This design comes from an exercise in tuning for small area on the open sky130 flow, not from production work.
RTL that was checked went through simulation tests only; none was proved equivalent to the original.
Not every run is shown, and edits may drop behaviour that the tests do not exercise.
Only the layout flow was run in runs 2 to 7; the RTL was not checked for function there.
In run 10 the design's own scripts or RTL, not TritonCTS, make the clock network.
No driver is modelled on the clock port, so clock power and skew are understated where the tree is cut down; a real chip needs a root buffer or a tree.

<file path="design/flow/run.sh">
#!/bin/bash
# synth_recipe.tcl (not shown) runs the flow's synth.tcl, then flattens the netlist and writes it again
# the make line also repeats each setting of config.mk as NAME=value (left out here)
make -C /OpenROAD-flow-scripts/flow DESIGN_CONFIG=/design/flow/config.mk WORK_HOME=/design/flow/orfs CLKGATE_MAP_FILE= SYNTH_SCRIPT=/design/flow/synth_recipe.tcl finish
</file>
<file path="design/flow/config.mk">
export PLATFORM = sky130hd
export DESIGN_NAME = i2c_slave
export DESIGN_NICKNAME = i2c_slave
export VERILOG_FILES = /design/flow/design.v
export SDC_FILE = /design/flow/constraint.sdc
export NUM_CORES = 4
export LEC_CHECK = 0
export CAP_MARGIN = 20
export CORE_MARGIN = 2
export CORE_UTILIZATION = 40
export PLACE_DENSITY = 0.6
export SLEW_MARGIN = 20
</file>
<file path="design/flow/constraint.sdc">
create_clock -name core_clock -period 6.0 [get_ports {i_sclk}]
set_input_delay 1.2000 -clock core_clock [delete_from_list [all_inputs] [get_ports {i_sclk}]]
set_output_delay 1.2000 -clock core_clock [all_outputs]
set_load 0.01 [all_outputs]
</file>
<file path="design/flow/design.v">
module i2c_slave(
 input                 i_sclk
,input                 i_rst_n
,input         [7:0]   i_device_addr
,output reg            o_wr_de
,output        [7:0]   o_wr_addr
,output        [7:0]   o_wr_data
,output reg            o_wr_done
,output        [8:0]   o_wr_length
,output        [7:0]   o_rd_addr
,input         [7:0]   i_rd_data
,output reg            o_rd_de
,input                 i_scl
,input                 i_sda
,output                o_sda
);
localparam   S_IDLE         = 4'h0;
localparam   S_START        = 4'h1;
localparam   S_DEV_ADDR     = 4'h2;
localparam   S_DEV_ACK      = 4'h3;
localparam   S_REG_ADDR     = 4'h4;
localparam   S_REG_ACK      = 4'h5;
localparam   S_WR_DATA      = 4'h6;
localparam   S_WR_DATA_ACK  = 4'h7;
localparam   S_RD_DATA      = 4'h8;
localparam   S_RD_DATA_ACK  = 4'h9;
localparam   S_STOP         = 4'ha;
reg  [3:0]   r_cs;
reg  [3:0]   r_ns;
reg  [3:0]   r_scl;
reg  [3:0]   r_sda;
reg          ro_sda;
wire w_sda_pos   = ~r_sda[3] &  r_sda[2];
wire w_sda_neg   =  r_sda[3] & ~r_sda[2];
wire w_scl_pos   = ~r_scl[3] &  r_scl[2];
wire w_scl_neg   =  r_scl[3] & ~r_scl[2];
wire w_bus_start = w_sda_neg & r_scl[3];
wire w_bus_stop  = w_sda_pos & r_scl[3];
reg  [3:0]   r_bit_cnt;
reg  [7:0]   r_shift;
reg  [7:0]   r_rd_data;
reg  [7:0]   r_rd_addr;
reg  [8:0]   r_wr_length;
reg          r_wr_first;
reg          r_rd_de;
reg          r_bus_wr_rd;
reg  [10:0]  r_ph_cnt;
reg  [9:0]   r_scl_low;
reg  [9:0]   r_scl_high;
reg  [9:0]   r_sda_en_cnt;
reg          r_sda_en;
reg          r_idle_en;
assign o_sda       = ro_sda;
assign o_rd_addr   = r_rd_addr;
assign o_wr_data   = r_shift;
assign o_wr_length = r_wr_length;
wire [7:0] w_wr_ofs = r_wr_first ? 8'd0 : r_wr_length[7:0];
wire [8:0] w_wr_sum = {1'b0, r_rd_addr} + {1'b0, w_wr_ofs};
assign o_wr_addr = w_wr_sum[7:0];
wire w_ns_idle  = (r_ns == S_IDLE);
wire w_ns_dev   = (r_ns == S_DEV_ADDR);
wire w_cs_acked = (r_cs == S_REG_ADDR) && (r_bit_cnt == 4'd8) && w_scl_neg;
always @(posedge i_sclk or negedge i_rst_n) begin
	if(~i_rst_n) begin
		r_sda <= 4'd0;
		r_scl <= 4'd0;
	end
	else begin
		r_sda <= {r_sda[2:0], i_sda};
		r_scl <= {r_scl[2:0], i_scl};
	end
end
always @(posedge i_sclk or negedge i_rst_n) begin
	if(~i_rst_n)
		r_bit_cnt <= 4'd0;
	else if(r_ns == S_DEV_ADDR || r_ns == S_REG_ADDR || r_ns == S_WR_DATA || r_ns == S_RD_DATA) begin
		if(w_scl_pos)
			r_bit_cnt <= r_bit_cnt + 4'd1;
	end
	else
		r_bit_cnt <= 4'd0;
end
always @(posedge i_sclk or negedge i_rst_n) begin
	if(~i_rst_n)
		o_rd_de <= 1'b0;
	else
		o_rd_de <= w_scl_pos && ((r_cs == S_DEV_ACK && r_bus_wr_rd) || r_cs == S_RD_DATA_ACK);
end
always @(posedge i_sclk or negedge i_rst_n) begin
	if(~i_rst_n)
		r_rd_de <= 1'b0;
	else
		r_rd_de <= o_rd_de;
end
always @(posedge i_sclk or negedge i_rst_n) begin
	if(~i_rst_n)
		o_wr_de <= 1'b0;
	else
		o_wr_de <= (r_cs == S_WR_DATA) && (r_bit_cnt == 4'd8) && w_scl_neg;
end
always @(posedge i_sclk or negedge i_rst_n) begin
	if(~i_rst_n)
		r_bus_wr_rd <= 1'b0;
	else if(r_cs == S_DEV_ADDR && r_bit_cnt == 4'd7 && w_scl_pos)
		r_bus_wr_rd <= r_sda[3];
end
always @(posedge i_sclk) begin
	if(w_cs_acked)
		r_wr_first <= 1'b1;
	else if(r_cs == S_WR_DATA_ACK && w_scl_pos)
		r_wr_first <= 1'b0;
end
always @(posedge i_sclk or negedge i_rst_n) begin
	if(~i_rst_n)
		r_rd_addr <= 8'd0;
	else if(w_cs_acked)
		r_rd_addr <= r_shift;
	else if(r_cs == S_RD_DATA_ACK && w_scl_pos)
		r_rd_addr <= r_rd_addr + 8'd1;
end
always @(posedge i_sclk or negedge i_rst_n) begin
	if(~i_rst_n)
		r_wr_length <= 9'd0;
	else if(r_cs == S_WR_DATA_ACK && w_scl_pos)
		r_wr_length <= ({1'b0, w_wr_ofs} + 9'd1) ^ {w_wr_sum[8], 8'd0};
end
always @(posedge i_sclk or negedge i_rst_n) begin
	if(~i_rst_n)
		o_wr_done <= 1'b0;
	else
		o_wr_done <= ~r_bus_wr_rd & w_bus_stop;
end
always @(posedge i_sclk) begin
	if(w_scl_pos)
		r_shift <= {r_shift[6:0], r_sda[3]};
end
always @(posedge i_sclk) begin
	if(r_rd_de)
		r_rd_data <= i_rd_data;
	else if(r_ns == S_RD_DATA && w_scl_pos)
		r_rd_data <= {r_rd_data[6:0], 1'b0};
end
always @(posedge i_sclk or negedge i_rst_n) begin
	if(~i_rst_n)
		ro_sda <= 1'b1;
	else if(w_ns_idle || r_idle_en)
		ro_sda <= 1'b1;
	else if(r_sda_en)
		case(r_ns)
			S_DEV_ACK, S_REG_ACK, S_WR_DATA_ACK: ro_sda <= 1'b0;
			S_RD_DATA:                           ro_sda <= r_rd_data[7];
			default:                             ro_sda <= 1'b1;
		endcase
end
always @(posedge i_sclk) begin
	if(w_scl_pos || w_scl_neg)
		r_ph_cnt <= 11'd0;
	else
		r_ph_cnt <= r_ph_cnt + 11'd1;
end
always @(posedge i_sclk or negedge i_rst_n) begin
	if(~i_rst_n)
		r_scl_low <= 10'd0;
	else if(w_ns_dev && r_bit_cnt == 4'd1 && w_scl_pos)
		r_scl_low <= r_ph_cnt[9:0];
end
always @(posedge i_sclk) begin
	if(~w_ns_idle && r_scl_low != 10'd0 && r_sda_en_cnt != r_scl_low && ~r_scl[3])
		r_sda_en_cnt <= r_sda_en_cnt + 10'd1;
	else
		r_sda_en_cnt <= 10'd0;
end
always @(posedge i_sclk or negedge i_rst_n) begin
	if(~i_rst_n)
		r_sda_en <= 1'b0;
	else
		r_sda_en <= (r_scl_low != 10'd0) && (r_sda_en_cnt == r_scl_low[9:1]);
end
always @(posedge i_sclk or negedge i_rst_n) begin
	if(~i_rst_n)
		r_scl_high <= 10'd0;
	else if(w_ns_idle)
		r_scl_high <= 10'd0;
	else if(w_ns_dev && r_bit_cnt == 4'd2 && w_scl_neg)
		r_scl_high <= r_ph_cnt[9:0];
end
always @(posedge i_sclk or negedge i_rst_n) begin
	if(~i_rst_n)
		r_idle_en <= 1'b0;
	else
		r_idle_en <= r_scl[3] && (r_scl_high != 10'd0) &&
		             (r_ph_cnt > {1'b0, r_scl_high} + {3'b0, r_scl_high[9:2]});
end
always @(posedge i_sclk or negedge i_rst_n) begin
	if(~i_rst_n)
		r_cs <= S_IDLE;
	else if(r_idle_en)
		r_cs <= S_IDLE;
	else
		r_cs <= r_ns;
end
always @(*) begin
	if(w_bus_start)
		r_ns = S_START;
	else if(w_bus_stop)
		r_ns = S_IDLE;
	else case(r_cs)
		S_START:
			r_ns = w_scl_neg ? S_DEV_ADDR : S_START;
		S_DEV_ADDR:
			if(r_bit_cnt == 4'd8 && w_scl_neg)
				r_ns = (r_shift[7:1] == i_device_addr[7:1]) ? S_DEV_ACK : S_IDLE;
			else
				r_ns = S_DEV_ADDR;
		S_DEV_ACK:
			if(w_scl_neg)
				r_ns = r_bus_wr_rd ? S_RD_DATA : S_REG_ADDR;
			else
				r_ns = S_DEV_ACK;
		S_REG_ADDR:
			r_ns = (r_bit_cnt == 4'd8 && w_scl_neg) ? S_REG_ACK : S_REG_ADDR;
		S_REG_ACK:
			r_ns = w_scl_neg ? S_WR_DATA : S_REG_ACK;
		S_WR_DATA:
			r_ns = (r_bit_cnt == 4'd8 && w_scl_neg) ? S_WR_DATA_ACK : S_WR_DATA;
		S_WR_DATA_ACK:
			r_ns = w_scl_neg ? S_WR_DATA : S_WR_DATA_ACK;
		S_RD_DATA:
			r_ns = (r_bit_cnt == 4'd8 && w_scl_neg) ? S_RD_DATA_ACK : S_RD_DATA;
		S_RD_DATA_ACK:
			if(w_scl_neg)
				r_ns = r_shift[0] ? S_STOP : S_RD_DATA;
			else
				r_ns = S_RD_DATA_ACK;
		S_STOP:
			r_ns = S_STOP;
		default:
			r_ns = S_IDLE;
	endcase
end
endmodule
</file>
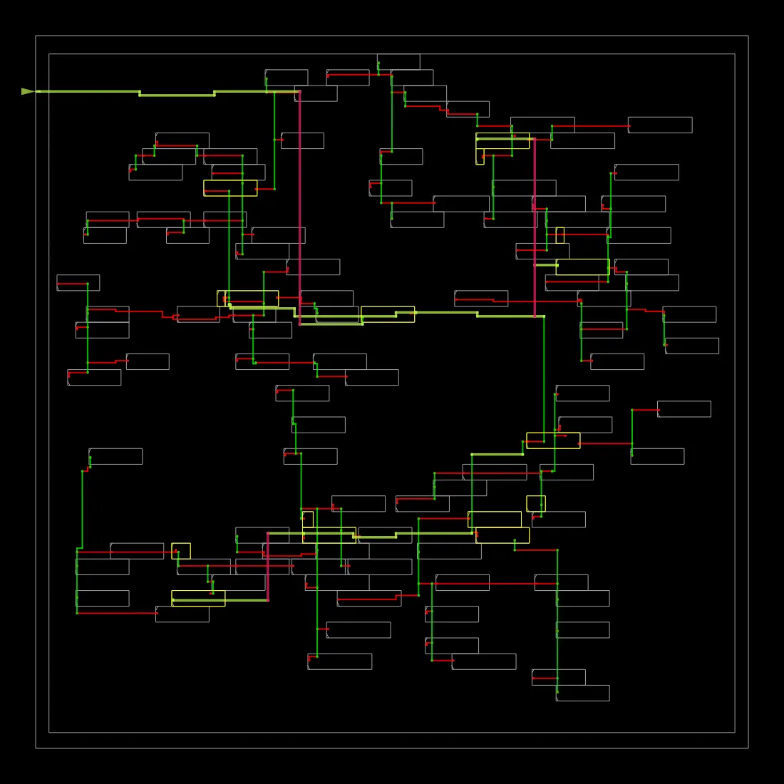
run_1/clocks.png
clk_skew: 0.00596 ns
Skew-Pair Late Insertion Delay: 0.34 ns
clock buffers: 13
total CTS buffers: 9

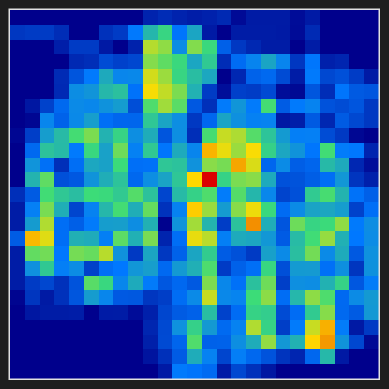
run_1/metal_density.png
(3 px per um) The die is cut into 25 by 25 equal tiles; dark blue is low, red is high, scaled to the fullest tile. Values are wire area over tile area, all layers added.
The emptiest ninth of the die: bottom left. The mean over all tiles is 0.13. 16% of the tiles are nearly empty. The densest ninth of the die: middle. The fullest tile reaches 0.50.

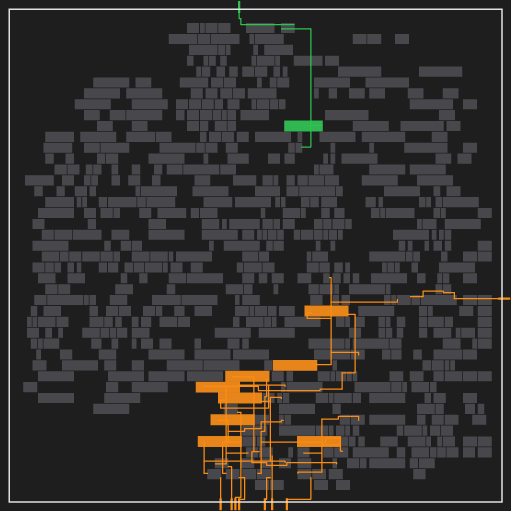
run_1/io_fan.png
(4 px per um)
Key: o_sda = green [bits 1, direction output, edge top, end cells 1, buffers 1, wire 59.2 um]; o_wr_data = orange [bits 8, direction output, edge 7 bottom, 1 right, end cells 8, buffers 8, wire 513 um]

==> results.json, run 1 <==
{
  "outcome": "finished clean",
  "cts_max_level": 3,
  "cp-endpoint": "o_wr_addr[7]",
  "nonClockInverterCount": 17,
  "multi_input_area_share_pct": 46.1,
  "met1_length_um": 5670,
  "avgRoutedWirePerCell_um": 15.6,
  "critPathMaxStageDelay_ns": 0.63,
  "dr.first_iter.drc_count": 265,
  "rr_worst_depth": 12,
  "final-seq-area_um2": 2450,
  "dieHeight_um": 123,
  "cts_hold_buffers": 0,
  "slew_viol_final": 0,
  "seq_cell_count": 99,
  "cp-end-kind": "output port",
  "nNetsFinal": 659,
  "grt_overflow_total": 0,
  "io_pins": 57,
  "synth.most_common_cell": "dfrtp_1",
  "wl_met3_um": 417,
  "num-multi-input-gates": 416,
  "holdWs_ns": 0.348,
  "cts_resized": 0,
  "postLayoutCoreUtil_pct": 48.1,
  "setup_tns_ns": 0,
  "post-place-ws_ns": 1.94,
  "layout_commonest_cell": "dfrtp_1",
  "ys_seq_elements": 99,
  "final_layout_size_suffix_gt1_share_pct": 7.93,
  "grt_setup_unrepaired": "no",
  "grt_pass1_wl_um": 20200,
  "crit_path_max_fanout": 16,
  "min_to": "r_sda[2]$_DFF_PN0_",
  "path_cells": "nand2b_1 > inv_1 > ha_1 > a21o_1 > a21oi_1 > nor2b_1 > o21a_1 > o41a_1 > xor2_1 > clkdlybuf4s50_1",
  "core_area_um2": 13800,
  "netlist_area_um2": 5650,
  "synth_cell_types": 66,
  "num_tap_cells": 180,
  "drc": 0,
  "crit_slowest_cell": "dfxtp_1",
  "n_all_buffers": 57,
  "cp-startpoint": "r_wr_first$_SDFFE_PP1P_",
  "std_cell_rows": 43,
  "fin_crit_sh_pct": 73.5,
  "post-cts-setup-buffer-count": 0,
  "track_usage_pct": 17.1,
  "max_freq_ghz": 0.227,
  "finalHoldViolCount": 0,
  "synth_common_cells": "60 x dfrtp_1, 42 x xor2_1, 37 x ha_1, 37 x nor2_1, 34 x nand2_1",
  "ys.flop_type": "dfrtp_1",
  "synth_top_cell_area_share_pct": 26.6,
  "highest_layer": "met4",
  "gp_congestion": 0.841,
  "path_clk_slew_ns": 0.07,
  "holdPathStages": 0,
  "r2r_start": "r_scl_high[2]$_DFFE_PN0P_",
  "synth_edf_count": 16,
  "critPathLaunchType": "register",
  "design_area_um2": 6650,
  "numPortBuffers": 55,
  "required_ns": 4.80,
  "nonClkBufAreaFrac_pct": 8.43,
  "dieWidth_um": 123,
  "setup_viol": 0,
  "r2r_end": "r_idle_en$_DFF_PN0_",
  "worstHoldStart": "r_sda[1]$_DFF_PN0_",
  "synth_cells": 549,
  "dp_cells": 769,
  "fin_ws_ns": 1.59,
  "antennaDiodeCount": 0,
  "ys_seq_area_share_pct": 43.3,
  "tightest_slew_ns": 0.793,
  "vias": 4262,
  "final_cell_mix": "60 x dfrtp_1, 54 x clkdlybuf4s50_1, 42 x xor2_1",
  "routed_wl_um": 12200,
  "hp-class": "reg2reg",
  "clockBufferDepth": 2,
  "biggestCellCategory": "multi-input gates",
  "cap_violations": 0,
  "instances_no_fill": 785,
  "placed_cell_area_um2": 6360,
  "cts_tree": "done",
  "area.share.sequential_pct": 36.8,
  "syn_nets": 608,
  "area_delta_synth_final_pct": 17.7,
  "cts-root-buf": "clkbuf_16",
  "grt_max_degree": 62,
  "grt_antenna_before_repair": 0,
  "post-dp-hpwl_um": 8970,
  "clock_area_share_pct": 4.27,
  "rrSetupSlack_ns": 2.59,
  "viasPerCell": 5.43,
  "fin_crit_ns": 4.41,
  "async_reset_ff_share_pct": 61.6,
  "start_util_pct": 40.9,
  "drt_pre_antenna_iters": 4,
  "multi_input_comb_area_um2": 3070,
  "wl_met2_um": 6020,
  "postRouteAntennaNets": 0,
  "yosys_warnings": 1,
  "setup.worst_path.class": "reg2out",
  "syn_area_per_cell_um2": 10.3,
  "grt_pass1_vias": 4076,
  "synthTopCellsByArea": "dfrtp_1 27%, edfxtp_1 8.5%, ha_1 8.2%",
  "cts_sinks": 99,
  "die_area_um2": 15100,
  "yosys.area.top_type": "dfrtp_1",
  "slew_headroom_pct": 47.1,
  "worstPathArrival_ns": 3.21,
  "fillers": 1279
}
## run 1: flip-flops by register name, summed over array words and instances, names as in the netlist, 4 cells and up
| signal | count |
|---|---|
| r_rd_addr | 8 |
| r_bit_cnt | 4 |
| r_sda_en_cnt | 10 |
| r_rd_data | 8 |
| r_sda | 4 |
| r_shift | 8 |
| r_ph_cnt | 11 |
| r_scl_low | 10 |
| r_scl | 4 |
| r_cs | 4 |
| r_wr_length | 9 |
| r_scl_high | 10 |
## run 1: worst max-delay path, delay by kind of cell, from the launching register on
family          cells  cell delay, ns
buf+inv             2            0.63
simple gates        2            0.29
compound gates      4            0.91
flops               1            0.63
fa+ha+maj           1            0.26
xor+xnor            1            0.14
## run 1: kinds of logic after synthesis
| kind of cell | synth area share [%] |
|---|---|
| AND/OR/NAND/NOR | 18.9 |
| adder cells (fa/ha/maj) | 8.90 |
| buffers and inverters | 2.37 |
| AO/OA/AOI/OAI | 12.2 |
| multiplexers | 4.32 |
| flip-flops | 43.3 |
| XOR/XNOR | 9.92 |
## run 1: per-layer routing
layer	vias up	GRT usage (%)
li1	2098	-
met1	2089	21.8
met2	66	28.9
met3	9	3.95
met4	0	4.96
met5	-	0
==> run 2: a larger rewrite; changed files in full <==
==> design/flow/design.v <==
module i2c_slave(
 input                 i_sclk
,input                 i_rst_n
,input         [7:0]   i_device_addr
,output reg            o_wr_de
,output        [7:0]   o_wr_addr
,output        [7:0]   o_wr_data
,output reg            o_wr_done
,output        [8:0]   o_wr_length
,output        [7:0]   o_rd_addr
,input         [7:0]   i_rd_data
,output reg            o_rd_de
,input                 i_scl
,input                 i_sda
,output                o_sda
);
localparam   S_IDLE         = 4'h0;
localparam   S_START        = 4'h1;
localparam   S_DEV_ADDR     = 4'h2;
localparam   S_DEV_ACK      = 4'h3;
localparam   S_REG_ADDR     = 4'h4;
localparam   S_REG_ACK      = 4'h5;
localparam   S_WR_DATA      = 4'h6;
localparam   S_WR_DATA_ACK  = 4'h7;
localparam   S_RD_DATA      = 4'h8;
localparam   S_RD_DATA_ACK  = 4'h9;
localparam   S_STOP         = 4'ha;
reg  [3:0]   r_cs;
reg  [3:0]   r_ns;
reg  [3:0]   r_scl;
reg  [3:0]   r_sda;
reg          ro_sda;
wire w_sda_pos   = ~r_sda[3] &  r_sda[2];
wire w_sda_neg   =  r_sda[3] & ~r_sda[2];
wire w_scl_pos   = ~r_scl[3] &  r_scl[2];
wire w_scl_neg   =  r_scl[3] & ~r_scl[2];
wire w_bus_start = w_sda_neg & r_scl[3];
wire w_bus_stop  = w_sda_pos & r_scl[3];
reg  [3:0]   r_bit_cnt;
reg  [7:0]   r_shift;
reg  [7:0]   r_rd_addr;
reg  [8:0]   r_wr_length;
reg          r_wr_first;
reg          r_bus_wr_rd;
reg  [10:0]  r_ph_cnt;
reg  [9:0]   r_scl_low;
reg  [9:0]   r_scl_high;
reg          r_scl_high_vld;
reg  [9:0]   r_sda_en_cnt;
reg          r_sda_en;
reg          r_idle_en;
assign o_sda       = ro_sda;
assign o_rd_addr   = r_rd_addr;
assign o_wr_data   = r_shift;
assign o_wr_length = r_wr_length;
wire [7:0] w_wr_ofs = r_wr_first ? 8'd0 : r_wr_length[7:0];
wire [8:0] w_wr_sum = {1'b0, r_rd_addr} + {1'b0, w_wr_ofs};
assign o_wr_addr = w_wr_sum[7:0];
wire w_ns_idle  = (r_ns == S_IDLE);
wire w_rd_bit   = ~r_bit_cnt[3] & i_rd_data[~r_bit_cnt[2:0]];
wire w_ns_dev   = (r_ns == S_DEV_ADDR);
wire w_cs_acked = (r_cs == S_REG_ADDR) && (r_bit_cnt[3]) && w_scl_neg;
always @(posedge i_sclk or negedge i_rst_n) begin
	if(~i_rst_n) begin
		r_sda <= 4'd0;
		r_scl <= 4'd0;
	end
	else begin
		r_sda <= {r_sda[2:0], i_sda};
		r_scl <= {r_scl[2:0], i_scl};
	end
end
always @(posedge i_sclk) begin
	if(r_ns == S_DEV_ADDR || r_ns == S_REG_ADDR || r_ns == S_WR_DATA || r_ns == S_RD_DATA) begin
		if(w_scl_pos)
			r_bit_cnt <= r_bit_cnt + 4'd1;
	end
	else
		r_bit_cnt <= 4'd0;
end
always @(posedge i_sclk or negedge i_rst_n) begin
	if(~i_rst_n)
		o_rd_de <= 1'b0;
	else
		o_rd_de <= w_scl_pos && ((r_cs == S_DEV_ACK && r_bus_wr_rd) || r_cs == S_RD_DATA_ACK);
end
always @(posedge i_sclk or negedge i_rst_n) begin
	if(~i_rst_n)
		o_wr_de <= 1'b0;
	else
		o_wr_de <= (r_cs == S_WR_DATA) && (r_bit_cnt[3]) && w_scl_neg;
end
always @(posedge i_sclk or negedge i_rst_n) begin
	if(~i_rst_n)
		r_bus_wr_rd <= 1'b0;
	else if(r_cs == S_DEV_ADDR && r_bit_cnt[2:0] == 3'd7 && w_scl_pos)
		r_bus_wr_rd <= r_sda[3];
end
always @(posedge i_sclk) begin
	if(w_cs_acked)
		r_wr_first <= 1'b1;
	else if(r_cs == S_WR_DATA_ACK && w_scl_pos)
		r_wr_first <= 1'b0;
end
always @(posedge i_sclk or negedge i_rst_n) begin
	if(~i_rst_n)
		r_rd_addr <= 8'd0;
	else if(w_cs_acked)
		r_rd_addr <= r_shift;
	else if(r_cs == S_RD_DATA_ACK && w_scl_pos)
		r_rd_addr <= r_rd_addr + 8'd1;
end
always @(posedge i_sclk or negedge i_rst_n) begin
	if(~i_rst_n)
		r_wr_length <= 9'd0;
	else if(r_cs == S_WR_DATA_ACK && w_scl_pos)
		r_wr_length <= ({1'b0, w_wr_ofs} + 9'd1) ^ {w_wr_sum[8], 8'd0};
end
always @(posedge i_sclk or negedge i_rst_n) begin
	if(~i_rst_n)
		o_wr_done <= 1'b0;
	else
		o_wr_done <= ~r_bus_wr_rd & w_bus_stop;
end
always @(posedge i_sclk) begin
	if(w_scl_pos)
		r_shift <= {r_shift[6:0], r_sda[3]};
end
always @(posedge i_sclk or negedge i_rst_n) begin
	if(~i_rst_n)
		ro_sda <= 1'b1;
	else if(w_ns_idle || r_idle_en)
		ro_sda <= 1'b1;
	else if(r_sda_en)
		case(r_ns)
			S_DEV_ACK, S_REG_ACK, S_WR_DATA_ACK: ro_sda <= 1'b0;
			S_RD_DATA:                           ro_sda <= w_rd_bit;
			default:                             ro_sda <= 1'b1;
		endcase
end
always @(posedge i_sclk) begin
	if(w_scl_pos || w_scl_neg)
		r_ph_cnt <= 11'd0;
	else
		r_ph_cnt <= r_ph_cnt + 11'd1;
end
always @(posedge i_sclk) begin
	if(r_cs == S_DEV_ADDR && r_bit_cnt[2:0] == 3'd1 && w_scl_pos)
		r_scl_low <= r_ph_cnt[9:0];
end
always @(posedge i_sclk) begin
	if(~w_ns_idle && r_sda_en_cnt != r_scl_low && ~r_scl[3])
		r_sda_en_cnt <= r_sda_en_cnt + 10'd1;
	else
		r_sda_en_cnt <= 10'd0;
end
always @(posedge i_sclk) begin
	r_sda_en <= (r_sda_en_cnt == r_scl_low[9:1]);
end
always @(posedge i_sclk) begin
	if(w_ns_dev && r_bit_cnt[2:0] == 3'd2 && w_scl_neg)
		r_scl_high <= r_ph_cnt[9:0];
end
always @(posedge i_sclk) begin
	if(w_ns_idle)
		r_scl_high_vld <= 1'b0;
	else if(w_ns_dev && r_bit_cnt[2:0] == 3'd2 && w_scl_neg)
		r_scl_high_vld <= 1'b1;
end
always @(posedge i_sclk) begin
	r_idle_en <= r_scl[3] && r_scl_high_vld &&
		             (r_ph_cnt > {1'b0, r_scl_high} + {3'b0, r_scl_high[9:2]});
end
always @(posedge i_sclk or negedge i_rst_n) begin
	if(~i_rst_n)
		r_cs <= S_IDLE;
	else if(r_idle_en)
		r_cs <= S_IDLE;
	else
		r_cs <= r_ns;
end
always @(*) begin
	if(w_bus_start)
		r_ns = S_START;
	else if(w_bus_stop)
		r_ns = S_IDLE;
	else case(r_cs)
		S_START:
			r_ns = w_scl_neg ? S_DEV_ADDR : S_START;
		S_DEV_ADDR:
			if(r_bit_cnt[3] && w_scl_neg)
				r_ns = (r_shift[7:1] == i_device_addr[7:1]) ? S_DEV_ACK : S_IDLE;
			else
				r_ns = S_DEV_ADDR;
		S_DEV_ACK:
			if(w_scl_neg)
				r_ns = r_bus_wr_rd ? S_RD_DATA : S_REG_ADDR;
			else
				r_ns = S_DEV_ACK;
		S_REG_ADDR:
			r_ns = (r_bit_cnt[3] && w_scl_neg) ? S_REG_ACK : S_REG_ADDR;
		S_REG_ACK:
			r_ns = w_scl_neg ? S_WR_DATA : S_REG_ACK;
		S_WR_DATA:
			r_ns = (r_bit_cnt[3] && w_scl_neg) ? S_WR_DATA_ACK : S_WR_DATA;
		S_WR_DATA_ACK:
			r_ns = w_scl_neg ? S_WR_DATA : S_WR_DATA_ACK;
		S_RD_DATA:
			r_ns = (r_bit_cnt[3] && w_scl_neg) ? S_RD_DATA_ACK : S_RD_DATA;
		S_RD_DATA_ACK:
			if(w_scl_neg)
				r_ns = r_shift[0] ? S_STOP : S_RD_DATA;
			else
				r_ns = S_RD_DATA_ACK;
		S_STOP:
			r_ns = S_STOP;
		default:
			r_ns = S_IDLE;
	endcase
end
endmodule
==> design/flow/config.mk <==
export PLATFORM = sky130hd
export DESIGN_NAME = i2c_slave
export DESIGN_NICKNAME = i2c_slave
export VERILOG_FILES = /design/flow/design.v
export SDC_FILE = /design/flow/constraint.sdc
export NUM_CORES = 4
export LEC_CHECK = 0
export ABC_AREA = 1
export CAP_MARGIN = 20
export CORE_MARGIN = 2
export CORE_UTILIZATION = 40
export PLACE_DENSITY = 0.6
export SLEW_MARGIN = 20
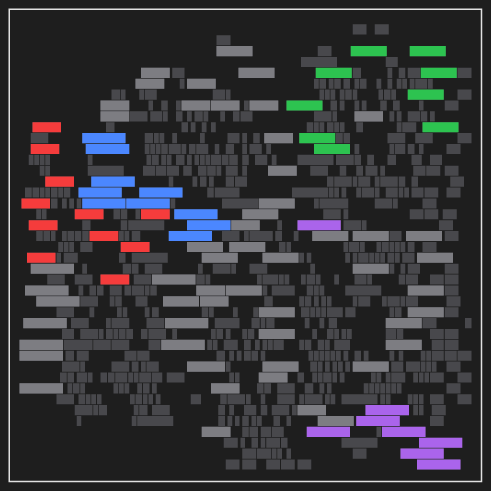
run_2/flops_by_reg.png
(4 px per um)
Key: r_scl_low = blue [sequential cells 10, where left middle]; r_wr_length = green [sequential cells 9, where top right]; r_ph_cnt = red [sequential cells 11, where left middle]; r_shift = purple [sequential cells 8, where bottom right]
Another 53 sequential cells are not coloured.

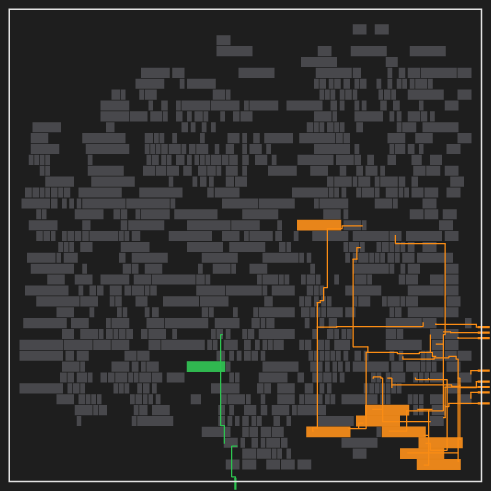
run_2/io_fan.png
(4 px per um)
Key: o_sda = green [bits 1, direction output, edge bottom, end cells 1, buffers 1, wire 39.7 um]; o_wr_data = orange [bits 8, direction output, edge right, end cells 8, buffers 8, wire 488 um]

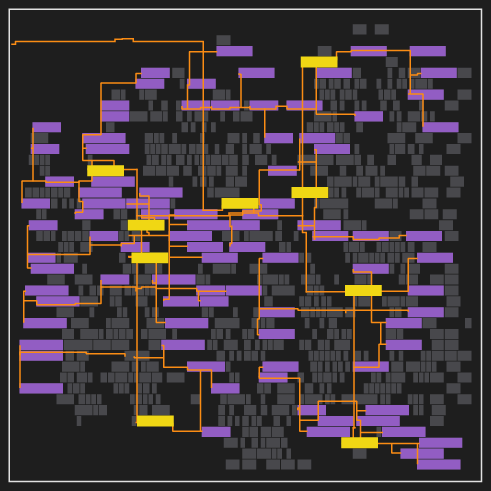
run_2/clk_routes.png
(4 px per um)
Key: clock wires = orange [length 1210 um]; flip-flops = purple [count 91]; clock drivers = yellow [count 9]
There are 10 routed clock nets. Position of the flops: spread over the die.

==> results.json, run 2 <==
{
  "outcome": "finished clean",
  "slew_headroom_pct": 44.5,
  "cts_resized": 0,
  "synth_common_cells": "126 x nand2_1, 85 x inv_1, 64 x nor2_1",
  "final_layout_size_suffix_gt1_share_pct": 6.14,
  "clkbuf_count": 13,
  "grt_pass1_wl_um": 19700,
  "synth.most_common_cell": "nand2_1",
  "design_area_um2": 6250,
  "cap_violations": 0,
  "tightest_slew_ns": 0.832,
  "synth_top_cell_area_share_pct": 16.3,
  "num-multi-input-gates": 432,
  "slew_viol_final": 0,
  "setup_tns_ns": 0,
  "cts-root-buf": "clkbuf_16",
  "path_cells": "inv_1 > nand2_1 > inv_1 > ha_1 > a21oi_1 > nand2_1 > nand2_1 > nand2_1 > nand2_1 > nand2_1 > a21oi_1 > o21bai_1 > xor2_1 > clkdlybuf4s50_1",
  "instances_no_fill": 856,
  "grt_antenna_before_repair": 0,
  "synthAdderAreaFrac_pct": 9.97,
  "postLayoutCoreUtil_pct": 49.5,
  "avgRoutedWirePerCell_um": 13.5,
  "synth_top_family_by_area": "simple AND/OR/NAND/NOR gates",
  "drt_pre_antenna_iters": 5,
  "die_area_um2": 13900,
  "track_usage_pct": 17.5,
  "ys.flop_type": "dfrtp_1",
  "drc": 0,
  "nonClkBufAreaFrac_pct": 8.85,
  "biggestCellCategory": "multi-input gates",
  "max_freq_ghz": 0.242,
  "synth-xor-area-share_pct": 6.10,
  "largest_register_ffs": 11,
  "required_ns": 4.80,
  "path_delay_family": "buffers and inverters",
  "yosys_warnings": 1,
  "nNetsFinal": 739,
  "synth-simple-area-share_pct": 22.9,
  "holdWs_ns": 0.355,
  "cts_max_level": 3,
  "antennaDiodeCount": 0,
  "netlist_area_um2": 5170,
  "placed_cell_area_um2": 5940,
  "hp-class": "reg2reg",
  "fin_crit_ns": 4.13,
  "dr.first_iter.drc_count": 325,
  "cts_hold_buffers": 0,
  "syn_area_per_cell_um2": 8.44,
  "critPathLaunchType": "register",
  "cts_tree": "done",
  "num_tap_cells": 172,
  "setup.worst_path.class": "reg2out",
  "max_flop_register": "r_ph_cnt",
  "post-dp-hpwl_um": 8940,
  "synthTopCellsByArea": "edfxtp_1 16%, dfrtp_1 16%, dfxtp_1 11%",
  "dp_cells": 840,
  "viasPerCell": 4.97,
  "std_cell_rows": 41,
  "crit_slowest_cell": "clkdlybuf4s50_1",
  "grt_setup_unrepaired": "no",
  "fillers": 1226,
  "final_cell_mix": "126 x nand2_1, 85 x inv_1, 64 x nor2_1",
  "grt_pass1_vias": 4140,
  "routed_wl_um": 11600,
  "post-place-ws_ns": 2.24,
  "worstPathArrival_ns": 2.93,
  "start_util_pct": 41.0,
  "final-seq-area_um2": 2270,
  "clock_latency_ns": 0.35,
  "layout_commonest_cell": "nand2_1",
  "vias": 4258,
  "grt_max_degree": 35,
  "finalHoldViolCount": 0,
  "area_delta_synth_final_pct": 20.9,
  "fin_ws_ns": 1.87,
  "nonClockInverterCount": 89,
  "post-cts-setup-buffer-count": 0,
  "critPathMaxStageDelay_ns": 0.55,
  "syn_nets": 673,
  "grt_overflow_total": 0,
  "setup_viol": 0,
  "muxShareOfSynthArea_pct": 0,
  "crit_path_max_fanout": 8,
  "area.share.sequential_pct": 36.4,
  "path_clk_slew_ns": 0.07,
  "clockBufferDepth": 2,
  "cp_common_cell": "nand2_1",
  "finClkSkew_ns": 0.00709,
  "multi_input_comb_area_um2": 2570,
  "postRouteAntennaNets": 0,
  "dieWidth_um": 118,
  "ys_seq_area_share_pct": 44.0,
  "cp_num_buf_inv": 3,
  "synth_edf_count": 28,
  "yosys.area.top_type": "edfxtp_1",
  "cp-end-kind": "output port",
  "io_pins": 57,
  "dieHeight_um": 118,
  "synth_cells": 613,
  "cts_sinks": 91,
  "ys_seq_elements": 91,
  "cts_inserted_buffers": 9,
  "clock_area_share_pct": 4.92,
  "n_all_buffers": 56,
  "fin_crit_sh_pct": 68.9,
  "numPortBuffers": 55,
  "multi_input_area_share_pct": 41.1,
  "synth_compound_area_share_pct": 10.5,
  "seq_cell_count": 91,
  "core_area_um2": 12600,
  "gp_congestion": 0.944,
  "async_reset_ff_share_pct": 37.4,
  "synth_cell_types": 43
}
-- run 2: layer usage --
layer / part of all wire, % / vias to the layer above / GRT usage, %
met4: 3.2 / 0 / 8.21
met3: 4.7 / 34 / 3.05
met5: 0 / - / 0
li1: - / 2169 / -
met1: 46 / 1925 / 22.2
met2: 47 / 130 / 29.0
-- run 2: final timing paths --
check / start / to / slack, ns / cells past startpoint
max in group asynchronous: i_rst_n / r_wr_length[3]$_DFFE_PN0P_ / 4.53 / 1
setup reg to reg: r_scl_high[2]$_DFFE_PP_ / r_idle_en$_DFF_P_ / 3.05 / 18
min in group asynchronous: i_rst_n / r_rd_addr[7]$_DFFE_PN0P_ / 0.95 / 1
hold / removal: r_sda[0]$_DFF_PN0_ / r_sda[1]$_DFF_PN0_ / 0.35 / 0
setup / recovery: r_wr_first$_SDFFE_PP1P_ / o_wr_addr[7] / 1.87 / 14
hold reg to reg: r_sda[0]$_DFF_PN0_ / r_sda[1]$_DFF_PN0_ / 0.35 / 0
==> run 3, diff against run 2 <==
--- a/design/flow/config.mk
+++ b/design/flow/config.mk
@@ -5,7 +5,6 @@
 export SDC_FILE = /design/flow/constraint.sdc
 export NUM_CORES = 4
 export LEC_CHECK = 0
-export ABC_AREA = 1
 export CAP_MARGIN = 20
 export CORE_MARGIN = 2
 export CORE_UTILIZATION = 40
==> results.json, run 3 <==
{
  "setup_tns_ns": 0,
  "netlist_area_um2": 5210,
  "grt_antenna_before_repair": 0,
  "cp_common_cell": "nand2b_1",
  "critPathMaxStageDelay_ns": 0.63,
  "final_cell_mix": "54 x clkdlybuf4s50_1, 38 x ha_1, 37 x nand2_1",
  "synth_compound_area_share_pct": 12.3,
  "fin_crit_sh_pct": 72.1,
  "synthAdderAreaFrac_pct": 9.90,
  "avgRoutedWirePerCell_um": 15.0,
  "r2r_end": "r_idle_en$_DFF_P_",
  "syn_nets": 562,
  "post-dp-hpwl_um": 8200,
  "synth-simple-area-share_pct": 18.5,
  "post-cts-setup-buffer-count": 0,
  "yosys.area.top_type": "edfxtp_1",
  "synth_cells": 502,
  "cts_resized": 0,
  "clockBufferDepth": 2,
  "synth.most_common_cell": "ha_1",
  "grt_pass1_wl_um": 18900,
  "numPortBuffers": 55,
  "die_area_um2": 13900,
  "drt_pre_antenna_iters": 4,
  "path_clk_slew_ns": 0.06,
  "synth_edf_count": 28,
  "setup.worst_path.class": "reg2out",
  "critPathLaunchType": "register",
  "instances_no_fill": 733,
  "crit_slowest_cell": "dfxtp_1",
  "synth-xor-area-share_pct": 10.1,
  "setup_viol": 0,
  "synth_cell_types": 70,
  "grt_setup_unrepaired": "no",
  "area_delta_synth_final_pct": 18.8,
  "syn_area_per_cell_um2": 10.4,
  "cts_hold_buffers": 0,
  "async_reset_ff_share_pct": 37.4,
  "core_area_um2": 12700,
  "cp-startpoint": "r_wr_first$_SDFFE_PP1P_",
  "ys.flop_type": "dfrtp_1",
  "synthTopCellsByArea": "edfxtp_1 16%, dfrtp_1 16%, dfxtp_1 11%",
  "start_util_pct": 41.1,
  "rr_worst_depth": 13,
  "routed_wl_um": 11000,
  "max_freq_ghz": 0.231,
  "design_area_um2": 6180,
  "outcome": "finished clean",
  "gp_congestion": 0.853,
  "postRouteAntennaNets": 0,
  "final_layout_size_suffix_gt1_share_pct": 6.95,
  "hp-class": "reg2reg",
  "cts_inserted_buffers": 9,
  "viasPerCell": 5.26,
  "yosys_warnings": 1,
  "largest_register_ffs": 11,
  "slew_headroom_pct": 31.3,
  "cts-root-buf": "clkbuf_16",
  "nNetsFinal": 616,
  "clock_latency_ns": 0.34,
  "dieHeight_um": 118,
  "holdWs_ns": 0.348,
  "tightest_slew_ns": 1.02,
  "worstPathArrival_ns": 3.13,
  "holdPathStages": 0
}
[run 3: changes by cell type after synthesis, sizes merged, moves of 7 or more]
| cell | previous run | this run |
|---|---|---|
| a21o | 2 | 9 |
| a21oi | 34 | 21 |
| clkbuf | 1 | 10 |
| inv | 89 | 15 |
| nand2 | 132 | 37 |
| nand3 | 33 | 21 |
| nor2 | 71 | 32 |
| nor2b | 0 | 12 |
| or3 | 0 | 11 |
| xnor2 | 14 | 25 |
| xor2 | 22 | 35 |
[run 3: cell type report]
type	count	area, um2
clock buffer	12	246
clock inverter	4	50.0
fill	1178	6490
inverter	15	56.3
multi-input combinational	382	2780
sequential	91	2270
tap	172	215
timing repair buffer	57	561
[run 3: per-layer routing]
metal  part of all wire (%)  vias to the layer above  track usage (%)
li1                       -                     1925                -
met1                     48                     1856             21.9
met2                     48                       72             27.1
met3                    3.6                        6             4.99
met4                   0.83                        0             4.59
met5                      0                        -                0
[run 3: critical path, delay by kind of cell, from the launching register on]
family	cells	cell delay, ns
fa+ha+maj	1	0.27
compound gates	4	0.74
buf+inv	2	0.64
flops	1	0.63
simple gates	2	0.37
xor+xnor	1	0.14
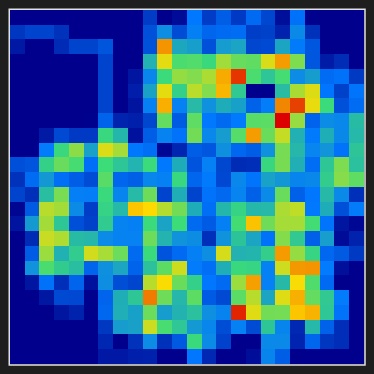
run_3/metal_density.png
(3 px per um) The die is cut into 24 by 24 equal tiles; dark blue is low, red is high, scaled to the fullest tile. Values are wire area over tile area, all layers added.
21% of the tiles are nearly empty. The mean over all tiles is 0.12. The emptiest ninth of the die: top left.

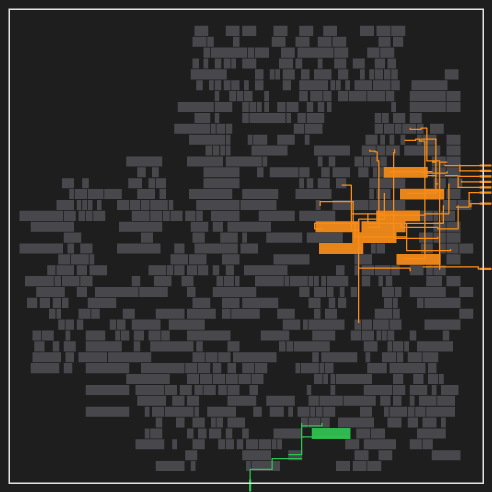
run_3/io_fan.png
(4 px per um)
Key: o_sda = green [bits 1, direction output, edge bottom, end cells 1, buffers 1, wire 46.8 um]; o_wr_data = orange [bits 8, direction output, edge right, end cells 8, buffers 8, wire 469 um]

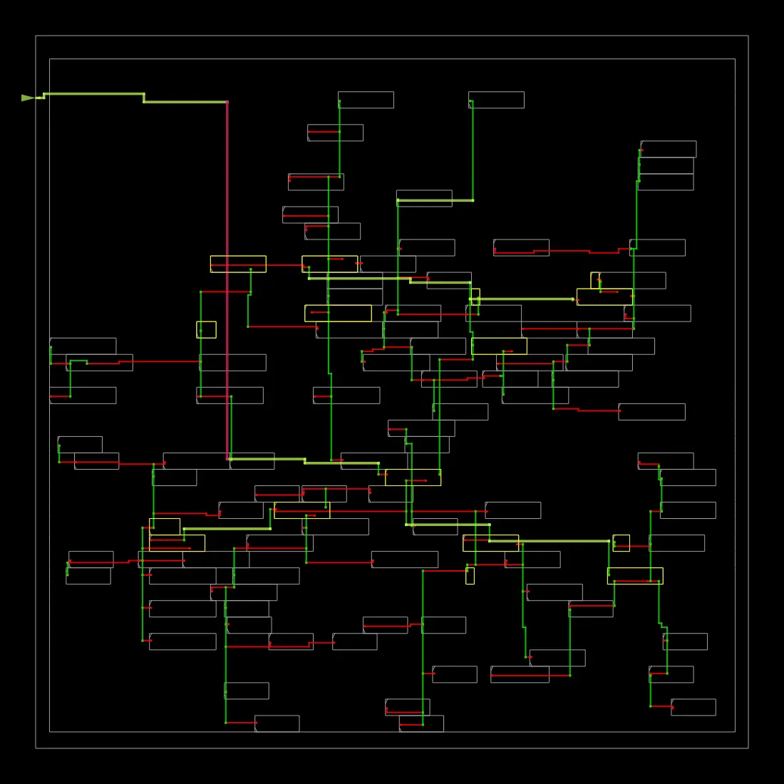
run_3/clocks.png
clock buffers: 12
clk_skew: 0.00586 ns
Clock Sinks: 91

==> run 4, diff against run 3 <==
--- a/design/flow/config.mk
+++ b/design/flow/config.mk
@@ -7,6 +7,9 @@
 export LEC_CHECK = 0
 export CAP_MARGIN = 20
 export CORE_MARGIN = 2
-export CORE_UTILIZATION = 40
-export PLACE_DENSITY = 0.6
+export CORE_UTILIZATION = 60
+export CTS_BUF_LIST = sky130_fd_sc_hd__clkbuf_8
+export CTS_CLUSTER_DIAMETER = 200
+export CTS_CLUSTER_SIZE = 50
+export PLACE_DENSITY = 0.8
 export SLEW_MARGIN = 20
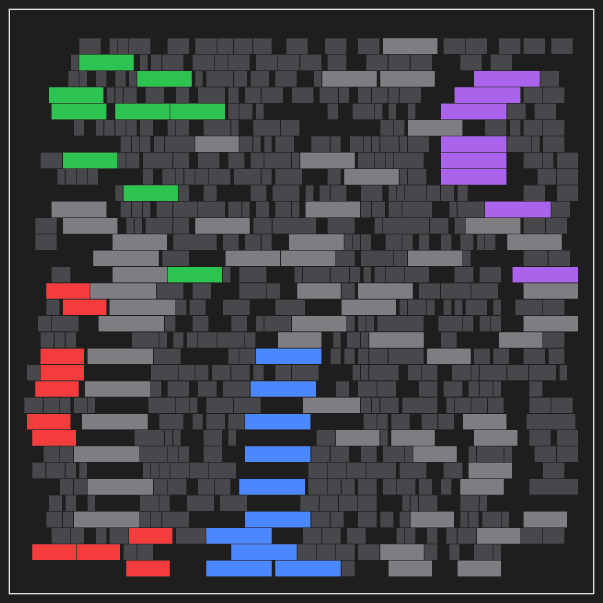
run_4/flops_by_reg.png
(6 px per um)
Key: r_ph_cnt = red [sequential cells 11]; r_wr_length = green [sequential cells 9, where top left]; r_scl_low = blue [sequential cells 10, where bottom middle]; r_shift = purple [sequential cells 8, where top right]
Another 53 sequential cells are not coloured.

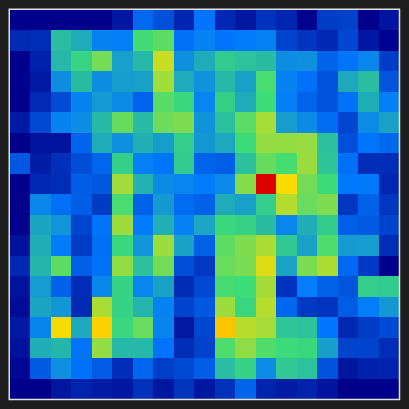
run_4/metal_density.png
(4 px per um) The die is cut into 19 by 19 equal tiles; dark blue is low, red is high, scaled to the fullest tile. Values are wire area over tile area, all layers added.
The mean over all tiles is 0.19. The fullest tile reaches 0.64. 16% of the tiles are over half the peak. 6.1% of the tiles are nearly empty.

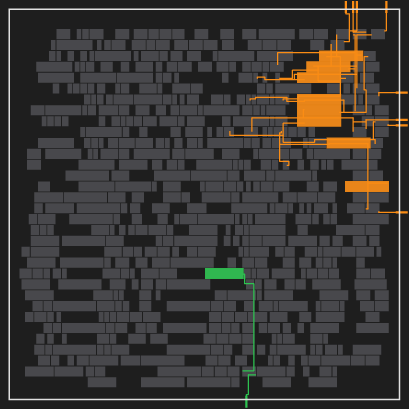
run_4/io_fan.png
(4 px per um)
Key: o_wr_data = orange [bits 8, direction output, edge 4 right, 4 top, end cells 8, buffers 8, wire 414 um]; o_sda = green [bits 1, direction output, edge bottom, end cells 1, buffers 1, wire 37.6 um]

==> results.json, run 4 <==
{
  "outcome": "finished clean",
  "syn_nets": 562,
  "cts_sinks": 91,
  "clockBufferDepth": 2,
  "grt_antenna_before_repair": 0,
  "fin_crit_ns": 4.39,
  "setup.worst_path.class": "reg2out",
  "post-dp-hpwl_um": 8280,
  "post-place-ws_ns": 1.81,
  "crit_path_max_fanout": 16,
  "dieWidth_um": 97.2,
  "hp-class": "reg2reg",
  "ys.flop_type": "dfrtp_1",
  "postLayoutCoreUtil_pct": 72.2,
  "dp_cells": 650,
  "vias": 3875,
  "std_cell_rows": 33,
  "core_area_um2": 8300,
  "path_clk_slew_ns": 0.08,
  "finClkSkew_ns": 0.0122,
  "routed_wl_um": 11100,
  "final_layout_size_suffix_gt1_share_pct": 6.95,
  "io_pins": 57,
  "holdPathStages": 0,
  "drc": 0,
  "syn_area_per_cell_um2": 10.4,
  "synth_edf_count": 28,
  "synth_cell_types": 70,
  "path_delay_family": "compound AO/OA/AOI/OAI gates",
  "start_util_pct": 62.7,
  "cts-root-buf": "clkbuf_8",
  "nNetsFinal": 616,
  "setup_viol": 0,
  "critPathMaxStageDelay_ns": 0.64,
  "cts_max_level": 3,
  "numPortBuffers": 55,
  "synth.most_common_cell": "ha_1",
  "slew_viol_final": 0,
  "yosys_warnings": 1,
  "layout_commonest_cell": "clkdlybuf4s50_1",
  "cap_violations": 0,
  "grt_max_degree": 35,
  "rrSetupSlack_ns": 2.58,
  "finalHoldViolCount": 0,
  "cts_tree": "done",
  "grt_pass1_wl_um": 18500,
  "cts_inserted_buffers": 9,
  "ys_seq_elements": 91,
  "placed_cell_area_um2": 5810,
  "clock_latency_ns": 0.38,
  "die_area_um2": 9440,
  "cp-endpoint": "o_wr_addr[7]",
  "synth_top_cell_area_share_pct": 16.1,
  "holdWs_ns": 0.353,
  "fin_crit_sh_pct": 73.2,
  "viasPerCell": 5.82,
  "r2r_start": "r_scl_high[2]$_DFFE_PP_",
  "r2r_end": "r_idle_en$_DFF_P_",
  "cp-end-kind": "output port",
  "max_freq_ghz": 0.228,
  "cts_resized": 0,
  "critPathLaunchType": "register",
  "rr_worst_depth": 13,
  "async_reset_ff_share_pct": 37.4,
  "path_depth": 10,
  "synthTopCellsByArea": "edfxtp_1 16%, dfrtp_1 16%, dfxtp_1 11%",
  "dr.first_iter.drc_count": 90,
  "required_ns": 4.80,
  "cp_common_cell": "nand2b_1",
  "max_flop_register": "r_ph_cnt",
  "track_usage_pct": 24.1,
  "yosys.area.top_type": "edfxtp_1",
  "grt_pass1_vias": 3885,
  "slew_headroom_pct": 45.2,
  "synth_cells": 502,
  "setup_tns_ns": 0,
  "worstPathArrival_ns": 3.19,
  "cts_hold_buffers": 0,
  "drt_pre_antenna_iters": 4,
  "dieHeight_um": 97.2,
  "fin_ws_ns": 1.61,
  "grt_setup_unrepaired": "no",
  "min_to": "r_scl[1]$_DFF_PN0_",
  "ys_seq_area_share_pct": 43.7,
  "cp-startpoint": "r_wr_first$_SDFFE_PP1P_",
  "crit_slowest_cell": "dfxtp_1",
  "tightest_slew_ns": 0.819
}
run 4: cell types whose count changed in the layout (fill, tap and decap cells not counted):
cell             previous run  this run
buf_2                       1         0
bufinv_16                   1         0
clkbuf_1                    2         0
clkbuf_16                   9         0
clkbuf_8                    1         9
clkdlybuf4s50_1            54        55
clkinv_1                    1         2
clkinv_2                    0         1
clkinvlp_4                  1         3
nor4_2                      2         0
nor4_4                      0         2
run 4: cells by family (layout without fill, tap and decap cells):
logic type,after synthesis,in the layout,synth area share (%)
AOI/OAI and AO/OA,93,93,12.3
DFF,91,91,43.7
muxes,10,10,2.55
and+or+nand+nor,179,179,18.5
buffers and inverters,29,88,3.03
xor gates and xnor gates,60,60,10.1
adders and majority gates,40,40,9.90
run 4: area by class of cell:
class | count | area, um2
Multi-Input combinational cell | 382 | 2800
Fill cell | 575 | 2300
Sequential cell | 91 | 2270
Timing Repair Buffer | 57 | 566
Tap cell | 105 | 131
Clock buffer | 9 | 124
Inverter | 15 | 56.3
Clock inverter | 7 | 43.8
run 4: layer usage:
layer	GRT usage, %	up-vias	wire length, um
met4	9.32	0	264
li1	-	1923	-
met5	0	-	0
met2	40.0	94	5280
met1	32.0	1837	5060
met3	3.60	21	482
run_4/clocks.png
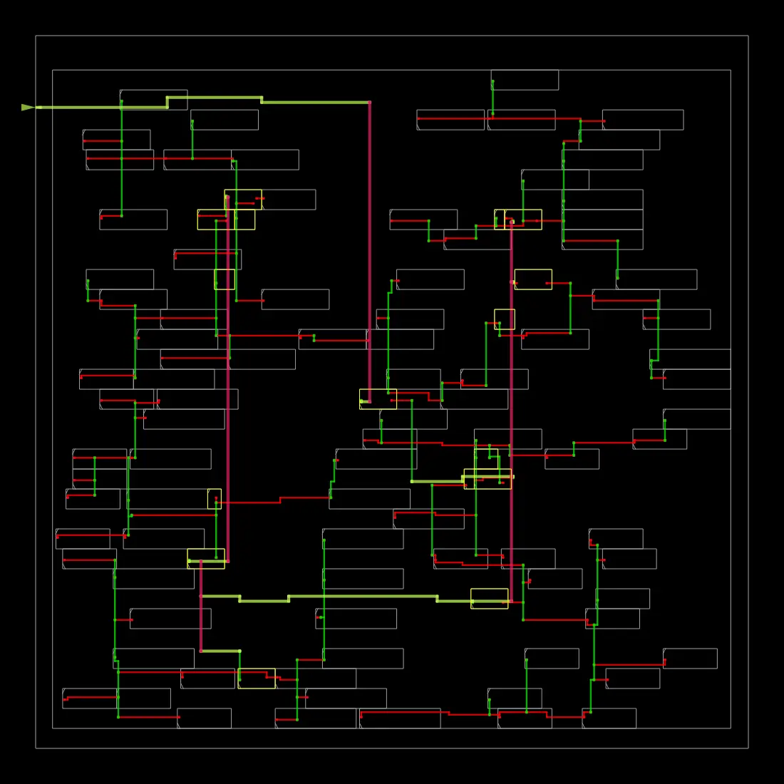

==> run 5, diff against run 4 <==
==> design/flow/flow/run.sh (new file) <==
#!/bin/bash
# Standard ORFS layout (standard.sh, standard synthesis unchanged) with two changes:
#  * port buffers use the smallest buffer cell instead of the default pick;
#  * a lighter clock tree: larger sink clusters, clkbuf_8 only, no dummy loads.
set -euo pipefail
export BUFFER_PORTS_ARGS="-buffer_cell sky130_fd_sc_hd__buf_1"
export CTS_ARGS="-sink_clustering_enable -repair_clock_nets -sink_clustering_size 100 -sink_clustering_max_diameter 500 -buf_list sky130_fd_sc_hd__clkbuf_8 -root_buf sky130_fd_sc_hd__clkbuf_8 -dont_use_dummy_load"
bash standard.sh > orfs_flow.log 2>&1
==> design/flow/standard.sh (new file) <==
#!/bin/bash
# synth_recipe.tcl (not shown) runs the flow's synth.tcl, then flattens the netlist and writes it again
# the make line also repeats each setting of config.mk as NAME=value (left out here)
make -C /OpenROAD-flow-scripts/flow DESIGN_CONFIG=/design/flow/config.mk WORK_HOME=/design/flow/orfs CLKGATE_MAP_FILE= SYNTH_SCRIPT=/design/flow/synth_recipe.tcl "${@:-finish}"
--- a/design/flow/config.mk
+++ b/design/flow/config.mk
@@ -8,8 +8,5 @@
 export CAP_MARGIN = 20
 export CORE_MARGIN = 2
 export CORE_UTILIZATION = 60
-export CTS_BUF_LIST = sky130_fd_sc_hd__clkbuf_8
-export CTS_CLUSTER_DIAMETER = 200
-export CTS_CLUSTER_SIZE = 50
 export PLACE_DENSITY = 0.8
 export SLEW_MARGIN = 20
removed: design/flow/run.sh
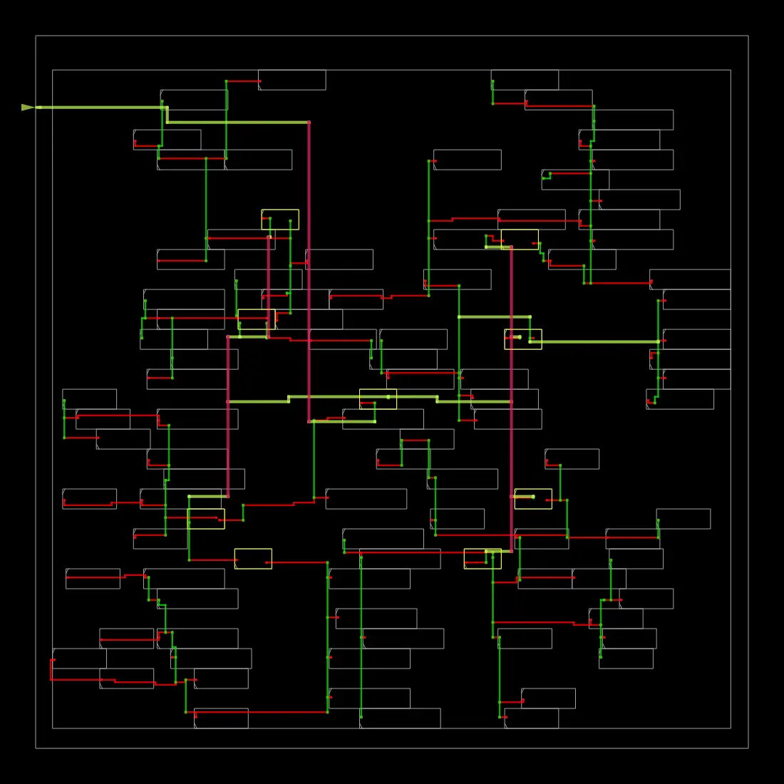
run_5/clocks.png
clk_skew: 0.0342 ns
clock buffers: 9
Seq Cell Count: 91
Skew-Pair Late Insertion Delay: 0.36 ns

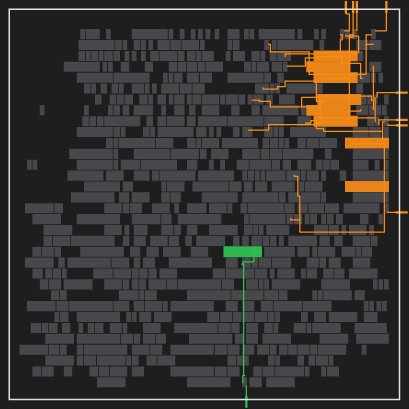
run_5/io_fan.png
(4 px per um)
Key: o_sda = green [bits 1, direction output, edge bottom, end cells 1, buffers 1, wire 40.6 um]; o_wr_data = orange [bits 8, direction output, edge 4 right, 4 top, end cells 8, buffers 8, wire 408 um]

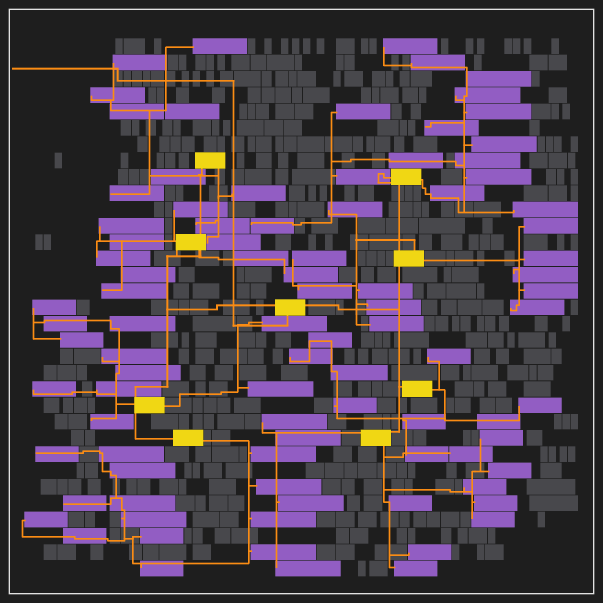
run_5/clk_routes.png
(6 px per um)
Key: flip-flops = purple [count 91]; clock drivers = yellow [count 9]; clock wires = orange [length 1060 um]
There are 10 routed clock nets. Position of the flops: spread over the die.

==> results.json, run 5 <==
{
  "outcome": "finished clean",
  "antennaDiodeCount": 0,
  "yosys_warnings": 1,
  "instances_no_fill": 658,
  "cp_common_cell": "nand2b_1",
  "synth-xor-area-share_pct": 10.1,
  "syn_nets": 562,
  "finalHoldViolCount": 0,
  "routed_wl_um": 10900,
  "required_ns": 4.80,
  "grt_overflow_total": 0,
  "final_cell_mix": "54 x buf_1, 38 x ha_1, 37 x nand2_1",
  "grt_max_degree": 35,
  "clockBufferDepth": 2,
  "slew_viol_final": 0,
  "track_usage_pct": 24.0,
  "largest_register_ffs": 11,
  "syn_area_per_cell_um2": 10.4,
  "synth_top_family_by_area": "simple AND/OR/NAND/NOR gates",
  "critPathLaunchType": "register",
  "tightest_slew_ns": 0.867,
  "path_cells": "nand2b_1 > inv_1 > ha_1 > a21o_1 > a21oi_1 > nand2b_1 > a21boi_0 > o211ai_1 > xnor2_1 > buf_1",
  "ys_seq_area_share_pct": 43.7,
  "r2r_end": "r_idle_en$_DFF_P_",
  "fin_crit_sh_pct": 66.2,
  "crit_slowest_cell": "dfxtp_1",
  "setup_viol": 0,
  "grt_pass1_vias": 3938,
  "max_freq_ghz": 0.252,
  "ys.flop_type": "dfrtp_1",
  "cap_violations": 0,
  "cp_num_buf_inv": 2,
  "dr.first_iter.drc_count": 110,
  "holdPathStages": 0,
  "slew_headroom_pct": 42.2,
  "ys_seq_elements": 91,
  "grt_pass1_wl_um": 18500,
  "final_layout_size_suffix_gt1_share_pct": 6.15,
  "synth_edf_count": 28,
  "synth.most_common_cell": "ha_1",
  "nNetsFinal": 615,
  "synth-simple-area-share_pct": 18.5,
  "cp-end-kind": "output port",
  "rr_worst_depth": 13,
  "rrSetupSlack_ns": 2.54,
  "vias": 3933,
  "path_delay_family": "compound AO/OA/AOI/OAI gates",
  "fin_ws_ns": 2.03,
  "postRouteAntennaNets": 0,
  "layout_commonest_cell": "buf_1",
  "r2r_start": "r_scl_high[2]$_DFFE_PP_",
  "cp-startpoint": "r_wr_first$_SDFFE_PP1P_",
  "grt_setup_unrepaired": "no",
  "crit_path_max_fanout": 16,
  "std_cell_rows": 33,
  "cts_sinks": 91,
  "setup.worst_path.class": "reg2out",
  "postLayoutCoreUtil_pct": 67.5,
  "post-cts-setup-buffer-count": 0,
  "max_flop_register": "r_ph_cnt",
  "avgRoutedWirePerCell_um": 16.5,
  "critPathMaxStageDelay_ns": 0.65,
  "core_area_um2": 8300,
  "placed_cell_area_um2": 5460,
  "dp_cells": 649,
  "grt_antenna_before_repair": 0,
  "muxShareOfSynthArea_pct": 2.55,
  "dieHeight_um": 97.2,
  "cts_max_level": 3,
  "drc": 0,
  "synth_cells": 502,
  "die_area_um2": 9440,
  "min_to": "r_sda[1]$_DFF_PN0_",
  "worstHoldStart": "r_sda[0]$_DFF_PN0_",
  "path_clk_slew_ns": 0.10,
  "hp-class": "reg2reg",
  "netlist_area_um2": 5210,
  "holdWs_ns": 0.344,
  "gp_congestion": 0.995,
  "cts-root-buf": "clkbuf_8",
  "synth_compound_area_share_pct": 12.3,
  "post-dp-hpwl_um": 8100,
  "cts_resized": 0,
  "worstPathArrival_ns": 2.77,
  "area_delta_synth_final_pct": 7.54,
  "viasPerCell": 5.98,
  "start_util_pct": 62.7,
  "cts_hold_buffers": 0,
  "synth_common_cells": "38 x ha_1, 37 x nand2_1, 35 x xor2_1",
  "cts_tree": "done",
  "cts_inserted_buffers": 9,
  "post-place-ws_ns": 2.24,
  "fin_crit_ns": 3.97,
  "synth_cell_types": 70,
  "yosys.area.top_type": "edfxtp_1",
  "dieWidth_um": 97.2,
  "drt_pre_antenna_iters": 4,
  "io_pins": 57,
  "setup_tns_ns": 0,
  "synthTopCellsByArea": "edfxtp_1 16%, dfrtp_1 16%, dfxtp_1 11%",
  "design_area_um2": 5600,
  "synth_top_cell_area_share_pct": 16.1,
  "async_reset_ff_share_pct": 37.4,
  "numPortBuffers": 55,
  "synthAdderAreaFrac_pct": 9.90
}
-- run 5: changes by cell type in the layout (fill, tap and decap cells not counted), sizes merged --
cell	before	now
clkbuf	9	10
clkinv	3	0
clkinvlp	3	0
inv	16	15
clkdlybuf4s50	55	0
buf	2	55
-- run 5: layout make-up --
| type | instances | area [um2] |
|---|---|---|
| sequential | 91 | 2270 |
| clock buffer | 9 | 124 |
| multi-input combinational | 382 | 2800 |
| tap | 105 | 131 |
| fill | 653 | 2700 |
| timing repair buffer | 56 | 215 |
| inverter | 15 | 56.3 |
-- run 5: how the worst max path moves through the flow --
stage / to / depth (start not counted)
2_1_floorplan: r_scl_high[0]$_DFFE_PP_ / 6
3_3_place_gp: r_scl_high[8]$_DFFE_PP_ / 7
3_5_place_dp: r_scl_high[8]$_DFFE_PP_ / 7
4_1_cts: o_wr_addr[7] / 10
5_1_grt: o_wr_addr[7] / 10
6_report: o_wr_addr[7] / 10
-- run 5: routing by layer --
layer  global-route usage, %  part of all wire [%]
met1                    31.3                    44
met2                    40.9                    49
met3                    3.02                   4.2
met4                    9.21                   2.3
met5                       0                     0
==> run 6, diff against run 5 <==
--- a/design/flow/config.mk
+++ b/design/flow/config.mk
@@ -5,6 +5,7 @@
 export SDC_FILE = /design/flow/constraint.sdc
 export NUM_CORES = 4
 export LEC_CHECK = 0
+export ABC_CLOCK_PERIOD_IN_PS = 30000
 export CAP_MARGIN = 20
 export CORE_MARGIN = 2
 export CORE_UTILIZATION = 60
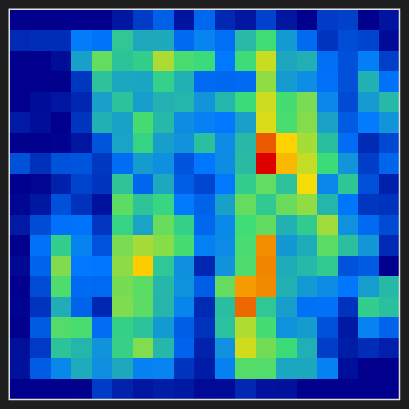
run_6/metal_density.png
(4 px per um) The die is cut into 19 by 19 equal tiles; dark blue is low, red is high, scaled to the fullest tile. Values are wire area over tile area, all layers added.
The emptiest ninth of the die: top left. The mean over all tiles is 0.18. The fullest tile reaches 0.63. 10% of the tiles are nearly empty. 17% of the tiles are over half the peak.

==> results.json, run 6 <==
{
  "cts-root-buf": "clkbuf_8",
  "fin_ws_ns": 2.03,
  "path_clk_slew_ns": 0.10,
  "netlist_area_um2": 5210,
  "crit_slowest_cell": "dfxtp_1",
  "rr_worst_depth": 13,
  "setup_viol": 0,
  "ys_seq_area_share_pct": 43.7,
  "cp-end-kind": "output port",
  "path_cells": "nand2b_1 > inv_1 > ha_1 > a21o_1 > a21oi_1 > nand2b_1 > a21boi_0 > o211ai_1 > xnor2_1 > buf_1",
  "yosys_warnings": 1,
  "rrSetupSlack_ns": 2.54,
  "setup_tns_ns": 0,
  "track_usage_pct": 24.0,
  "antennaDiodeCount": 0,
  "cts_max_level": 3,
  "cp_common_cell": "nand2b_1",
  "drt_pre_antenna_iters": 4,
  "postLayoutCoreUtil_pct": 67.5,
  "synth_compound_area_share_pct": 12.3,
  "viasPerCell": 5.98,
  "postRouteAntennaNets": 0,
  "finClkSkew_ns": 0.0342,
  "post-cts-setup-buffer-count": 0,
  "std_cell_rows": 33,
  "grt_pass1_wl_um": 18500,
  "gr-max-usage-layer": "met2",
  "cts_inserted_buffers": 9,
  "finalHoldViolCount": 0,
  "clockBufferDepth": 2,
  "avgRoutedWirePerCell_um": 16.5,
  "drc": 0,
  "worstPathArrival_ns": 2.77,
  "grt_pass1_vias": 3938,
  "worstHoldStart": "r_sda[0]$_DFF_PN0_",
  "required_ns": 4.80,
  "synthTopCellsByArea": "edfxtp_1 16%, dfrtp_1 16%, dfxtp_1 11%",
  "use_met3_pct": 3.02,
  "synth_common_cells": "38 x ha_1, 37 x nand2_1, 35 x xor2_1",
  "numPortBuffers": 55,
  "max_flop_register": "r_ph_cnt",
  "r2r_end": "r_idle_en$_DFF_P_",
  "layout_commonest_cell": "buf_1",
  "cts_resized": 0,
  "path_depth": 10,
  "outcome": "finished clean",
  "synth.most_common_cell": "ha_1",
  "largest_register_ffs": 11,
  "ys_seq_elements": 91,
  "fin_crit_sh_pct": 66.2,
  "design_area_um2": 5600,
  "final_layout_size_suffix_gt1_share_pct": 6.15,
  "grt_setup_unrepaired": "no",
  "nNetsFinal": 615,
  "grt_overflow_total": 0,
  "async_reset_ff_share_pct": 37.4,
  "use_met1_pct": 31.3,
  "critPathMaxStageDelay_ns": 0.65,
  "grt_max_degree": 35,
  "use_met2_pct": 40.9,
  "holdPathStages": 0,
  "vias": 3933,
  "synth-simple-area-share_pct": 18.5,
  "synth_cell_types": 70,
  "holdWs_ns": 0.344,
  "ys.flop_type": "dfrtp_1",
  "instances_no_fill": 658,
  "clock_latency_ns": 0.36,
  "area_delta_synth_final_pct": 7.54,
  "min_to": "r_sda[1]$_DFF_PN0_",
  "post-dp-hpwl_um": 8100,
  "synthAdderAreaFrac_pct": 9.90,
  "io_pins": 57,
  "slew_headroom_pct": 42.2,
  "yosys.area.top_type": "edfxtp_1",
  "setup.worst_path.class": "reg2out",
  "crit_path_max_fanout": 16,
  "cts_sinks": 91,
  "synth_top_cell_area_share_pct": 16.1,
  "synth_edf_count": 28,
  "hp-class": "reg2reg",
  "fin_crit_ns": 3.97,
  "fillers": 653,
  "dr.first_iter.drc_count": 110,
  "final-seq-area_um2": 2270,
  "slew_viol_final": 0,
  "synth_cells": 502,
  "syn_nets": 562,
  "max_freq_ghz": 0.252,
  "r2r_start": "r_scl_high[2]$_DFFE_PP_",
  "final_cell_mix": "54 x buf_1, 38 x ha_1, 37 x nand2_1",
  "tightest_slew_ns": 0.867,
  "gp_congestion": 0.995,
  "cp-startpoint": "r_wr_first$_SDFFE_PP1P_",
  "path_delay_family": "compound AO/OA/AOI/OAI gates",
  "cts_hold_buffers": 0
}
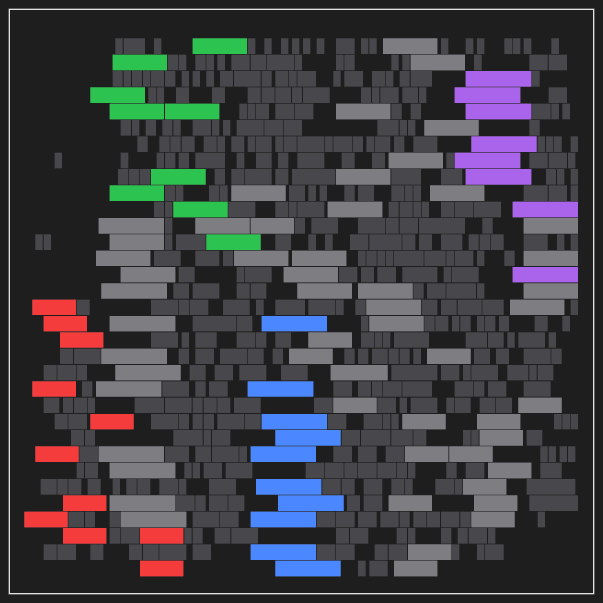
run_6/flops_by_reg.png
(6 px per um)
Key: r_wr_length = green [sequential cells 9]; r_ph_cnt = red [sequential cells 11]; r_scl_low = blue [sequential cells 10, where bottom middle]; r_shift = purple [sequential cells 8, where top right]

-- run 6: layer usage --
layer	up-vias	wire, um
met3	24	459
li1	1916	-
met4	0	245
met1	1878	4800
met5	-	0
met2	115	5380
-- run 6: area by class of cell --
class,count,area share (%)
inverter,15,1.01
sequential,91,40.6
clock buffer,9,2.21
timing repair buffer,56,3.84
tap,105,2.35
multi-input combinational,382,50.0
-- run 6: kinds of logic (layout without fill, tap and decap cells) --
| logic type | Yosys count | count (layout) |
|---|---|---|
| buf+inv | 29 | 80 |
| compound gates | 93 | 93 |
| xor+xnor | 60 | 60 |
| mux | 10 | 10 |
| simple gates | 179 | 179 |
| fa+ha+maj | 40 | 40 |
| flops | 91 | 91 |
-- run 6: worst register-to-register path, stage by stage (launching register included) --
cell and delay (ns):
edfxtp_1 0.40, ha_1 0.23, fa_1 0.41, a21o_1 0.19, a21oi_1 0.24, nor2b_1 0.08, o21a_1 0.19, o41a_1 0.35
xnor2_1 0.15, ha_1 0.29, a21o_1 0.16, a21o_1 0.17, a221oi_1 0.39, a21oi_1 0.12
==> run 7, diff against run 6 <==
--- a/design/flow/config.mk
+++ b/design/flow/config.mk
@@ -5,7 +5,7 @@
 export SDC_FILE = /design/flow/constraint.sdc
 export NUM_CORES = 4
 export LEC_CHECK = 0
-export ABC_CLOCK_PERIOD_IN_PS = 30000
+export ABC_AREA = 1
 export CAP_MARGIN = 20
 export CORE_MARGIN = 2
 export CORE_UTILIZATION = 60
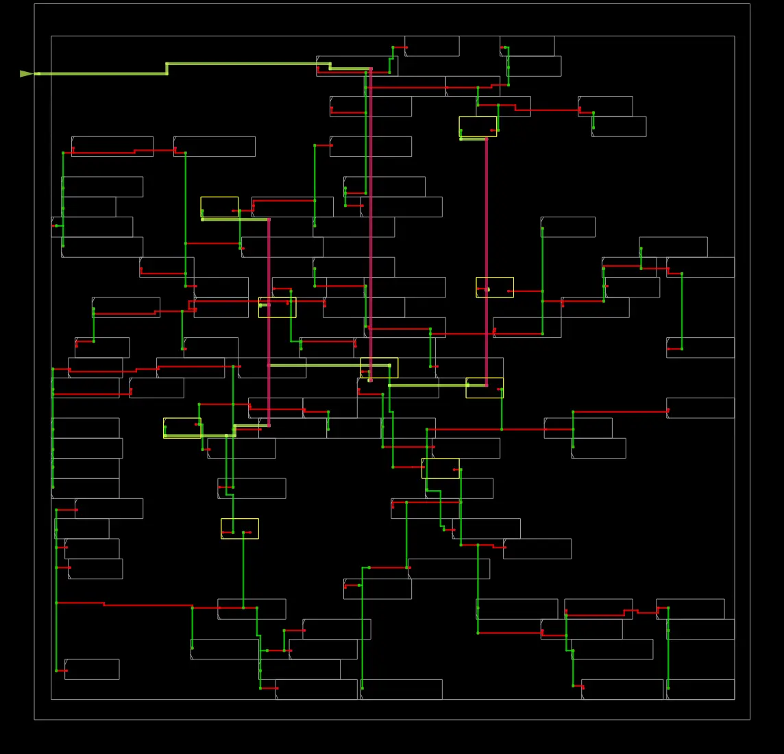
run_7/clocks.png
clk_skew: 0.0213 ns
Skew-Pair Late Insertion Delay: 0.35 ns

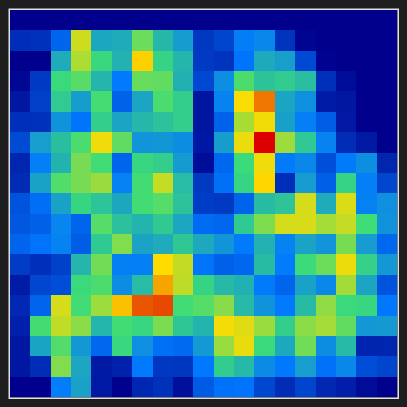
run_7/metal_density.png
(4 px per um) The die is cut into 19 by 19 equal tiles; dark blue is low, red is high, scaled to the fullest tile. Values are wire area over tile area, all layers added.
The emptiest ninth of the die: top right. The fullest tile reaches 0.58. The densest ninth of the die: bottom middle. 21% of the tiles are over half the peak.

==> results.json, run 7 <==
{
  "use_met1_pct": 31.1,
  "drc": 0,
  "async_reset_ff_share_pct": 37.4,
  "min_to": "r_scl[1]$_DFF_PN0_",
  "r2r_start": "r_scl_high[2]$_DFFE_PP_",
  "cts_inserted_buffers": 9,
  "vias": 4365,
  "yosys_warnings": 1,
  "cp-startpoint": "r_wr_first$_SDFFE_PP1P_",
  "grt_max_degree": 35,
  "synth_cell_types": 43,
  "placed_cell_area_um2": 5510,
  "synth_cells": 613,
  "path_clk_slew_ns": 0.09,
  "syn_nets": 673,
  "cp-end-kind": "output port",
  "cp_num_buf_inv": 3,
  "layout_commonest_cell": "nand2_1",
  "viasPerCell": 5.59,
  "ys.flop_type": "dfrtp_1",
  "crit_slowest_cell": "dfxtp_1",
  "netlist_area_um2": 5170,
  "final_layout_size_suffix_gt1_share_pct": 5.33,
  "highest_layer": "met4",
  "dieWidth_um": 96.9,
  "worstHoldStart": "r_scl[0]$_DFF_PN0_",
  "critPathLaunchType": "register",
  "track_usage_pct": 23.9,
  "die_area_um2": 9380,
  "outcome": "finished clean",
  "path_delay_family": "simple AND/OR/NAND/NOR gates",
  "use_met2_pct": 40.6,
  "holdPathStages": 0,
  "path_depth": 14,
  "postLayoutCoreUtil_pct": 67.9,
  "wl_met3_um": 486,
  "numPortBuffers": 55,
  "cts_max_level": 3,
  "avgRoutedWirePerCell_um": 14.1,
  "post-dp-hpwl_um": 8540,
  "r2r_end": "r_idle_en$_DFF_P_",
  "antennaDiodeCount": 0,
  "core_area_um2": 8300,
  "max_flop_register": "r_ph_cnt",
  "final_cell_mix": "126 x nand2_1, 85 x inv_1, 64 x nor2_1",
  "io_pins": 57,
  "synth.most_common_cell": "nand2_1",
  "cts_sinks": 91,
  "required_ns": 4.80,
  "synth_edf_count": 28,
  "crit_path_max_fanout": 8,
  "fin_crit_sh_pct": 63.2,
  "cp-endpoint": "o_wr_addr[7]",
  "hp-class": "reg2reg",
  "syn_area_per_cell_um2": 8.44,
  "max_freq_ghz": 0.264,
  "use_met3_pct": 3.68,
  "std_cell_rows": 33,
  "synth_top_cell_area_share_pct": 16.3,
  "gp_congestion": 0.929,
  "grt_pass1_wl_um": 18700,
  "postRouteAntennaNets": 0,
  "cap_violations": 0,
  "setup_tns_ns": 0,
  "synth_common_cells": "126 x nand2_1, 85 x inv_1, 64 x nor2_1",
  "setup.worst_path.class": "reg2out",
  "post-cts-setup-buffer-count": 0,
  "setup_viol": 0,
  "grt_pass1_vias": 4218,
  "cts_tree": "done",
  "rrSetupSlack_ns": 2.95,
  "critPathMaxStageDelay_ns": 0.49,
  "ys_seq_area_share_pct": 44.0
}
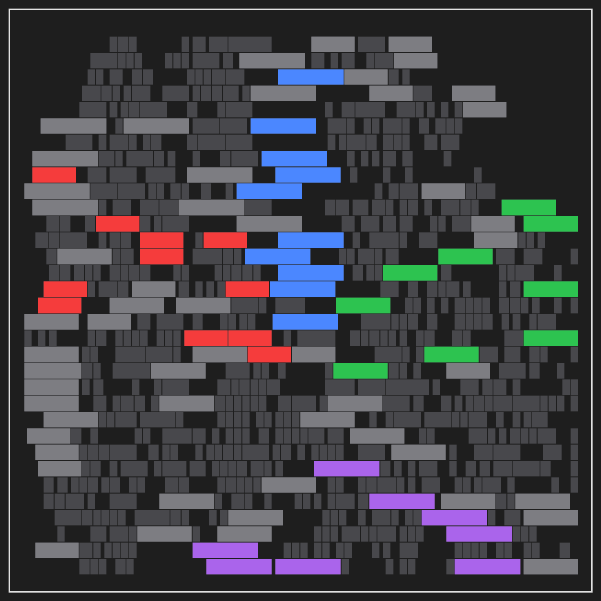
run_7/flops_by_reg.png
(6 px per um)
Key: r_wr_length = green [sequential cells 9, where right middle]; r_shift = purple [sequential cells 8]; r_ph_cnt = red [sequential cells 11]; r_scl_low = blue [sequential cells 10]

## run 7: cell count changes after synthesis, moves of 7 or more
cell and change:
a21o_1 -7, a21oi_1 +13, inv_1 +70, nand2_1 +89, nand3_1 +9, nor2_1 +32
nor2b_1 -12, or3_1 -11, xnor2_1 -11, xor2_1 -13
## run 7: through the flow
step	setup WS (ns)	cells	hold WS, ns
after CTS	2.17	781	0.368
final	2.21	781	0.369
after global placement	2.72	772	0.335
after global routing	1.94	781	0.371
after floorplan	2.86	613	0.331
after detailed placement	2.54	772	0.338
## run 7: cell families after synthesis
logic type	synth area share (%)
XOR/XNOR	6.10
adder cells (fa/ha/maj)	9.97
buffers and inverters	6.53
AO/OA/AOI/OAI	10.5
flip-flops	44.0
AND/OR/NAND/NOR	22.9
## run 7: final cells by class
class	count	area, um2
repair buffers	55	208
multi-input cells	432	2570
flip-flops and latches	91	2270
fillers	667	2660
well taps	105	131
inverters	89	334
clock buffers	9	124
run_7/clk_routes.png
(6 px per um)
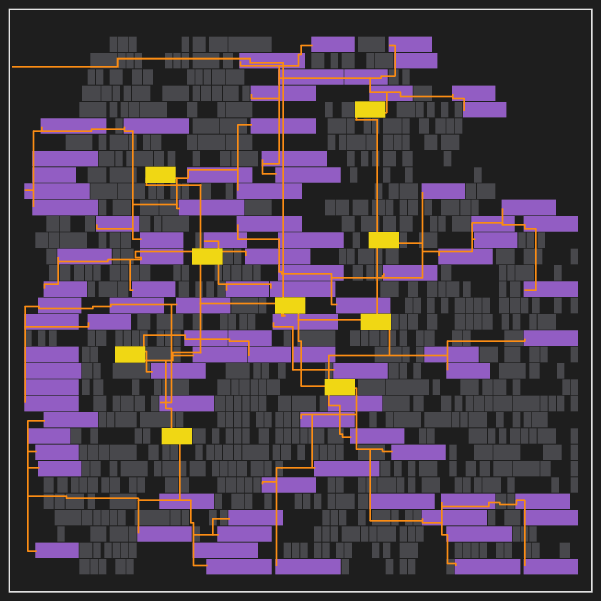

==> run 8: a larger rewrite; changed files in full <==
==> design/flow/design.v <==
module i2c_slave(
 input                 i_sclk
,input                 i_rst_n
,input         [7:0]   i_device_addr
,output reg            o_wr_de
,output        [7:0]   o_wr_addr
,output        [7:0]   o_wr_data
,output reg            o_wr_done
,output        [8:0]   o_wr_length
,output        [7:0]   o_rd_addr
,input         [7:0]   i_rd_data
,output reg            o_rd_de
,input                 i_scl
,input                 i_sda
,output                o_sda
);
localparam   S_IDLE         = 4'h0;
localparam   S_START        = 4'h1;
localparam   S_DEV_ADDR     = 4'h2;
localparam   S_DEV_ACK      = 4'h3;
localparam   S_REG_ADDR     = 4'h4;
localparam   S_REG_ACK      = 4'h5;
localparam   S_WR_DATA      = 4'h6;
localparam   S_WR_DATA_ACK  = 4'h7;
localparam   S_RD_DATA      = 4'h8;
localparam   S_RD_DATA_ACK  = 4'h9;
localparam   S_STOP         = 4'ha;
function [10:0] f_inc11(input [10:0] a);
	integer i; reg c;
	begin
		c = 1'b1;
		for(i = 0; i < 11; i = i + 1) begin
			f_inc11[i] = a[i] ^ c;
			c = c & a[i];
		end
	end
endfunction
function [8:0] f_inc9(input [8:0] a);
	integer i; reg c;
	begin
		c = 1'b1;
		for(i = 0; i < 9; i = i + 1) begin
			f_inc9[i] = a[i] ^ c;
			c = c & a[i];
		end
	end
endfunction
function [7:0] f_inc8(input [7:0] a);
	integer i; reg c;
	begin
		c = 1'b1;
		for(i = 0; i < 8; i = i + 1) begin
			f_inc8[i] = a[i] ^ c;
			c = c & a[i];
		end
	end
endfunction
function [8:0] f_add8(input [7:0] a, input [7:0] b);
	integer i; reg c;
	begin
		c = 1'b0;
		for(i = 0; i < 8; i = i + 1) begin
			f_add8[i] = a[i] ^ b[i] ^ c;
			c = (a[i] & b[i]) | (c & (a[i] ^ b[i]));
		end
		f_add8[8] = c;
	end
endfunction
function f_ge11(input [10:0] a, input [10:0] b);
	integer i; reg g;
	begin
		g = 1'b1;
		for(i = 0; i < 11; i = i + 1)
			g = (a[i] & ~b[i]) | ((a[i] | ~b[i]) & g);
		f_ge11 = g;
	end
endfunction
function [10:0] f_x125(input [9:0] x);
	integer i; reg c; reg [10:0] a, b;
	begin
		a = {1'b0, x};
		b = {3'b0, x[9:2]};
		c = 1'b0;
		for(i = 0; i < 11; i = i + 1) begin
			f_x125[i] = a[i] ^ b[i] ^ c;
			c = (a[i] & b[i]) | (c & (a[i] ^ b[i]));
		end
	end
endfunction
reg  [3:0]   r_cs;
reg  [3:0]   r_ns;
reg  [3:0]   r_scl;
reg  [3:0]   r_sda;
reg          r_scl_pos_d;
reg          ro_sda;
wire w_sda_pos   = ~r_sda[3] &  r_sda[2];
wire w_sda_neg   =  r_sda[3] & ~r_sda[2];
wire w_scl_pos   = ~r_scl[3] &  r_scl[2];
wire w_scl_neg   =  r_scl[3] & ~r_scl[2];
wire w_bus_start = w_sda_neg & r_scl[3];
wire w_bus_stop  = w_sda_pos & r_scl[3];
reg  [3:0]   r_bit_cnt;           
reg  [7:0]   r_shift;
reg  [7:0]   r_rd_addr;
reg  [8:0]   r_wr_length;
reg          r_wr_first;
reg          r_bus_wr_rd;
reg  [10:0]  r_ph_cnt;
reg  [9:0]   r_scl_low;
reg  [9:0]   r_scl_high;
reg          r_scl_high_vld;
reg          r_sda_en;
reg          r_idle_pre;
reg          r_idle_en;
assign o_sda       = ro_sda;
assign o_rd_addr   = r_rd_addr;
assign o_wr_data   = r_shift;
assign o_wr_length = r_wr_length;
wire [7:0] w_wr_ofs = r_wr_first ? 8'd0 : r_wr_length[7:0];
wire [8:0] w_wr_sum = f_add8(r_rd_addr, w_wr_ofs);
assign o_wr_addr = w_wr_sum[7:0];
wire w_ns_idle  = (r_ns == S_IDLE);
wire w_ns_dev   = (r_ns == S_DEV_ADDR);
wire w_cs_acked = (r_cs == S_REG_ADDR) && r_bit_cnt[3] && w_scl_neg;
wire w_rd_bit   = ~r_bit_cnt[3] & i_rd_data[~r_bit_cnt[2:0]];
wire w_low_meas = (r_cs == S_DEV_ADDR) && (r_bit_cnt[2:0] == 3'd1);
wire w_hi_meas  = w_ns_dev && (r_bit_cnt[2:0] == 3'd2) && w_scl_neg;
wire [10:0] w_ph_inc = f_inc11(r_ph_cnt);
always @(posedge i_sclk or negedge i_rst_n) begin
	if(~i_rst_n) begin
		r_sda <= 4'd0;
		r_scl <= 4'd0;
	end
	else begin
		r_sda <= {r_sda[2:0], i_sda};
		r_scl <= {r_scl[2:0], i_scl};
	end
end
always @(posedge i_sclk)
	r_scl_pos_d <= w_scl_pos;
always @(posedge i_sclk) begin
	if(r_ns == S_DEV_ADDR || r_ns == S_REG_ADDR || r_ns == S_WR_DATA || r_ns == S_RD_DATA) begin
		if(w_scl_pos)
			r_bit_cnt <= {r_bit_cnt[3] ^ (&r_bit_cnt[2:0]), r_bit_cnt[2] ^ (&r_bit_cnt[1:0]),
			              r_bit_cnt[1] ^ r_bit_cnt[0], ~r_bit_cnt[0]};
	end
	else
		r_bit_cnt <= 4'd0;
end
always @(posedge i_sclk or negedge i_rst_n) begin
	if(~i_rst_n)
		o_rd_de <= 1'b0;
	else
		o_rd_de <= w_scl_pos && ((r_cs == S_DEV_ACK && r_bus_wr_rd) || r_cs == S_RD_DATA_ACK);
end
always @(posedge i_sclk or negedge i_rst_n) begin
	if(~i_rst_n)
		o_wr_de <= 1'b0;
	else
		o_wr_de <= (r_cs == S_WR_DATA) && r_bit_cnt[3] && w_scl_neg;
end
always @(posedge i_sclk or negedge i_rst_n) begin
	if(~i_rst_n)
		r_bus_wr_rd <= 1'b0;
	else if(r_cs == S_DEV_ADDR && r_bit_cnt[2:0] == 3'd7 && w_scl_pos)
		r_bus_wr_rd <= r_sda[3];
end
always @(posedge i_sclk) begin
	if(w_cs_acked)
		r_wr_first <= 1'b1;
	else if(r_cs == S_WR_DATA_ACK && w_scl_pos)
		r_wr_first <= 1'b0;
end
always @(posedge i_sclk or negedge i_rst_n) begin
	if(~i_rst_n)
		r_rd_addr <= 8'd0;
	else if(w_cs_acked)
		r_rd_addr <= r_shift;
	else if(r_cs == S_RD_DATA_ACK && w_scl_pos)
		r_rd_addr <= f_inc8(r_rd_addr);
end
always @(posedge i_sclk or negedge i_rst_n) begin
	if(~i_rst_n)
		r_wr_length <= 9'd0;
	else if(r_cs == S_WR_DATA_ACK && w_scl_pos)
		r_wr_length <= f_inc9({1'b0, w_wr_ofs}) ^ {w_wr_sum[8], 8'd0};
end
always @(posedge i_sclk or negedge i_rst_n) begin
	if(~i_rst_n)
		o_wr_done <= 1'b0;
	else
		o_wr_done <= ~r_bus_wr_rd & w_bus_stop;
end
always @(posedge i_sclk) begin
	if(w_scl_pos)
		r_shift <= {r_shift[6:0], r_sda[3]};
end
always @(posedge i_sclk or negedge i_rst_n) begin
	if(~i_rst_n)
		ro_sda <= 1'b1;
	else if(w_ns_idle || r_idle_en)
		ro_sda <= 1'b1;
	else if(r_sda_en)
		case(r_ns)
			S_DEV_ACK, S_REG_ACK, S_WR_DATA_ACK: ro_sda <= 1'b0;
			S_RD_DATA:                           ro_sda <= w_rd_bit;
			default:                             ro_sda <= 1'b1;
		endcase
end
always @(posedge i_sclk) begin
	if(r_scl[3] ? (r_scl_pos_d || w_scl_neg)
	            : (w_ns_idle || (r_ph_cnt[9:0] == r_scl_low && ~w_low_meas)))
		r_ph_cnt <= 11'd0;
	else
		r_ph_cnt <= w_ph_inc;
end
always @(posedge i_sclk) begin
	if(w_low_meas && w_scl_pos)
		r_scl_low <= r_ph_cnt[9:0];
end
always @(posedge i_sclk) begin
	r_sda_en <= (~r_scl[3] || r_scl_pos_d) && (r_ph_cnt == {2'b0, r_scl_low[9:1]});
end
always @(posedge i_sclk) begin
	if(w_hi_meas)
		r_scl_high <= w_ph_inc[9:0];
end
always @(posedge i_sclk) begin
	if(w_ns_idle)
		r_scl_high_vld <= 1'b0;
	else if(w_hi_meas)
		r_scl_high_vld <= 1'b1;
end
always @(posedge i_sclk) begin
	r_idle_pre <= r_scl[3] && ~r_scl_pos_d && r_scl_high_vld && ~w_ns_idle && ~w_hi_meas &&
	              f_ge11(w_ph_inc, f_x125(r_scl_high));
	r_idle_en  <= r_idle_pre;
end
always @(posedge i_sclk or negedge i_rst_n) begin
	if(~i_rst_n)
		r_cs <= S_IDLE;
	else if(r_idle_en)
		r_cs <= S_IDLE;
	else
		r_cs <= r_ns;
end
always @(*) begin
	if(w_bus_start)
		r_ns = S_START;
	else if(w_bus_stop)
		r_ns = S_IDLE;
	else case(r_cs)
		S_START:
			r_ns = w_scl_neg ? S_DEV_ADDR : S_START;
		S_DEV_ADDR:
			if(r_bit_cnt[3] && w_scl_neg)
				r_ns = (r_shift[7:1] == i_device_addr[7:1]) ? S_DEV_ACK : S_IDLE;
			else
				r_ns = S_DEV_ADDR;
		S_DEV_ACK:
			if(w_scl_neg)
				r_ns = r_bus_wr_rd ? S_RD_DATA : S_REG_ADDR;
			else
				r_ns = S_DEV_ACK;
		S_REG_ADDR:
			r_ns = (r_bit_cnt[3] && w_scl_neg) ? S_REG_ACK : S_REG_ADDR;
		S_REG_ACK:
			r_ns = w_scl_neg ? S_WR_DATA : S_REG_ACK;
		S_WR_DATA:
			r_ns = (r_bit_cnt[3] && w_scl_neg) ? S_WR_DATA_ACK : S_WR_DATA;
		S_WR_DATA_ACK:
			r_ns = w_scl_neg ? S_WR_DATA : S_WR_DATA_ACK;
		S_RD_DATA:
			r_ns = (r_bit_cnt[3] && w_scl_neg) ? S_RD_DATA_ACK : S_RD_DATA;
		S_RD_DATA_ACK:
			if(w_scl_neg)
				r_ns = r_shift[0] ? S_STOP : S_RD_DATA;
			else
				r_ns = S_RD_DATA_ACK;
		S_STOP:
			r_ns = S_STOP;
		default:
			r_ns = S_IDLE;
	endcase
end
endmodule
==> design/flow/config.mk <==
export PLATFORM = sky130hd
export DESIGN_NAME = i2c_slave
export DESIGN_NICKNAME = i2c_slave
export VERILOG_FILES = /design/flow/design.v
export SDC_FILE = /design/flow/constraint.sdc
export NUM_CORES = 4
export LEC_CHECK = 0
export CAP_MARGIN = 20
export CORE_MARGIN = 2
export CORE_UTILIZATION = 60
export PLACE_DENSITY = 0.8
export SLEW_MARGIN = 20
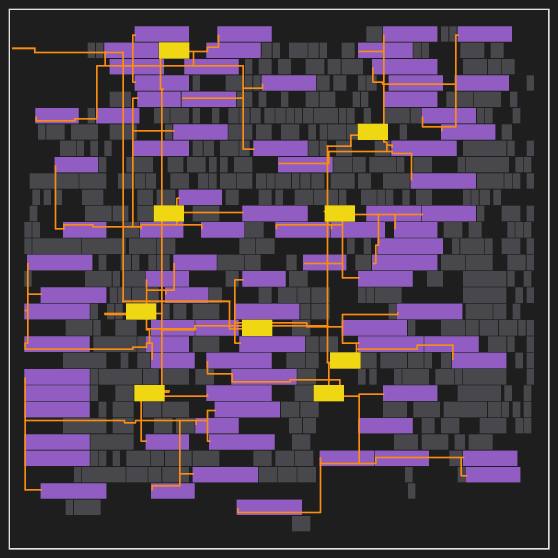
run_8/clk_routes.png
(6 px per um)
Key: flip-flops = purple [count 83]; clock wires = orange [length 916 um]; clock drivers = yellow [count 9]
There are 10 routed clock nets. Position of the flops: spread over the die.

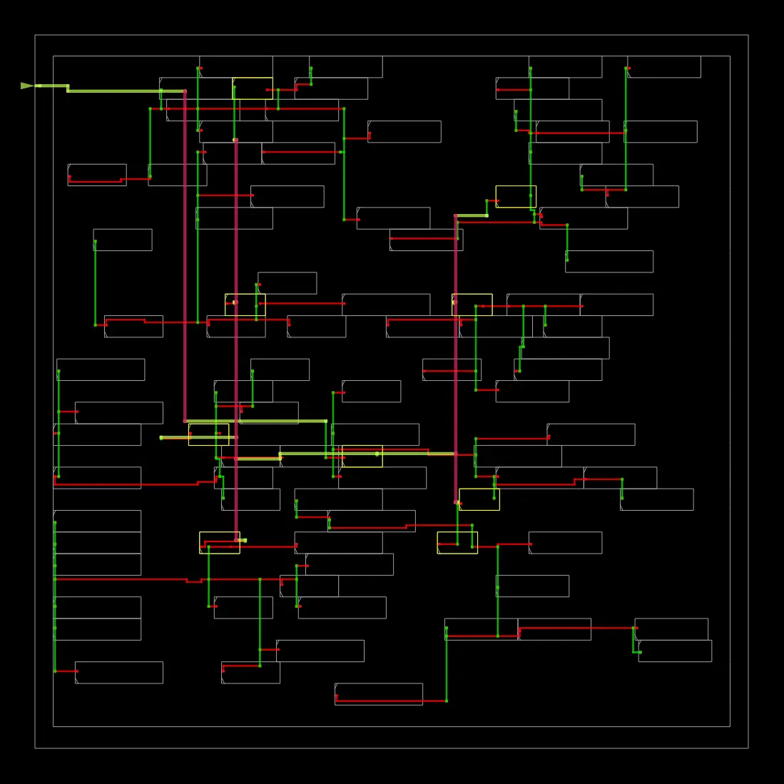
run_8/clocks.png
Seq Cell Count: 83
clk_skew: 0.0182 ns
Skew-Pair Late Insertion Delay: 0.34 ns

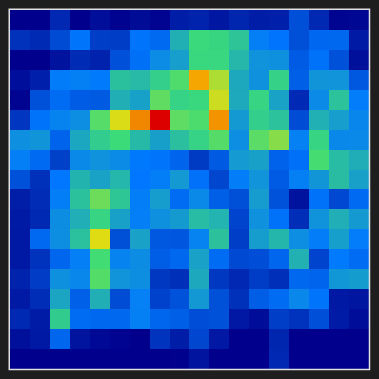
run_8/metal_density.png
(4 px per um) The die is cut into 18 by 18 equal tiles; dark blue is low, red is high, scaled to the fullest tile. Values are wire area over tile area, all layers added.
11% of the tiles are nearly empty. The mean over all tiles is 0.17. The densest ninth of the die: top middle. The fullest tile reaches 0.70.

==> results.json, run 8 <==
{
  "fin_crit_ns": 5.30,
  "drt_pre_antenna_iters": 5,
  "synth-simple-area-share_pct": 14.2,
  "std_cell_rows": 31,
  "cap_violations": 0,
  "setup_tns_ns": 0,
  "dieHeight_um": 89.7,
  "synth_compound_area_share_pct": 8.01,
  "gp_congestion": 0.865,
  "max_flop_register": "r_ph_cnt",
  "synth_cells": 377,
  "worstHoldStart": "r_idle_pre$_DFF_P_",
  "drc": 0,
  "die_area_um2": 8040,
  "ys_seq_area_share_pct": 48.0,
  "final_layout_size_suffix_gt1_share_pct": 10.1,
  "met1_length_um": 3650,
  "syn_nets": 441,
  "avgRoutedWirePerCell_um": 15.7,
  "area_delta_synth_final_pct": 9.34,
  "routed_wl_um": 8360,
  "tightest_slew_ns": 0.864,
  "post-cts-setup-buffer-count": 0,
  "fillers": 538,
  "grt_pass1_vias": 2849,
  "cp-end-kind": "output port",
  "layout_commonest_cell": "buf_1",
  "post-dp-hpwl_um": 6460,
  "synth_top_cell_area_share_pct": 19.1,
  "use_met3_pct": 3.56,
  "rrSetupSlack_ns": 1.19,
  "track_usage_pct": 22.2,
  "finalHoldViolCount": 0,
  "numPortBuffers": 55,
  "cts_sinks": 83,
  "final_cell_mix": "54 x buf_1, 33 x dfrtp_1, 31 x nand2_1",
  "gr-max-usage-layer": "met2",
  "path_clk_slew_ns": 0.07,
  "largest_registers": "r_ph_cnt (11), r_scl_high (10), r_scl_low (10)",
  "largest_register_ffs": 11,
  "antennaDiodeCount": 0,
  "cts-root-buf": "clkbuf_8",
  "clockBufferDepth": 2,
  "rr_worst_depth": 16,
  "synthAdderAreaFrac_pct": 16.0,
  "dp_cells": 525,
  "required_ns": 4.80,
  "synthTopCellsByArea": "edfxtp_1 19%, dfrtp_1 19%, dfxtp_1 9.5%",
  "cp-endpoint": "o_wr_addr[7]",
  "synth_top_family_by_area": "adder cells",
  "postLayoutCoreUtil_pct": 67.1,
  "core_area_um2": 7180,
  "worstPathArrival_ns": 4.10,
  "syn_area_per_cell_um2": 11.7,
  "nNetsFinal": 501,
  "grt_antenna_before_repair": 0,
  "wl_met2_um": 4070,
  "ys.flop_type": "dfrtp_1",
  "synth_common_cells": "33 x dfrtp_1, 31 x nand2_1, 30 x ha_1",
  "slew_headroom_pct": 42.4,
  "r2r_start": "r_scl_high[2]$_DFFE_PP_",
  "use_met2_pct": 36.8,
  "setup_viol": 0,
  "slew_viol_final": 0,
  "start_util_pct": 61.4,
  "muxShareOfSynthArea_pct": 3.49,
  "holdPathStages": 0,
  "highest_layer": "met4",
  "viasPerCell": 5.62,
  "fin_crit_sh_pct": 88.3,
  "critPathLaunchType": "register",
  "postRouteAntennaNets": 0,
  "max_freq_ghz": 0.189,
  "yosys.area.top_type": "edfxtp_1",
  "setup.worst_path.class": "reg2out",
  "ys_seq_elements": 83,
  "cts_max_level": 3,
  "synth_edf_count": 28,
  "grt_pass1_wl_um": 13300,
  "crit_path_max_fanout": 9,
  "synth_cell_types": 62,
  "cp-startpoint": "r_wr_first$_SDFFE_PP1P_",
  "cts_hold_buffers": 0,
  "grt_setup_unrepaired": "no",
  "min_to": "r_idle_en$_DFF_P_",
  "dr.first_iter.drc_count": 123,
  "synth.most_common_cell": "dfrtp_1",
  "cts_tree": "done",
  "yosys_warnings": 1,
  "async_reset_ff_share_pct": 41.0,
  "grt_overflow_total": 0,
  "instances_no_fill": 534,
  "grt_max_degree": 35,
  "io_pins": 57,
  "synth-xor-area-share_pct": 6.56,
  "dieWidth_um": 89.7,
  "cts_inserted_buffers": 9,
  "outcome": "finished clean",
  "cts_resized": 0,
  "hp-class": "reg2reg",
  "vias": 3001,
  "r2r_end": "r_idle_pre$_DFF_P_",
  "wl_met3_um": 483,
  "use_met1_pct": 29.0,
  "netlist_area_um2": 4410
}
## run 8: critical path: stages, from the launching register on
cell,delay (ns)
dfxtp_1,0.53
nor2b_1,0.15
ha_1,0.21
inv_1,0.06
fa_1,0.16
inv_1,0.05
fa_1,0.40
fa_1,0.39
fa_1,0.40
fa_1,0.39
fa_1,0.39
fa_1,0.49
buf_1,0.15
## run 8: layout make-up
cell class	instances	area, um2	area share (%)
flip-flops and latches	83	2110	43.9
repair buffers	57	223	4.62
clock buffers	9	124	2.57
multi-input cells	258	2130	44.2
inverters	28	105	2.18
well taps	99	124	2.57
## run 8: stage by stage
stage,worst slack [ns],area (um2),hold WS (ns)
after floorplan,1.40,4410,0.310
after global placement,1.13,4690,0.312
after detailed placement,1.04,4690,0.319
after CTS,0.681,4820,0.335
after global routing,0.535,4820,0.344
final,0.701,4820,0.337
==> run 9, diff against run 8 <==
==> design/flow/flow/run.sh (replaced) <==
#!/bin/bash
# The standard layout (standard.sh's make command) with these changes:
#  * synthesis: synth_recipe.tcl with ABC's area-oriented mapping script;
#  * port buffers use the smallest buffer cell instead of the default pick;
#  * a lighter clock tree: clkbuf_8 only and no dummy loads.
set -euo pipefail
here=$(pwd)
sed "s#SYNTH_SCRIPT=[^ ]*#SYNTH_SCRIPT=$here/flow/my_synth.tcl#" standard.sh > my_standard.sh
grep -q "SYNTH_SCRIPT=$here/flow/my_synth.tcl" my_standard.sh
export FLOW_SYNTH_TCL=$here/synth_recipe.tcl
export MY_ABC_SCRIPT=$here/flow/abc_area.script
export BUFFER_PORTS_ARGS="-buffer_cell sky130_fd_sc_hd__buf_1"
export CTS_ARGS="-sink_clustering_enable -repair_clock_nets -sink_clustering_size 100 -sink_clustering_max_diameter 500 -buf_list sky130_fd_sc_hd__clkbuf_8 -root_buf sky130_fd_sc_hd__clkbuf_8 -dont_use_dummy_load"
bash my_standard.sh > orfs_flow.log 2>&1
==> design/flow/flow/abc_area.script (new file) <==
&get -n
&st
&dch -f
&nf -a -R 1000
&put
==> design/flow/flow/my_synth.tcl (new file) <==
# The standard synthesis (synth_recipe.tcl, sourced unchanged) with one
# change: ABC maps the logic with an area-oriented script (MY_ABC_SCRIPT)
# instead of the delay-oriented one.  Flip-flop mapping is untouched, so the
# registers keep their names and cell types.
proc abc {args} {
  set i [lsearch -exact $args -script]
  if {$i >= 0 && [info exists ::env(MY_ABC_SCRIPT)]} {
    lset args [expr {$i + 1}] $::env(MY_ABC_SCRIPT)
  }
  yosys abc {*}$args
}
source $::env(FLOW_SYNTH_TCL)
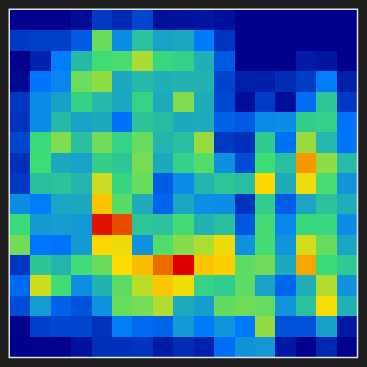
run_9/metal_density.png
(4 px per um) The die is cut into 17 by 17 equal tiles; dark blue is low, red is high, scaled to the fullest tile. Values are wire area over tile area, all layers added.
The emptiest ninth of the die: top right. The densest ninth of the die: bottom middle. 23% of the tiles are over half the peak. The mean over all tiles is 0.16. 9.3% of the tiles are nearly empty.

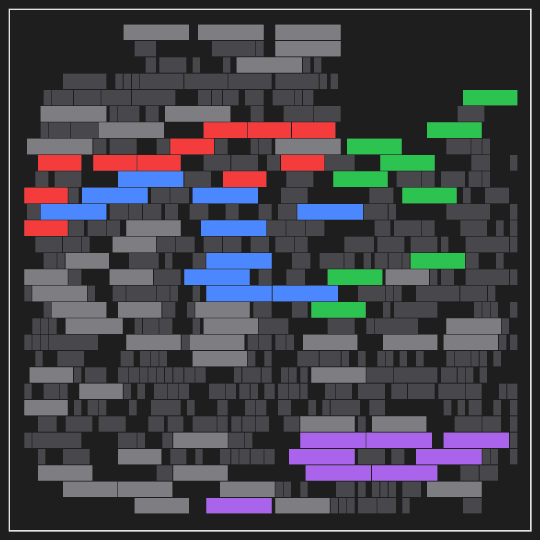
run_9/flops_by_reg.png
(6 px per um)
Key: r_shift = purple [sequential cells 8]; r_scl_low = blue [sequential cells 10]; r_wr_length = green [sequential cells 9]; r_ph_cnt = red [sequential cells 11]
Another 45 sequential cells are not coloured.

==> results.json, run 9 <==
{
  "outcome": "finished clean",
  "core_area_um2": 6720,
  "vias": 2706,
  "synth.most_common_cell": "dfrtp_1",
  "post-cts-setup-buffer-count": 0,
  "path_cells": "nor2b_1 > ha_1 > clkinv_1 > fa_1 > clkinv_1 > fa_1 > fa_1 > fa_1 > fa_1 > fa_1 > fa_1 > buf_1",
  "yosys_warnings": 1,
  "rr_worst_depth": 15,
  "final_cell_mix": "54 x buf_1, 33 x dfrtp_1, 30 x ha_1",
  "cp-end-kind": "output port",
  "grt_setup_unrepaired": "no",
  "synth_edf_count": 28,
  "grt_pass1_wl_um": 12900,
  "cap_violations": 0,
  "slew_viol_final": 0,
  "synth_top_cell_area_share_pct": 20.5,
  "slew_headroom_pct": 38.9,
  "synth_compound_area_share_pct": 6.04,
  "netlist_area_um2": 4100,
  "fillers": 500,
  "final_layout_size_suffix_gt1_share_pct": 3.91,
  "crit_path_max_fanout": 8,
  "grt_max_degree": 35,
  "syn_area_per_cell_um2": 12.0,
  "start_util_pct": 61.0,
  "setup_viol": 0,
  "fin_crit_ns": 5.27,
  "cp_num_buf_inv": 3,
  "synth_cell_types": 38,
  "numPortBuffers": 55,
  "critPathLaunchType": "register",
  "design_area_um2": 4550,
  "viasPerCell": 5.53,
  "instances_no_fill": 489,
  "ys_seq_area_share_pct": 51.5,
  "hp-class": "reg2reg",
  "cts_tree": "done",
  "fin_crit_sh_pct": 87.8,
  "dieWidth_um": 86.7,
  "drc": 0,
  "cp_common_cell": "fa_1",
  "path_clk_slew_ns": 0.06,
  "postRouteAntennaNets": 0,
  "cts_resized": 0,
  "area_delta_synth_final_pct": 11.0,
  "drt_pre_antenna_iters": 4,
  "synth_cells": 343,
  "routed_wl_um": 7430,
  "finalHoldViolCount": 0,
  "worstPathArrival_ns": 4.07,
  "cts-root-buf": "clkbuf_8",
  "post-dp-hpwl_um": 5730,
  "cts_hold_buffers": 0,
  "path_depth": 12,
  "finClkSkew_ns": 0.0168,
  "ys.flop_type": "dfrtp_1",
  "yosys.area.top_type": "edfxtp_1",
  "syn_nets": 407,
  "dp_cells": 480,
  "fin_ws_ns": 0.735,
  "placed_cell_area_um2": 4420,
  "track_usage_pct": 22.5,
  "grt_pass1_vias": 2760,
  "std_cell_rows": 30,
  "synth-xor-area-share_pct": 6.62,
  "synth_common_cells": "33 x dfrtp_1, 30 x ha_1, 28 x edfxtp_1",
  "avgRoutedWirePerCell_um": 15.2
}
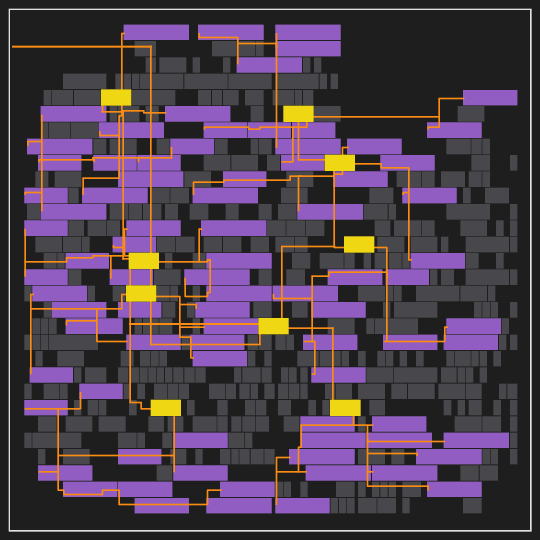
run_9/clk_routes.png
(6 px per um)
Key: flip-flops = purple [count 83]; clock wires = orange [length 913 um]; clock drivers = yellow [count 9]
Position of the flops: spread over the die. There are 10 routed clock nets.

run 9: area by class of cell:
| class | instances | area [um2] | area share, % |
|---|---|---|---|
| inverter | 23 | 86.3 | 1.90 |
| timing repair buffer | 57 | 223 | 4.89 |
| sequential | 83 | 2110 | 46.4 |
| clock buffer | 9 | 124 | 2.72 |
| tap | 80 | 100 | 2.20 |
| multi-input combinational | 237 | 1910 | 41.9 |
run 9: layer usage:
metal  GRT usage (%)  routed length [um]
met1            28.8                3340
met3            5.43                 302
met5               0                   0
met2            36.6                3670
met4            9.80                 117
run 9: path summary, 6_finish.rpt:
kind | from | end
worst min register to register | r_idle_pre$_DFF_P_ | r_idle_en$_DFF_P_
max in group asynchronous | i_rst_n | r_wr_length[3]$_DFFE_PN0P_
worst max-delay path | r_wr_first$_SDFFE_PP1P_ | o_wr_addr[7]
min in group asynchronous | i_rst_n | r_wr_length[7]$_DFFE_PN0P_
worst min-delay path | r_idle_pre$_DFF_P_ | r_idle_en$_DFF_P_
worst max register to register | r_scl_high[2]$_DFFE_PP_ | r_idle_pre$_DFF_P_
==> run 10, diff against run 9 <==
--- a/design/flow/design.v
+++ b/design/flow/design.v
@@ -9,7 +9,7 @@
 ,output        [8:0]   o_wr_length
 ,output        [7:0]   o_rd_addr
 ,input         [7:0]   i_rd_data
-,output reg            o_rd_de
+,output                o_rd_de
 ,input                 i_scl
 ,input                 i_sda
 ,output                o_sda
@@ -147,12 +147,7 @@
 	else
 		r_bit_cnt <= 4'd0;
 end
-always @(posedge i_sclk or negedge i_rst_n) begin
-	if(~i_rst_n)
-		o_rd_de <= 1'b0;
-	else
-		o_rd_de <= w_scl_pos && ((r_cs == S_DEV_ACK && r_bus_wr_rd) || r_cs == S_RD_DATA_ACK);
-end
+assign o_rd_de = r_scl_pos_d && ((r_cs == S_DEV_ACK && r_bus_wr_rd) || r_cs == S_RD_DATA_ACK);
 always @(posedge i_sclk or negedge i_rst_n) begin
 	if(~i_rst_n)
 		o_wr_de <= 1'b0;
==> design/flow/flow/run.sh (replaced) <==
#!/bin/bash
# The standard layout (standard.sh's make command) with these changes:
#  * synthesis: synth_recipe.tcl with ABC's area-oriented mapping script;
#  * port buffers use the smallest buffer cell instead of the default pick;
#  * a lighter clock tree: the clock port drives MCTS_K buffers, each placed
#    at the centre of the cluster of flip-flops it clocks (flow/mcts_hook.tcl).
set -euo pipefail
here=$(pwd)
sed "s#SYNTH_SCRIPT=[^ ]*#SYNTH_SCRIPT=$here/flow/my_synth.tcl#" standard.sh > my_standard.sh
grep -q "SYNTH_SCRIPT=$here/flow/my_synth.tcl" my_standard.sh
export FLOW_SYNTH_TCL=$here/synth_recipe.tcl
export MY_ABC_SCRIPT=$here/flow/abc_area.script
export BUFFER_PORTS_ARGS="-buffer_cell sky130_fd_sc_hd__buf_1"
export PRE_CTS_TCL=$here/flow/mcts_hook.tcl
export MCTS_CLK=i_sclk MCTS_K=3 MCTS_BUF=sky130_fd_sc_hd__clkbuf_16
bash my_standard.sh > orfs_flow.log 2>&1
==> design/flow/flow/mcts.tcl (new file) <==
# Manual clock tree: the clock port drives MCTS_K buffers (MCTS_BUF), each
# placed at the centre of a cluster of the flip-flops it clocks (k-means on
# the placed flip-flop positions).
proc mcts_build {} {
  set K $::env(MCTS_K)
  set bufname $::env(MCTS_BUF)
  set block [ord::get_db_block]
  set clknet [$block findNet $::env(MCTS_CLK)]
  set master [[ord::get_db] findMaster $bufname]
  set sinks {}
  foreach it [$clknet getITerms] {
    set loc [[$it getInst] getLocation]
    lappend sinks [list $it [lindex $loc 0] [lindex $loc 1]]
  }
  set n [llength $sinks]
  # initial centres: spread along x order
  set sorted [lsort -real -index 1 $sinks]
  set cx {}; set cy {}
  for {set k 0} {$k < $K} {incr k} {
    set s [lindex $sorted [expr {int(($k + 0.5) * $n / $K)}]]
    lappend cx [lindex $s 1]; lappend cy [lindex $s 2]
  }
  for {set iter 0} {$iter < 50} {incr iter} {
    set sx [lrepeat $K 0.0]; set sy [lrepeat $K 0.0]; set cnt [lrepeat $K 0]
    set assign {}
    foreach s $sinks {
      set best 0; set bd 1e30
      for {set k 0} {$k < $K} {incr k} {
        set d [expr {abs([lindex $s 1] - [lindex $cx $k]) + abs([lindex $s 2] - [lindex $cy $k])}]
        if {$d < $bd} { set bd $d; set best $k }
      }
      lappend assign $best
      lset sx $best [expr {[lindex $sx $best] + [lindex $s 1]}]
      lset sy $best [expr {[lindex $sy $best] + [lindex $s 2]}]
      lset cnt $best [expr {[lindex $cnt $best] + 1}]
    }
    for {set k 0} {$k < $K} {incr k} {
      if {[lindex $cnt $k] > 0} {
        lset cx $k [expr {[lindex $sx $k] / [lindex $cnt $k]}]
        lset cy $k [expr {[lindex $sy $k] / [lindex $cnt $k]}]
      }
    }
  }
  puts "mcts: $n sinks, cluster sizes $cnt"
  set nets {}
  for {set k 0} {$k < $K} {incr k} {
    set inst [odb::dbInst_create $block $master "mcts_buf_$k"]
    set net [odb::dbNet_create $block "mcts_clk_$k"]
    $net setSigType CLOCK
    [$inst findITerm A] connect $clknet
    [$inst findITerm X] connect $net
    $inst setLocation [expr {int([lindex $cx $k])}] [expr {int([lindex $cy $k])}]
    $inst setPlacementStatus PLACED
    $inst setSourceType TIMING
    lappend nets $net
  }
  foreach s $sinks a $assign {
    set it [lindex $s 0]
    $it disconnect
    $it connect [lindex $nets $a]
  }
}
==> design/flow/flow/mcts_hook.tcl (new file) <==
# PRE_CTS hook: build a one-level clock tree by hand (see mcts.tcl) and skip
# TritonCTS, whose H-tree uses more buffers than this small design needs.
source [file join [file dirname [info script]] mcts.tcl]
mcts_build
set_propagated_clock [all_clocks]
proc clock_tree_synthesis {args} {
  puts "clock_tree_synthesis skipped: clock tree built by mcts_hook.tcl"
}
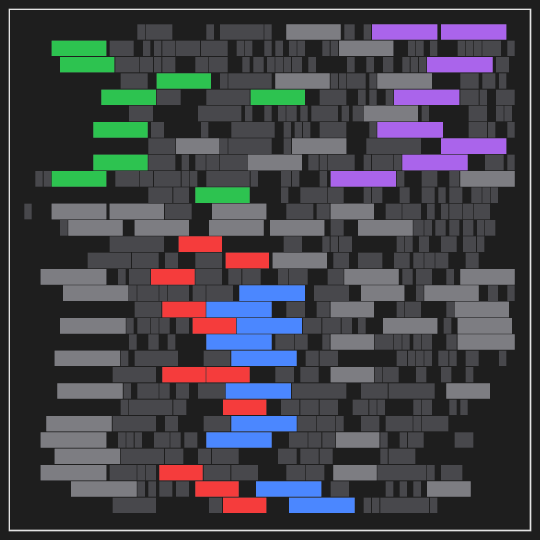
run_10/flops_by_reg.png
(6 px per um)
Key: r_wr_length = green [sequential cells 9, where top left]; r_shift = purple [sequential cells 8, where top right]; r_ph_cnt = red [sequential cells 11]; r_scl_low = blue [sequential cells 10]
Another 44 sequential cells are not coloured.

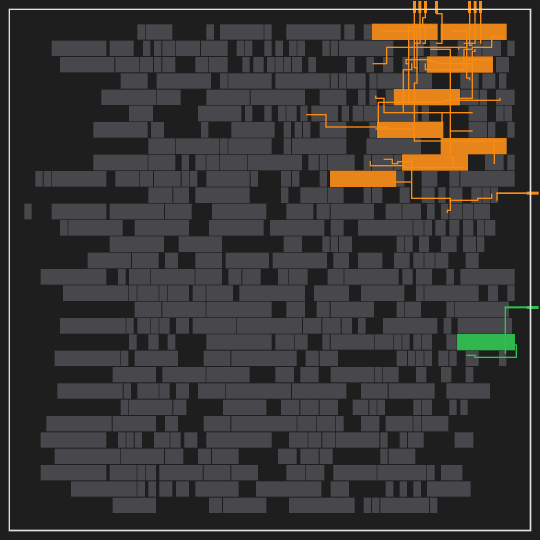
run_10/io_fan.png
(6 px per um)
Key: o_wr_data = orange [bits 8, direction output, edge 7 top, 1 right, end cells 8, buffers 8, wire 346 um]; o_sda = green [bits 1, direction output, edge right, end cells 1, buffers 1, wire 22.2 um]

==> results.json, run 10 <==
{
  "synth_cells": 351,
  "fin_crit_ns": 5.18,
  "fillers": 520,
  "rrSetupSlack_ns": 0.82,
  "critPathLaunchType": "register",
  "ys_seq_area_share_pct": 51.0,
  "std_cell_rows": 30,
  "drc": 0,
  "instances_no_fill": 491,
  "crit_path_max_fanout": 2,
  "finalHoldViolCount": 0,
  "fin_crit_sh_pct": 86.3,
  "wl_met2_um": 3580,
  "max_freq_ghz": 0.193,
  "setup_viol": 0,
  "final_layout_size_suffix_gt1_share_pct": 2.68,
  "cp-startpoint": "r_scl_high[2]$_DFFE_PP_",
  "grt_max_degree": 34,
  "design_area_um2": 4520,
  "rr_worst_depth": 18,
  "required_ns": 6.09,
  "setup_tns_ns": 0,
  "synth-xor-area-share_pct": 6.63,
  "grt_pass1_wl_um": 12400,
  "track_usage_pct": 20.2,
  "use_met3_pct": 1.24,
  "core_area_um2": 6680,
  "grt_pass1_vias": 2607,
  "largest_registers": "r_ph_cnt (11), r_scl_high (10), r_scl_low (10)",
  "postLayoutCoreUtil_pct": 67.6,
  "nNetsFinal": 477,
  "synth_edf_count": 28,
  "slew_headroom_pct": 45.0,
  "cp-endpoint": "r_idle_pre$_DFF_P_",
  "cts_resized": 0,
  "io_pins": 57,
  "drt_pre_antenna_iters": 4,
  "grt_overflow_total": 0,
  "antennaDiodeCount": 0,
  "synth_compound_area_share_pct": 5.07,
  "layout_commonest_cell": "buf_1",
  "post-cts-setup-buffer-count": 0,
  "dieWidth_um": 86.6,
  "holdPathStages": 0,
  "synth_top_family_by_area": "adder cells",
  "synthTopCellsByArea": "edfxtp_1 21%, dfrtp_1 20%, dfxtp_1 10%",
  "slew_viol_final": 0,
  "gp_congestion": 0.854,
  "dr.first_iter.drc_count": 133,
  "ys_seq_elements": 82,
  "multi_input_comb_area_um2": 1930,
  "ys.flop_type": "dfrtp_1",
  "dieHeight_um": 86.6,
  "max_flop_register": "r_ph_cnt",
  "final-seq-area_um2": 2090,
  "yosys_warnings": 1,
  "use_met2_pct": 34.5,
  "syn_area_per_cell_um2": 11.7,
  "path_clk_slew_ns": 0.11,
  "synth_cell_types": 38,
  "viasPerCell": 5.40,
  "area_delta_synth_final_pct": 10.3,
  "cp-end-kind": "register",
  "clock_latency_ns": 0.17,
  "dp_cells": 488,
  "muxShareOfSynthArea_pct": 3.54,
  "outcome": "finished clean",
  "grt_setup_unrepaired": "no",
  "synthAdderAreaFrac_pct": 16.7,
  "tightest_slew_ns": 0.825,
  "post-place-ws_ns": 0.849,
  "synth.most_common_cell": "nand2_1",
  "synth_common_cells": "39 x nand2_1, 32 x dfrtp_1, 30 x ha_1",
  "routed_wl_um": 7370,
  "async_reset_ff_share_pct": 40.2,
  "netlist_area_um2": 4100,
  "final_cell_mix": "54 x buf_1, 39 x nand2_1, 32 x dfrtp_1",
  "start_util_pct": 61.3,
  "wl_met3_um": 220,
  "hp-class": "reg2reg",
  "vias": 2650,
  "setup.worst_path.class": "reg2reg",
  "use_met1_pct": 30.1,
  "numPortBuffers": 55,
  "synth-simple-area-share_pct": 14.7,
  "finClkSkew_ns": 0.0147,
  "r2r_start": "r_scl_high[2]$_DFFE_PP_",
  "die_area_um2": 7500,
  "largest_register_ffs": 11,
  "yosys.area.top_type": "edfxtp_1",
  "cap_violations": 0,
  "post-dp-hpwl_um": 5820,
  "fin_ws_ns": 0.824,
  "worstPathArrival_ns": 5.26,
  "r2r_end": "r_idle_pre$_DFF_P_",
  "gr-max-usage-layer": "met2",
  "met1_length_um": 3520,
  "grt_antenna_before_repair": 0,
  "postRouteAntennaNets": 0,
  "avgRoutedWirePerCell_um": 15.0,
  "highest_layer": "met4",
  "min_to": "r_idle_en$_DFF_P_",
  "holdWs_ns": 0.352,
  "worstHoldStart": "r_idle_pre$_DFF_P_",
  "placed_cell_area_um2": 4430,
  "synth_top_cell_area_share_pct": 20.5,
  "cts_hold_buffers": 0,
  "syn_nets": 415
}
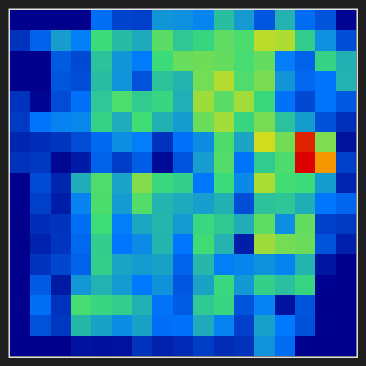
run_10/metal_density.png
(4 px per um) The die is cut into 17 by 17 equal tiles; dark blue is low, red is high, scaled to the fullest tile. Values are wire area over tile area, all layers added.
15% of the tiles are over half the peak. The mean over all tiles is 0.15. 11% of the tiles are nearly empty. The fullest tile reaches 0.52.

[run 10: cell types whose count changed after synthesis, moves of 2 or more]
| cell | change |
|---|---|
| xor2_1 | +8 |
| o22ai_1 | +2 |
| nand4_1 | -2 |
| a22oi_1 | -5 |
| xnor2_1 | -8 |
| nor2_1 | -5 |
| a21boi_0 | +3 |
| a221o_1 | -2 |
| nand2_1 | +12 |
| clkinv_1 | +3 |
| nand3_1 | +5 |
| nor4_1 | +2 |
| o21ai_0 | -2 |
[run 10: cell type report, clock buffers not listed]
class | count | area share (%)
inverters | 26 | 2.16
multi-input cells | 243 | 42.8
flip-flops and latches | 82 | 46.2
well taps | 80 | 2.22
repair buffers | 57 | 4.93
[run 10: worst max-delay path, cell delays in order (launching register included)]
cell,delay [ns]
edfxtp_1,0.37
ha_1,0.15
clkinv_1,0.07
fa_1,0.38
fa_1,0.40
fa_1,0.40
fa_1,0.39
fa_1,0.40
fa_1,0.39
clkinv_1,0.07
fa_1,0.40
clkinv_1,0.07
o22ai_1,0.07
a21oi_1,0.12
a21oi_1,0.06
maj3_1,0.36
maj3_1,0.36
maj3_1,0.38
nor4_1,0.25

## Gallery

Routed clock nets over the placement.
panel A
(4 px per um)
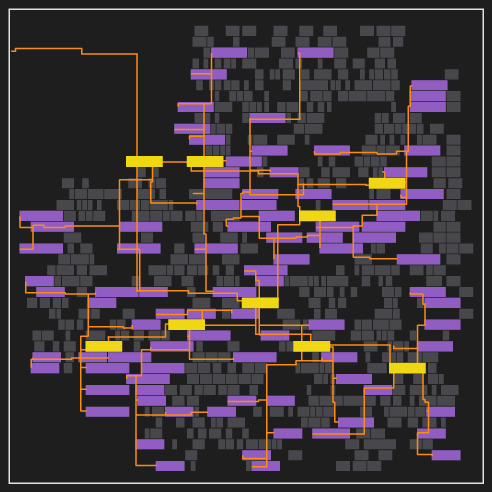
panel B
(6 px per um)
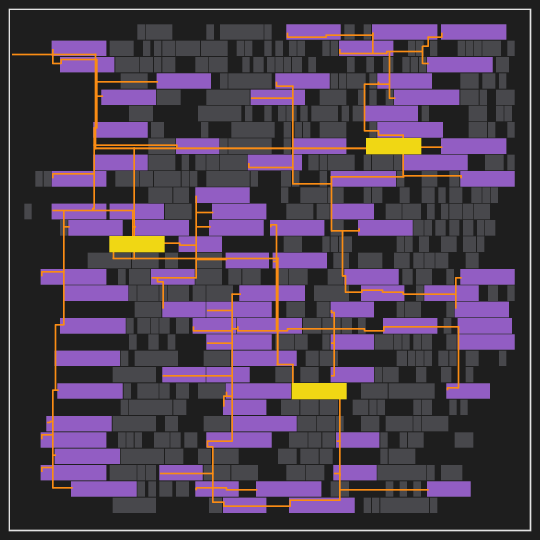
panel C
(6 px per um)
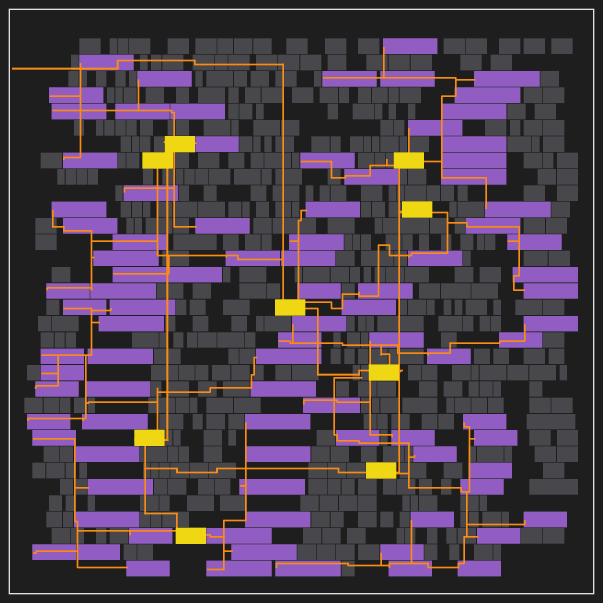
panel D
(4 px per um)
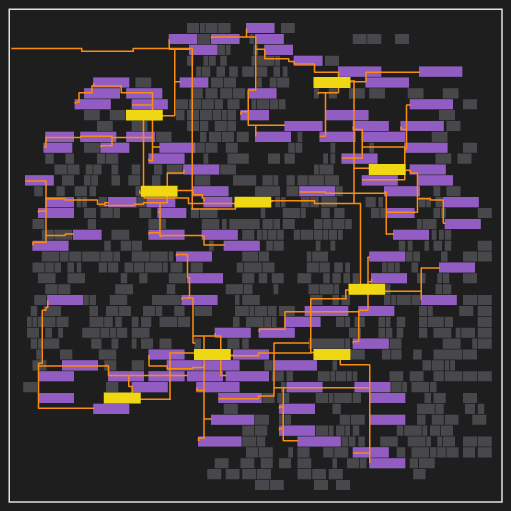
- smallest die: panel B
panel D: run 1
panel C: run 4
panel A: run 3
panel B: run 10


==> layout pictures side by side <==
Wires at chosen ports, followed through buffers.
(a)
(4 px per um)
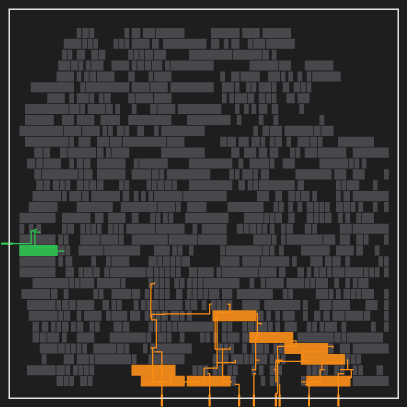
(b)
(6 px per um)
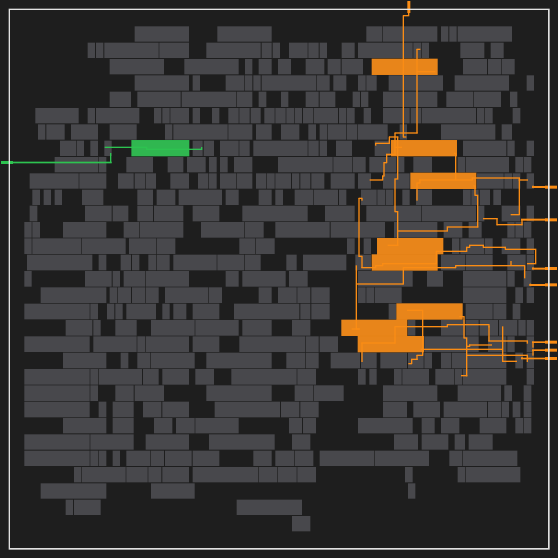
(c)
(6 px per um)
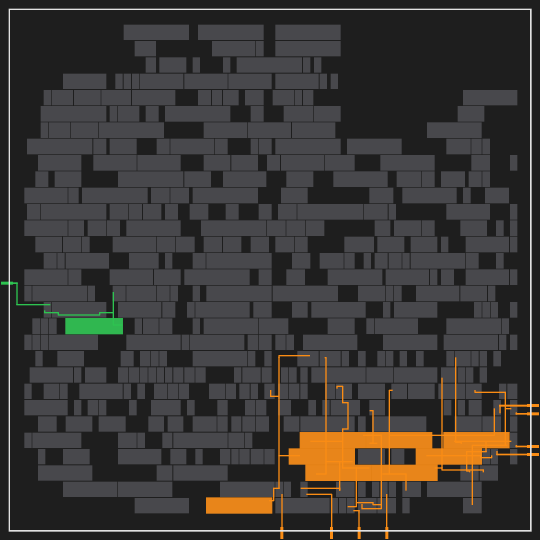
The one with the largest die is (a).
The one with the most cells is (a).
(b): run 8
(c): run 9
(a): run 7

==> afterwards: timing with drivers on the ports <==
No port has a modelled driver above. Below, the same layouts with a new extraction and two added sets of constraints. Step 1 (the two cells are an assumption about what drives the block):
set clk [get_ports {i_sclk}]
set_driving_cell -lib_cell sky130_fd_sc_hd__clkbuf_16 $clk
set_driving_cell -lib_cell sky130_fd_sc_hd__buf_2 [delete_from_list [all_inputs] $clk]
Step 2, shift: input delay + t, output delay - t, t = (earliest + latest rising clock arrival at the registers) / 2. This alone moves slack from input paths to output paths. Three values: ideal, step 1, step 2; two values: the first two.
| run | shift t [ns] | setup slack, ns | clock arrival spread, ns |
|---|---|---|---|
| run 1 | 0.379 | 1.588 / 1.550 / 1.929 | 0.007 / 0.006 |
| run 2 | 0.382 | 1.866 / 1.830 / 2.212 | 0.008 / 0.008 |
| run 3 | 0.374 | 1.672 / 1.631 / 2.005 | 0.007 / 0.007 |
| run 4 | 0.403 | 1.607 / 1.574 / 1.977 | 0.013 / 0.013 |
| run 5 | 0.380 | 2.030 / 1.995 / 2.375 | 0.034 / 0.034 |
| run 6 | 0.380 | 2.030 / 1.995 / 2.375 | 0.034 / 0.034 |
| run 7 | 0.373 | 2.206 / 2.173 / 2.546 | 0.022 / 0.022 |
| run 8 | 0.367 | 0.701 / 0.669 / 1.036 | 0.019 / 0.018 |
| run 9 | 0.364 | 0.735 / 0.702 / 1.066 | 0.017 / 0.017 |
| run 10 | 0.226 | 0.824 / 0.824 / 0.824 | 0.014 / 0.015 |
After both steps setup and hold are still met in every run listed.
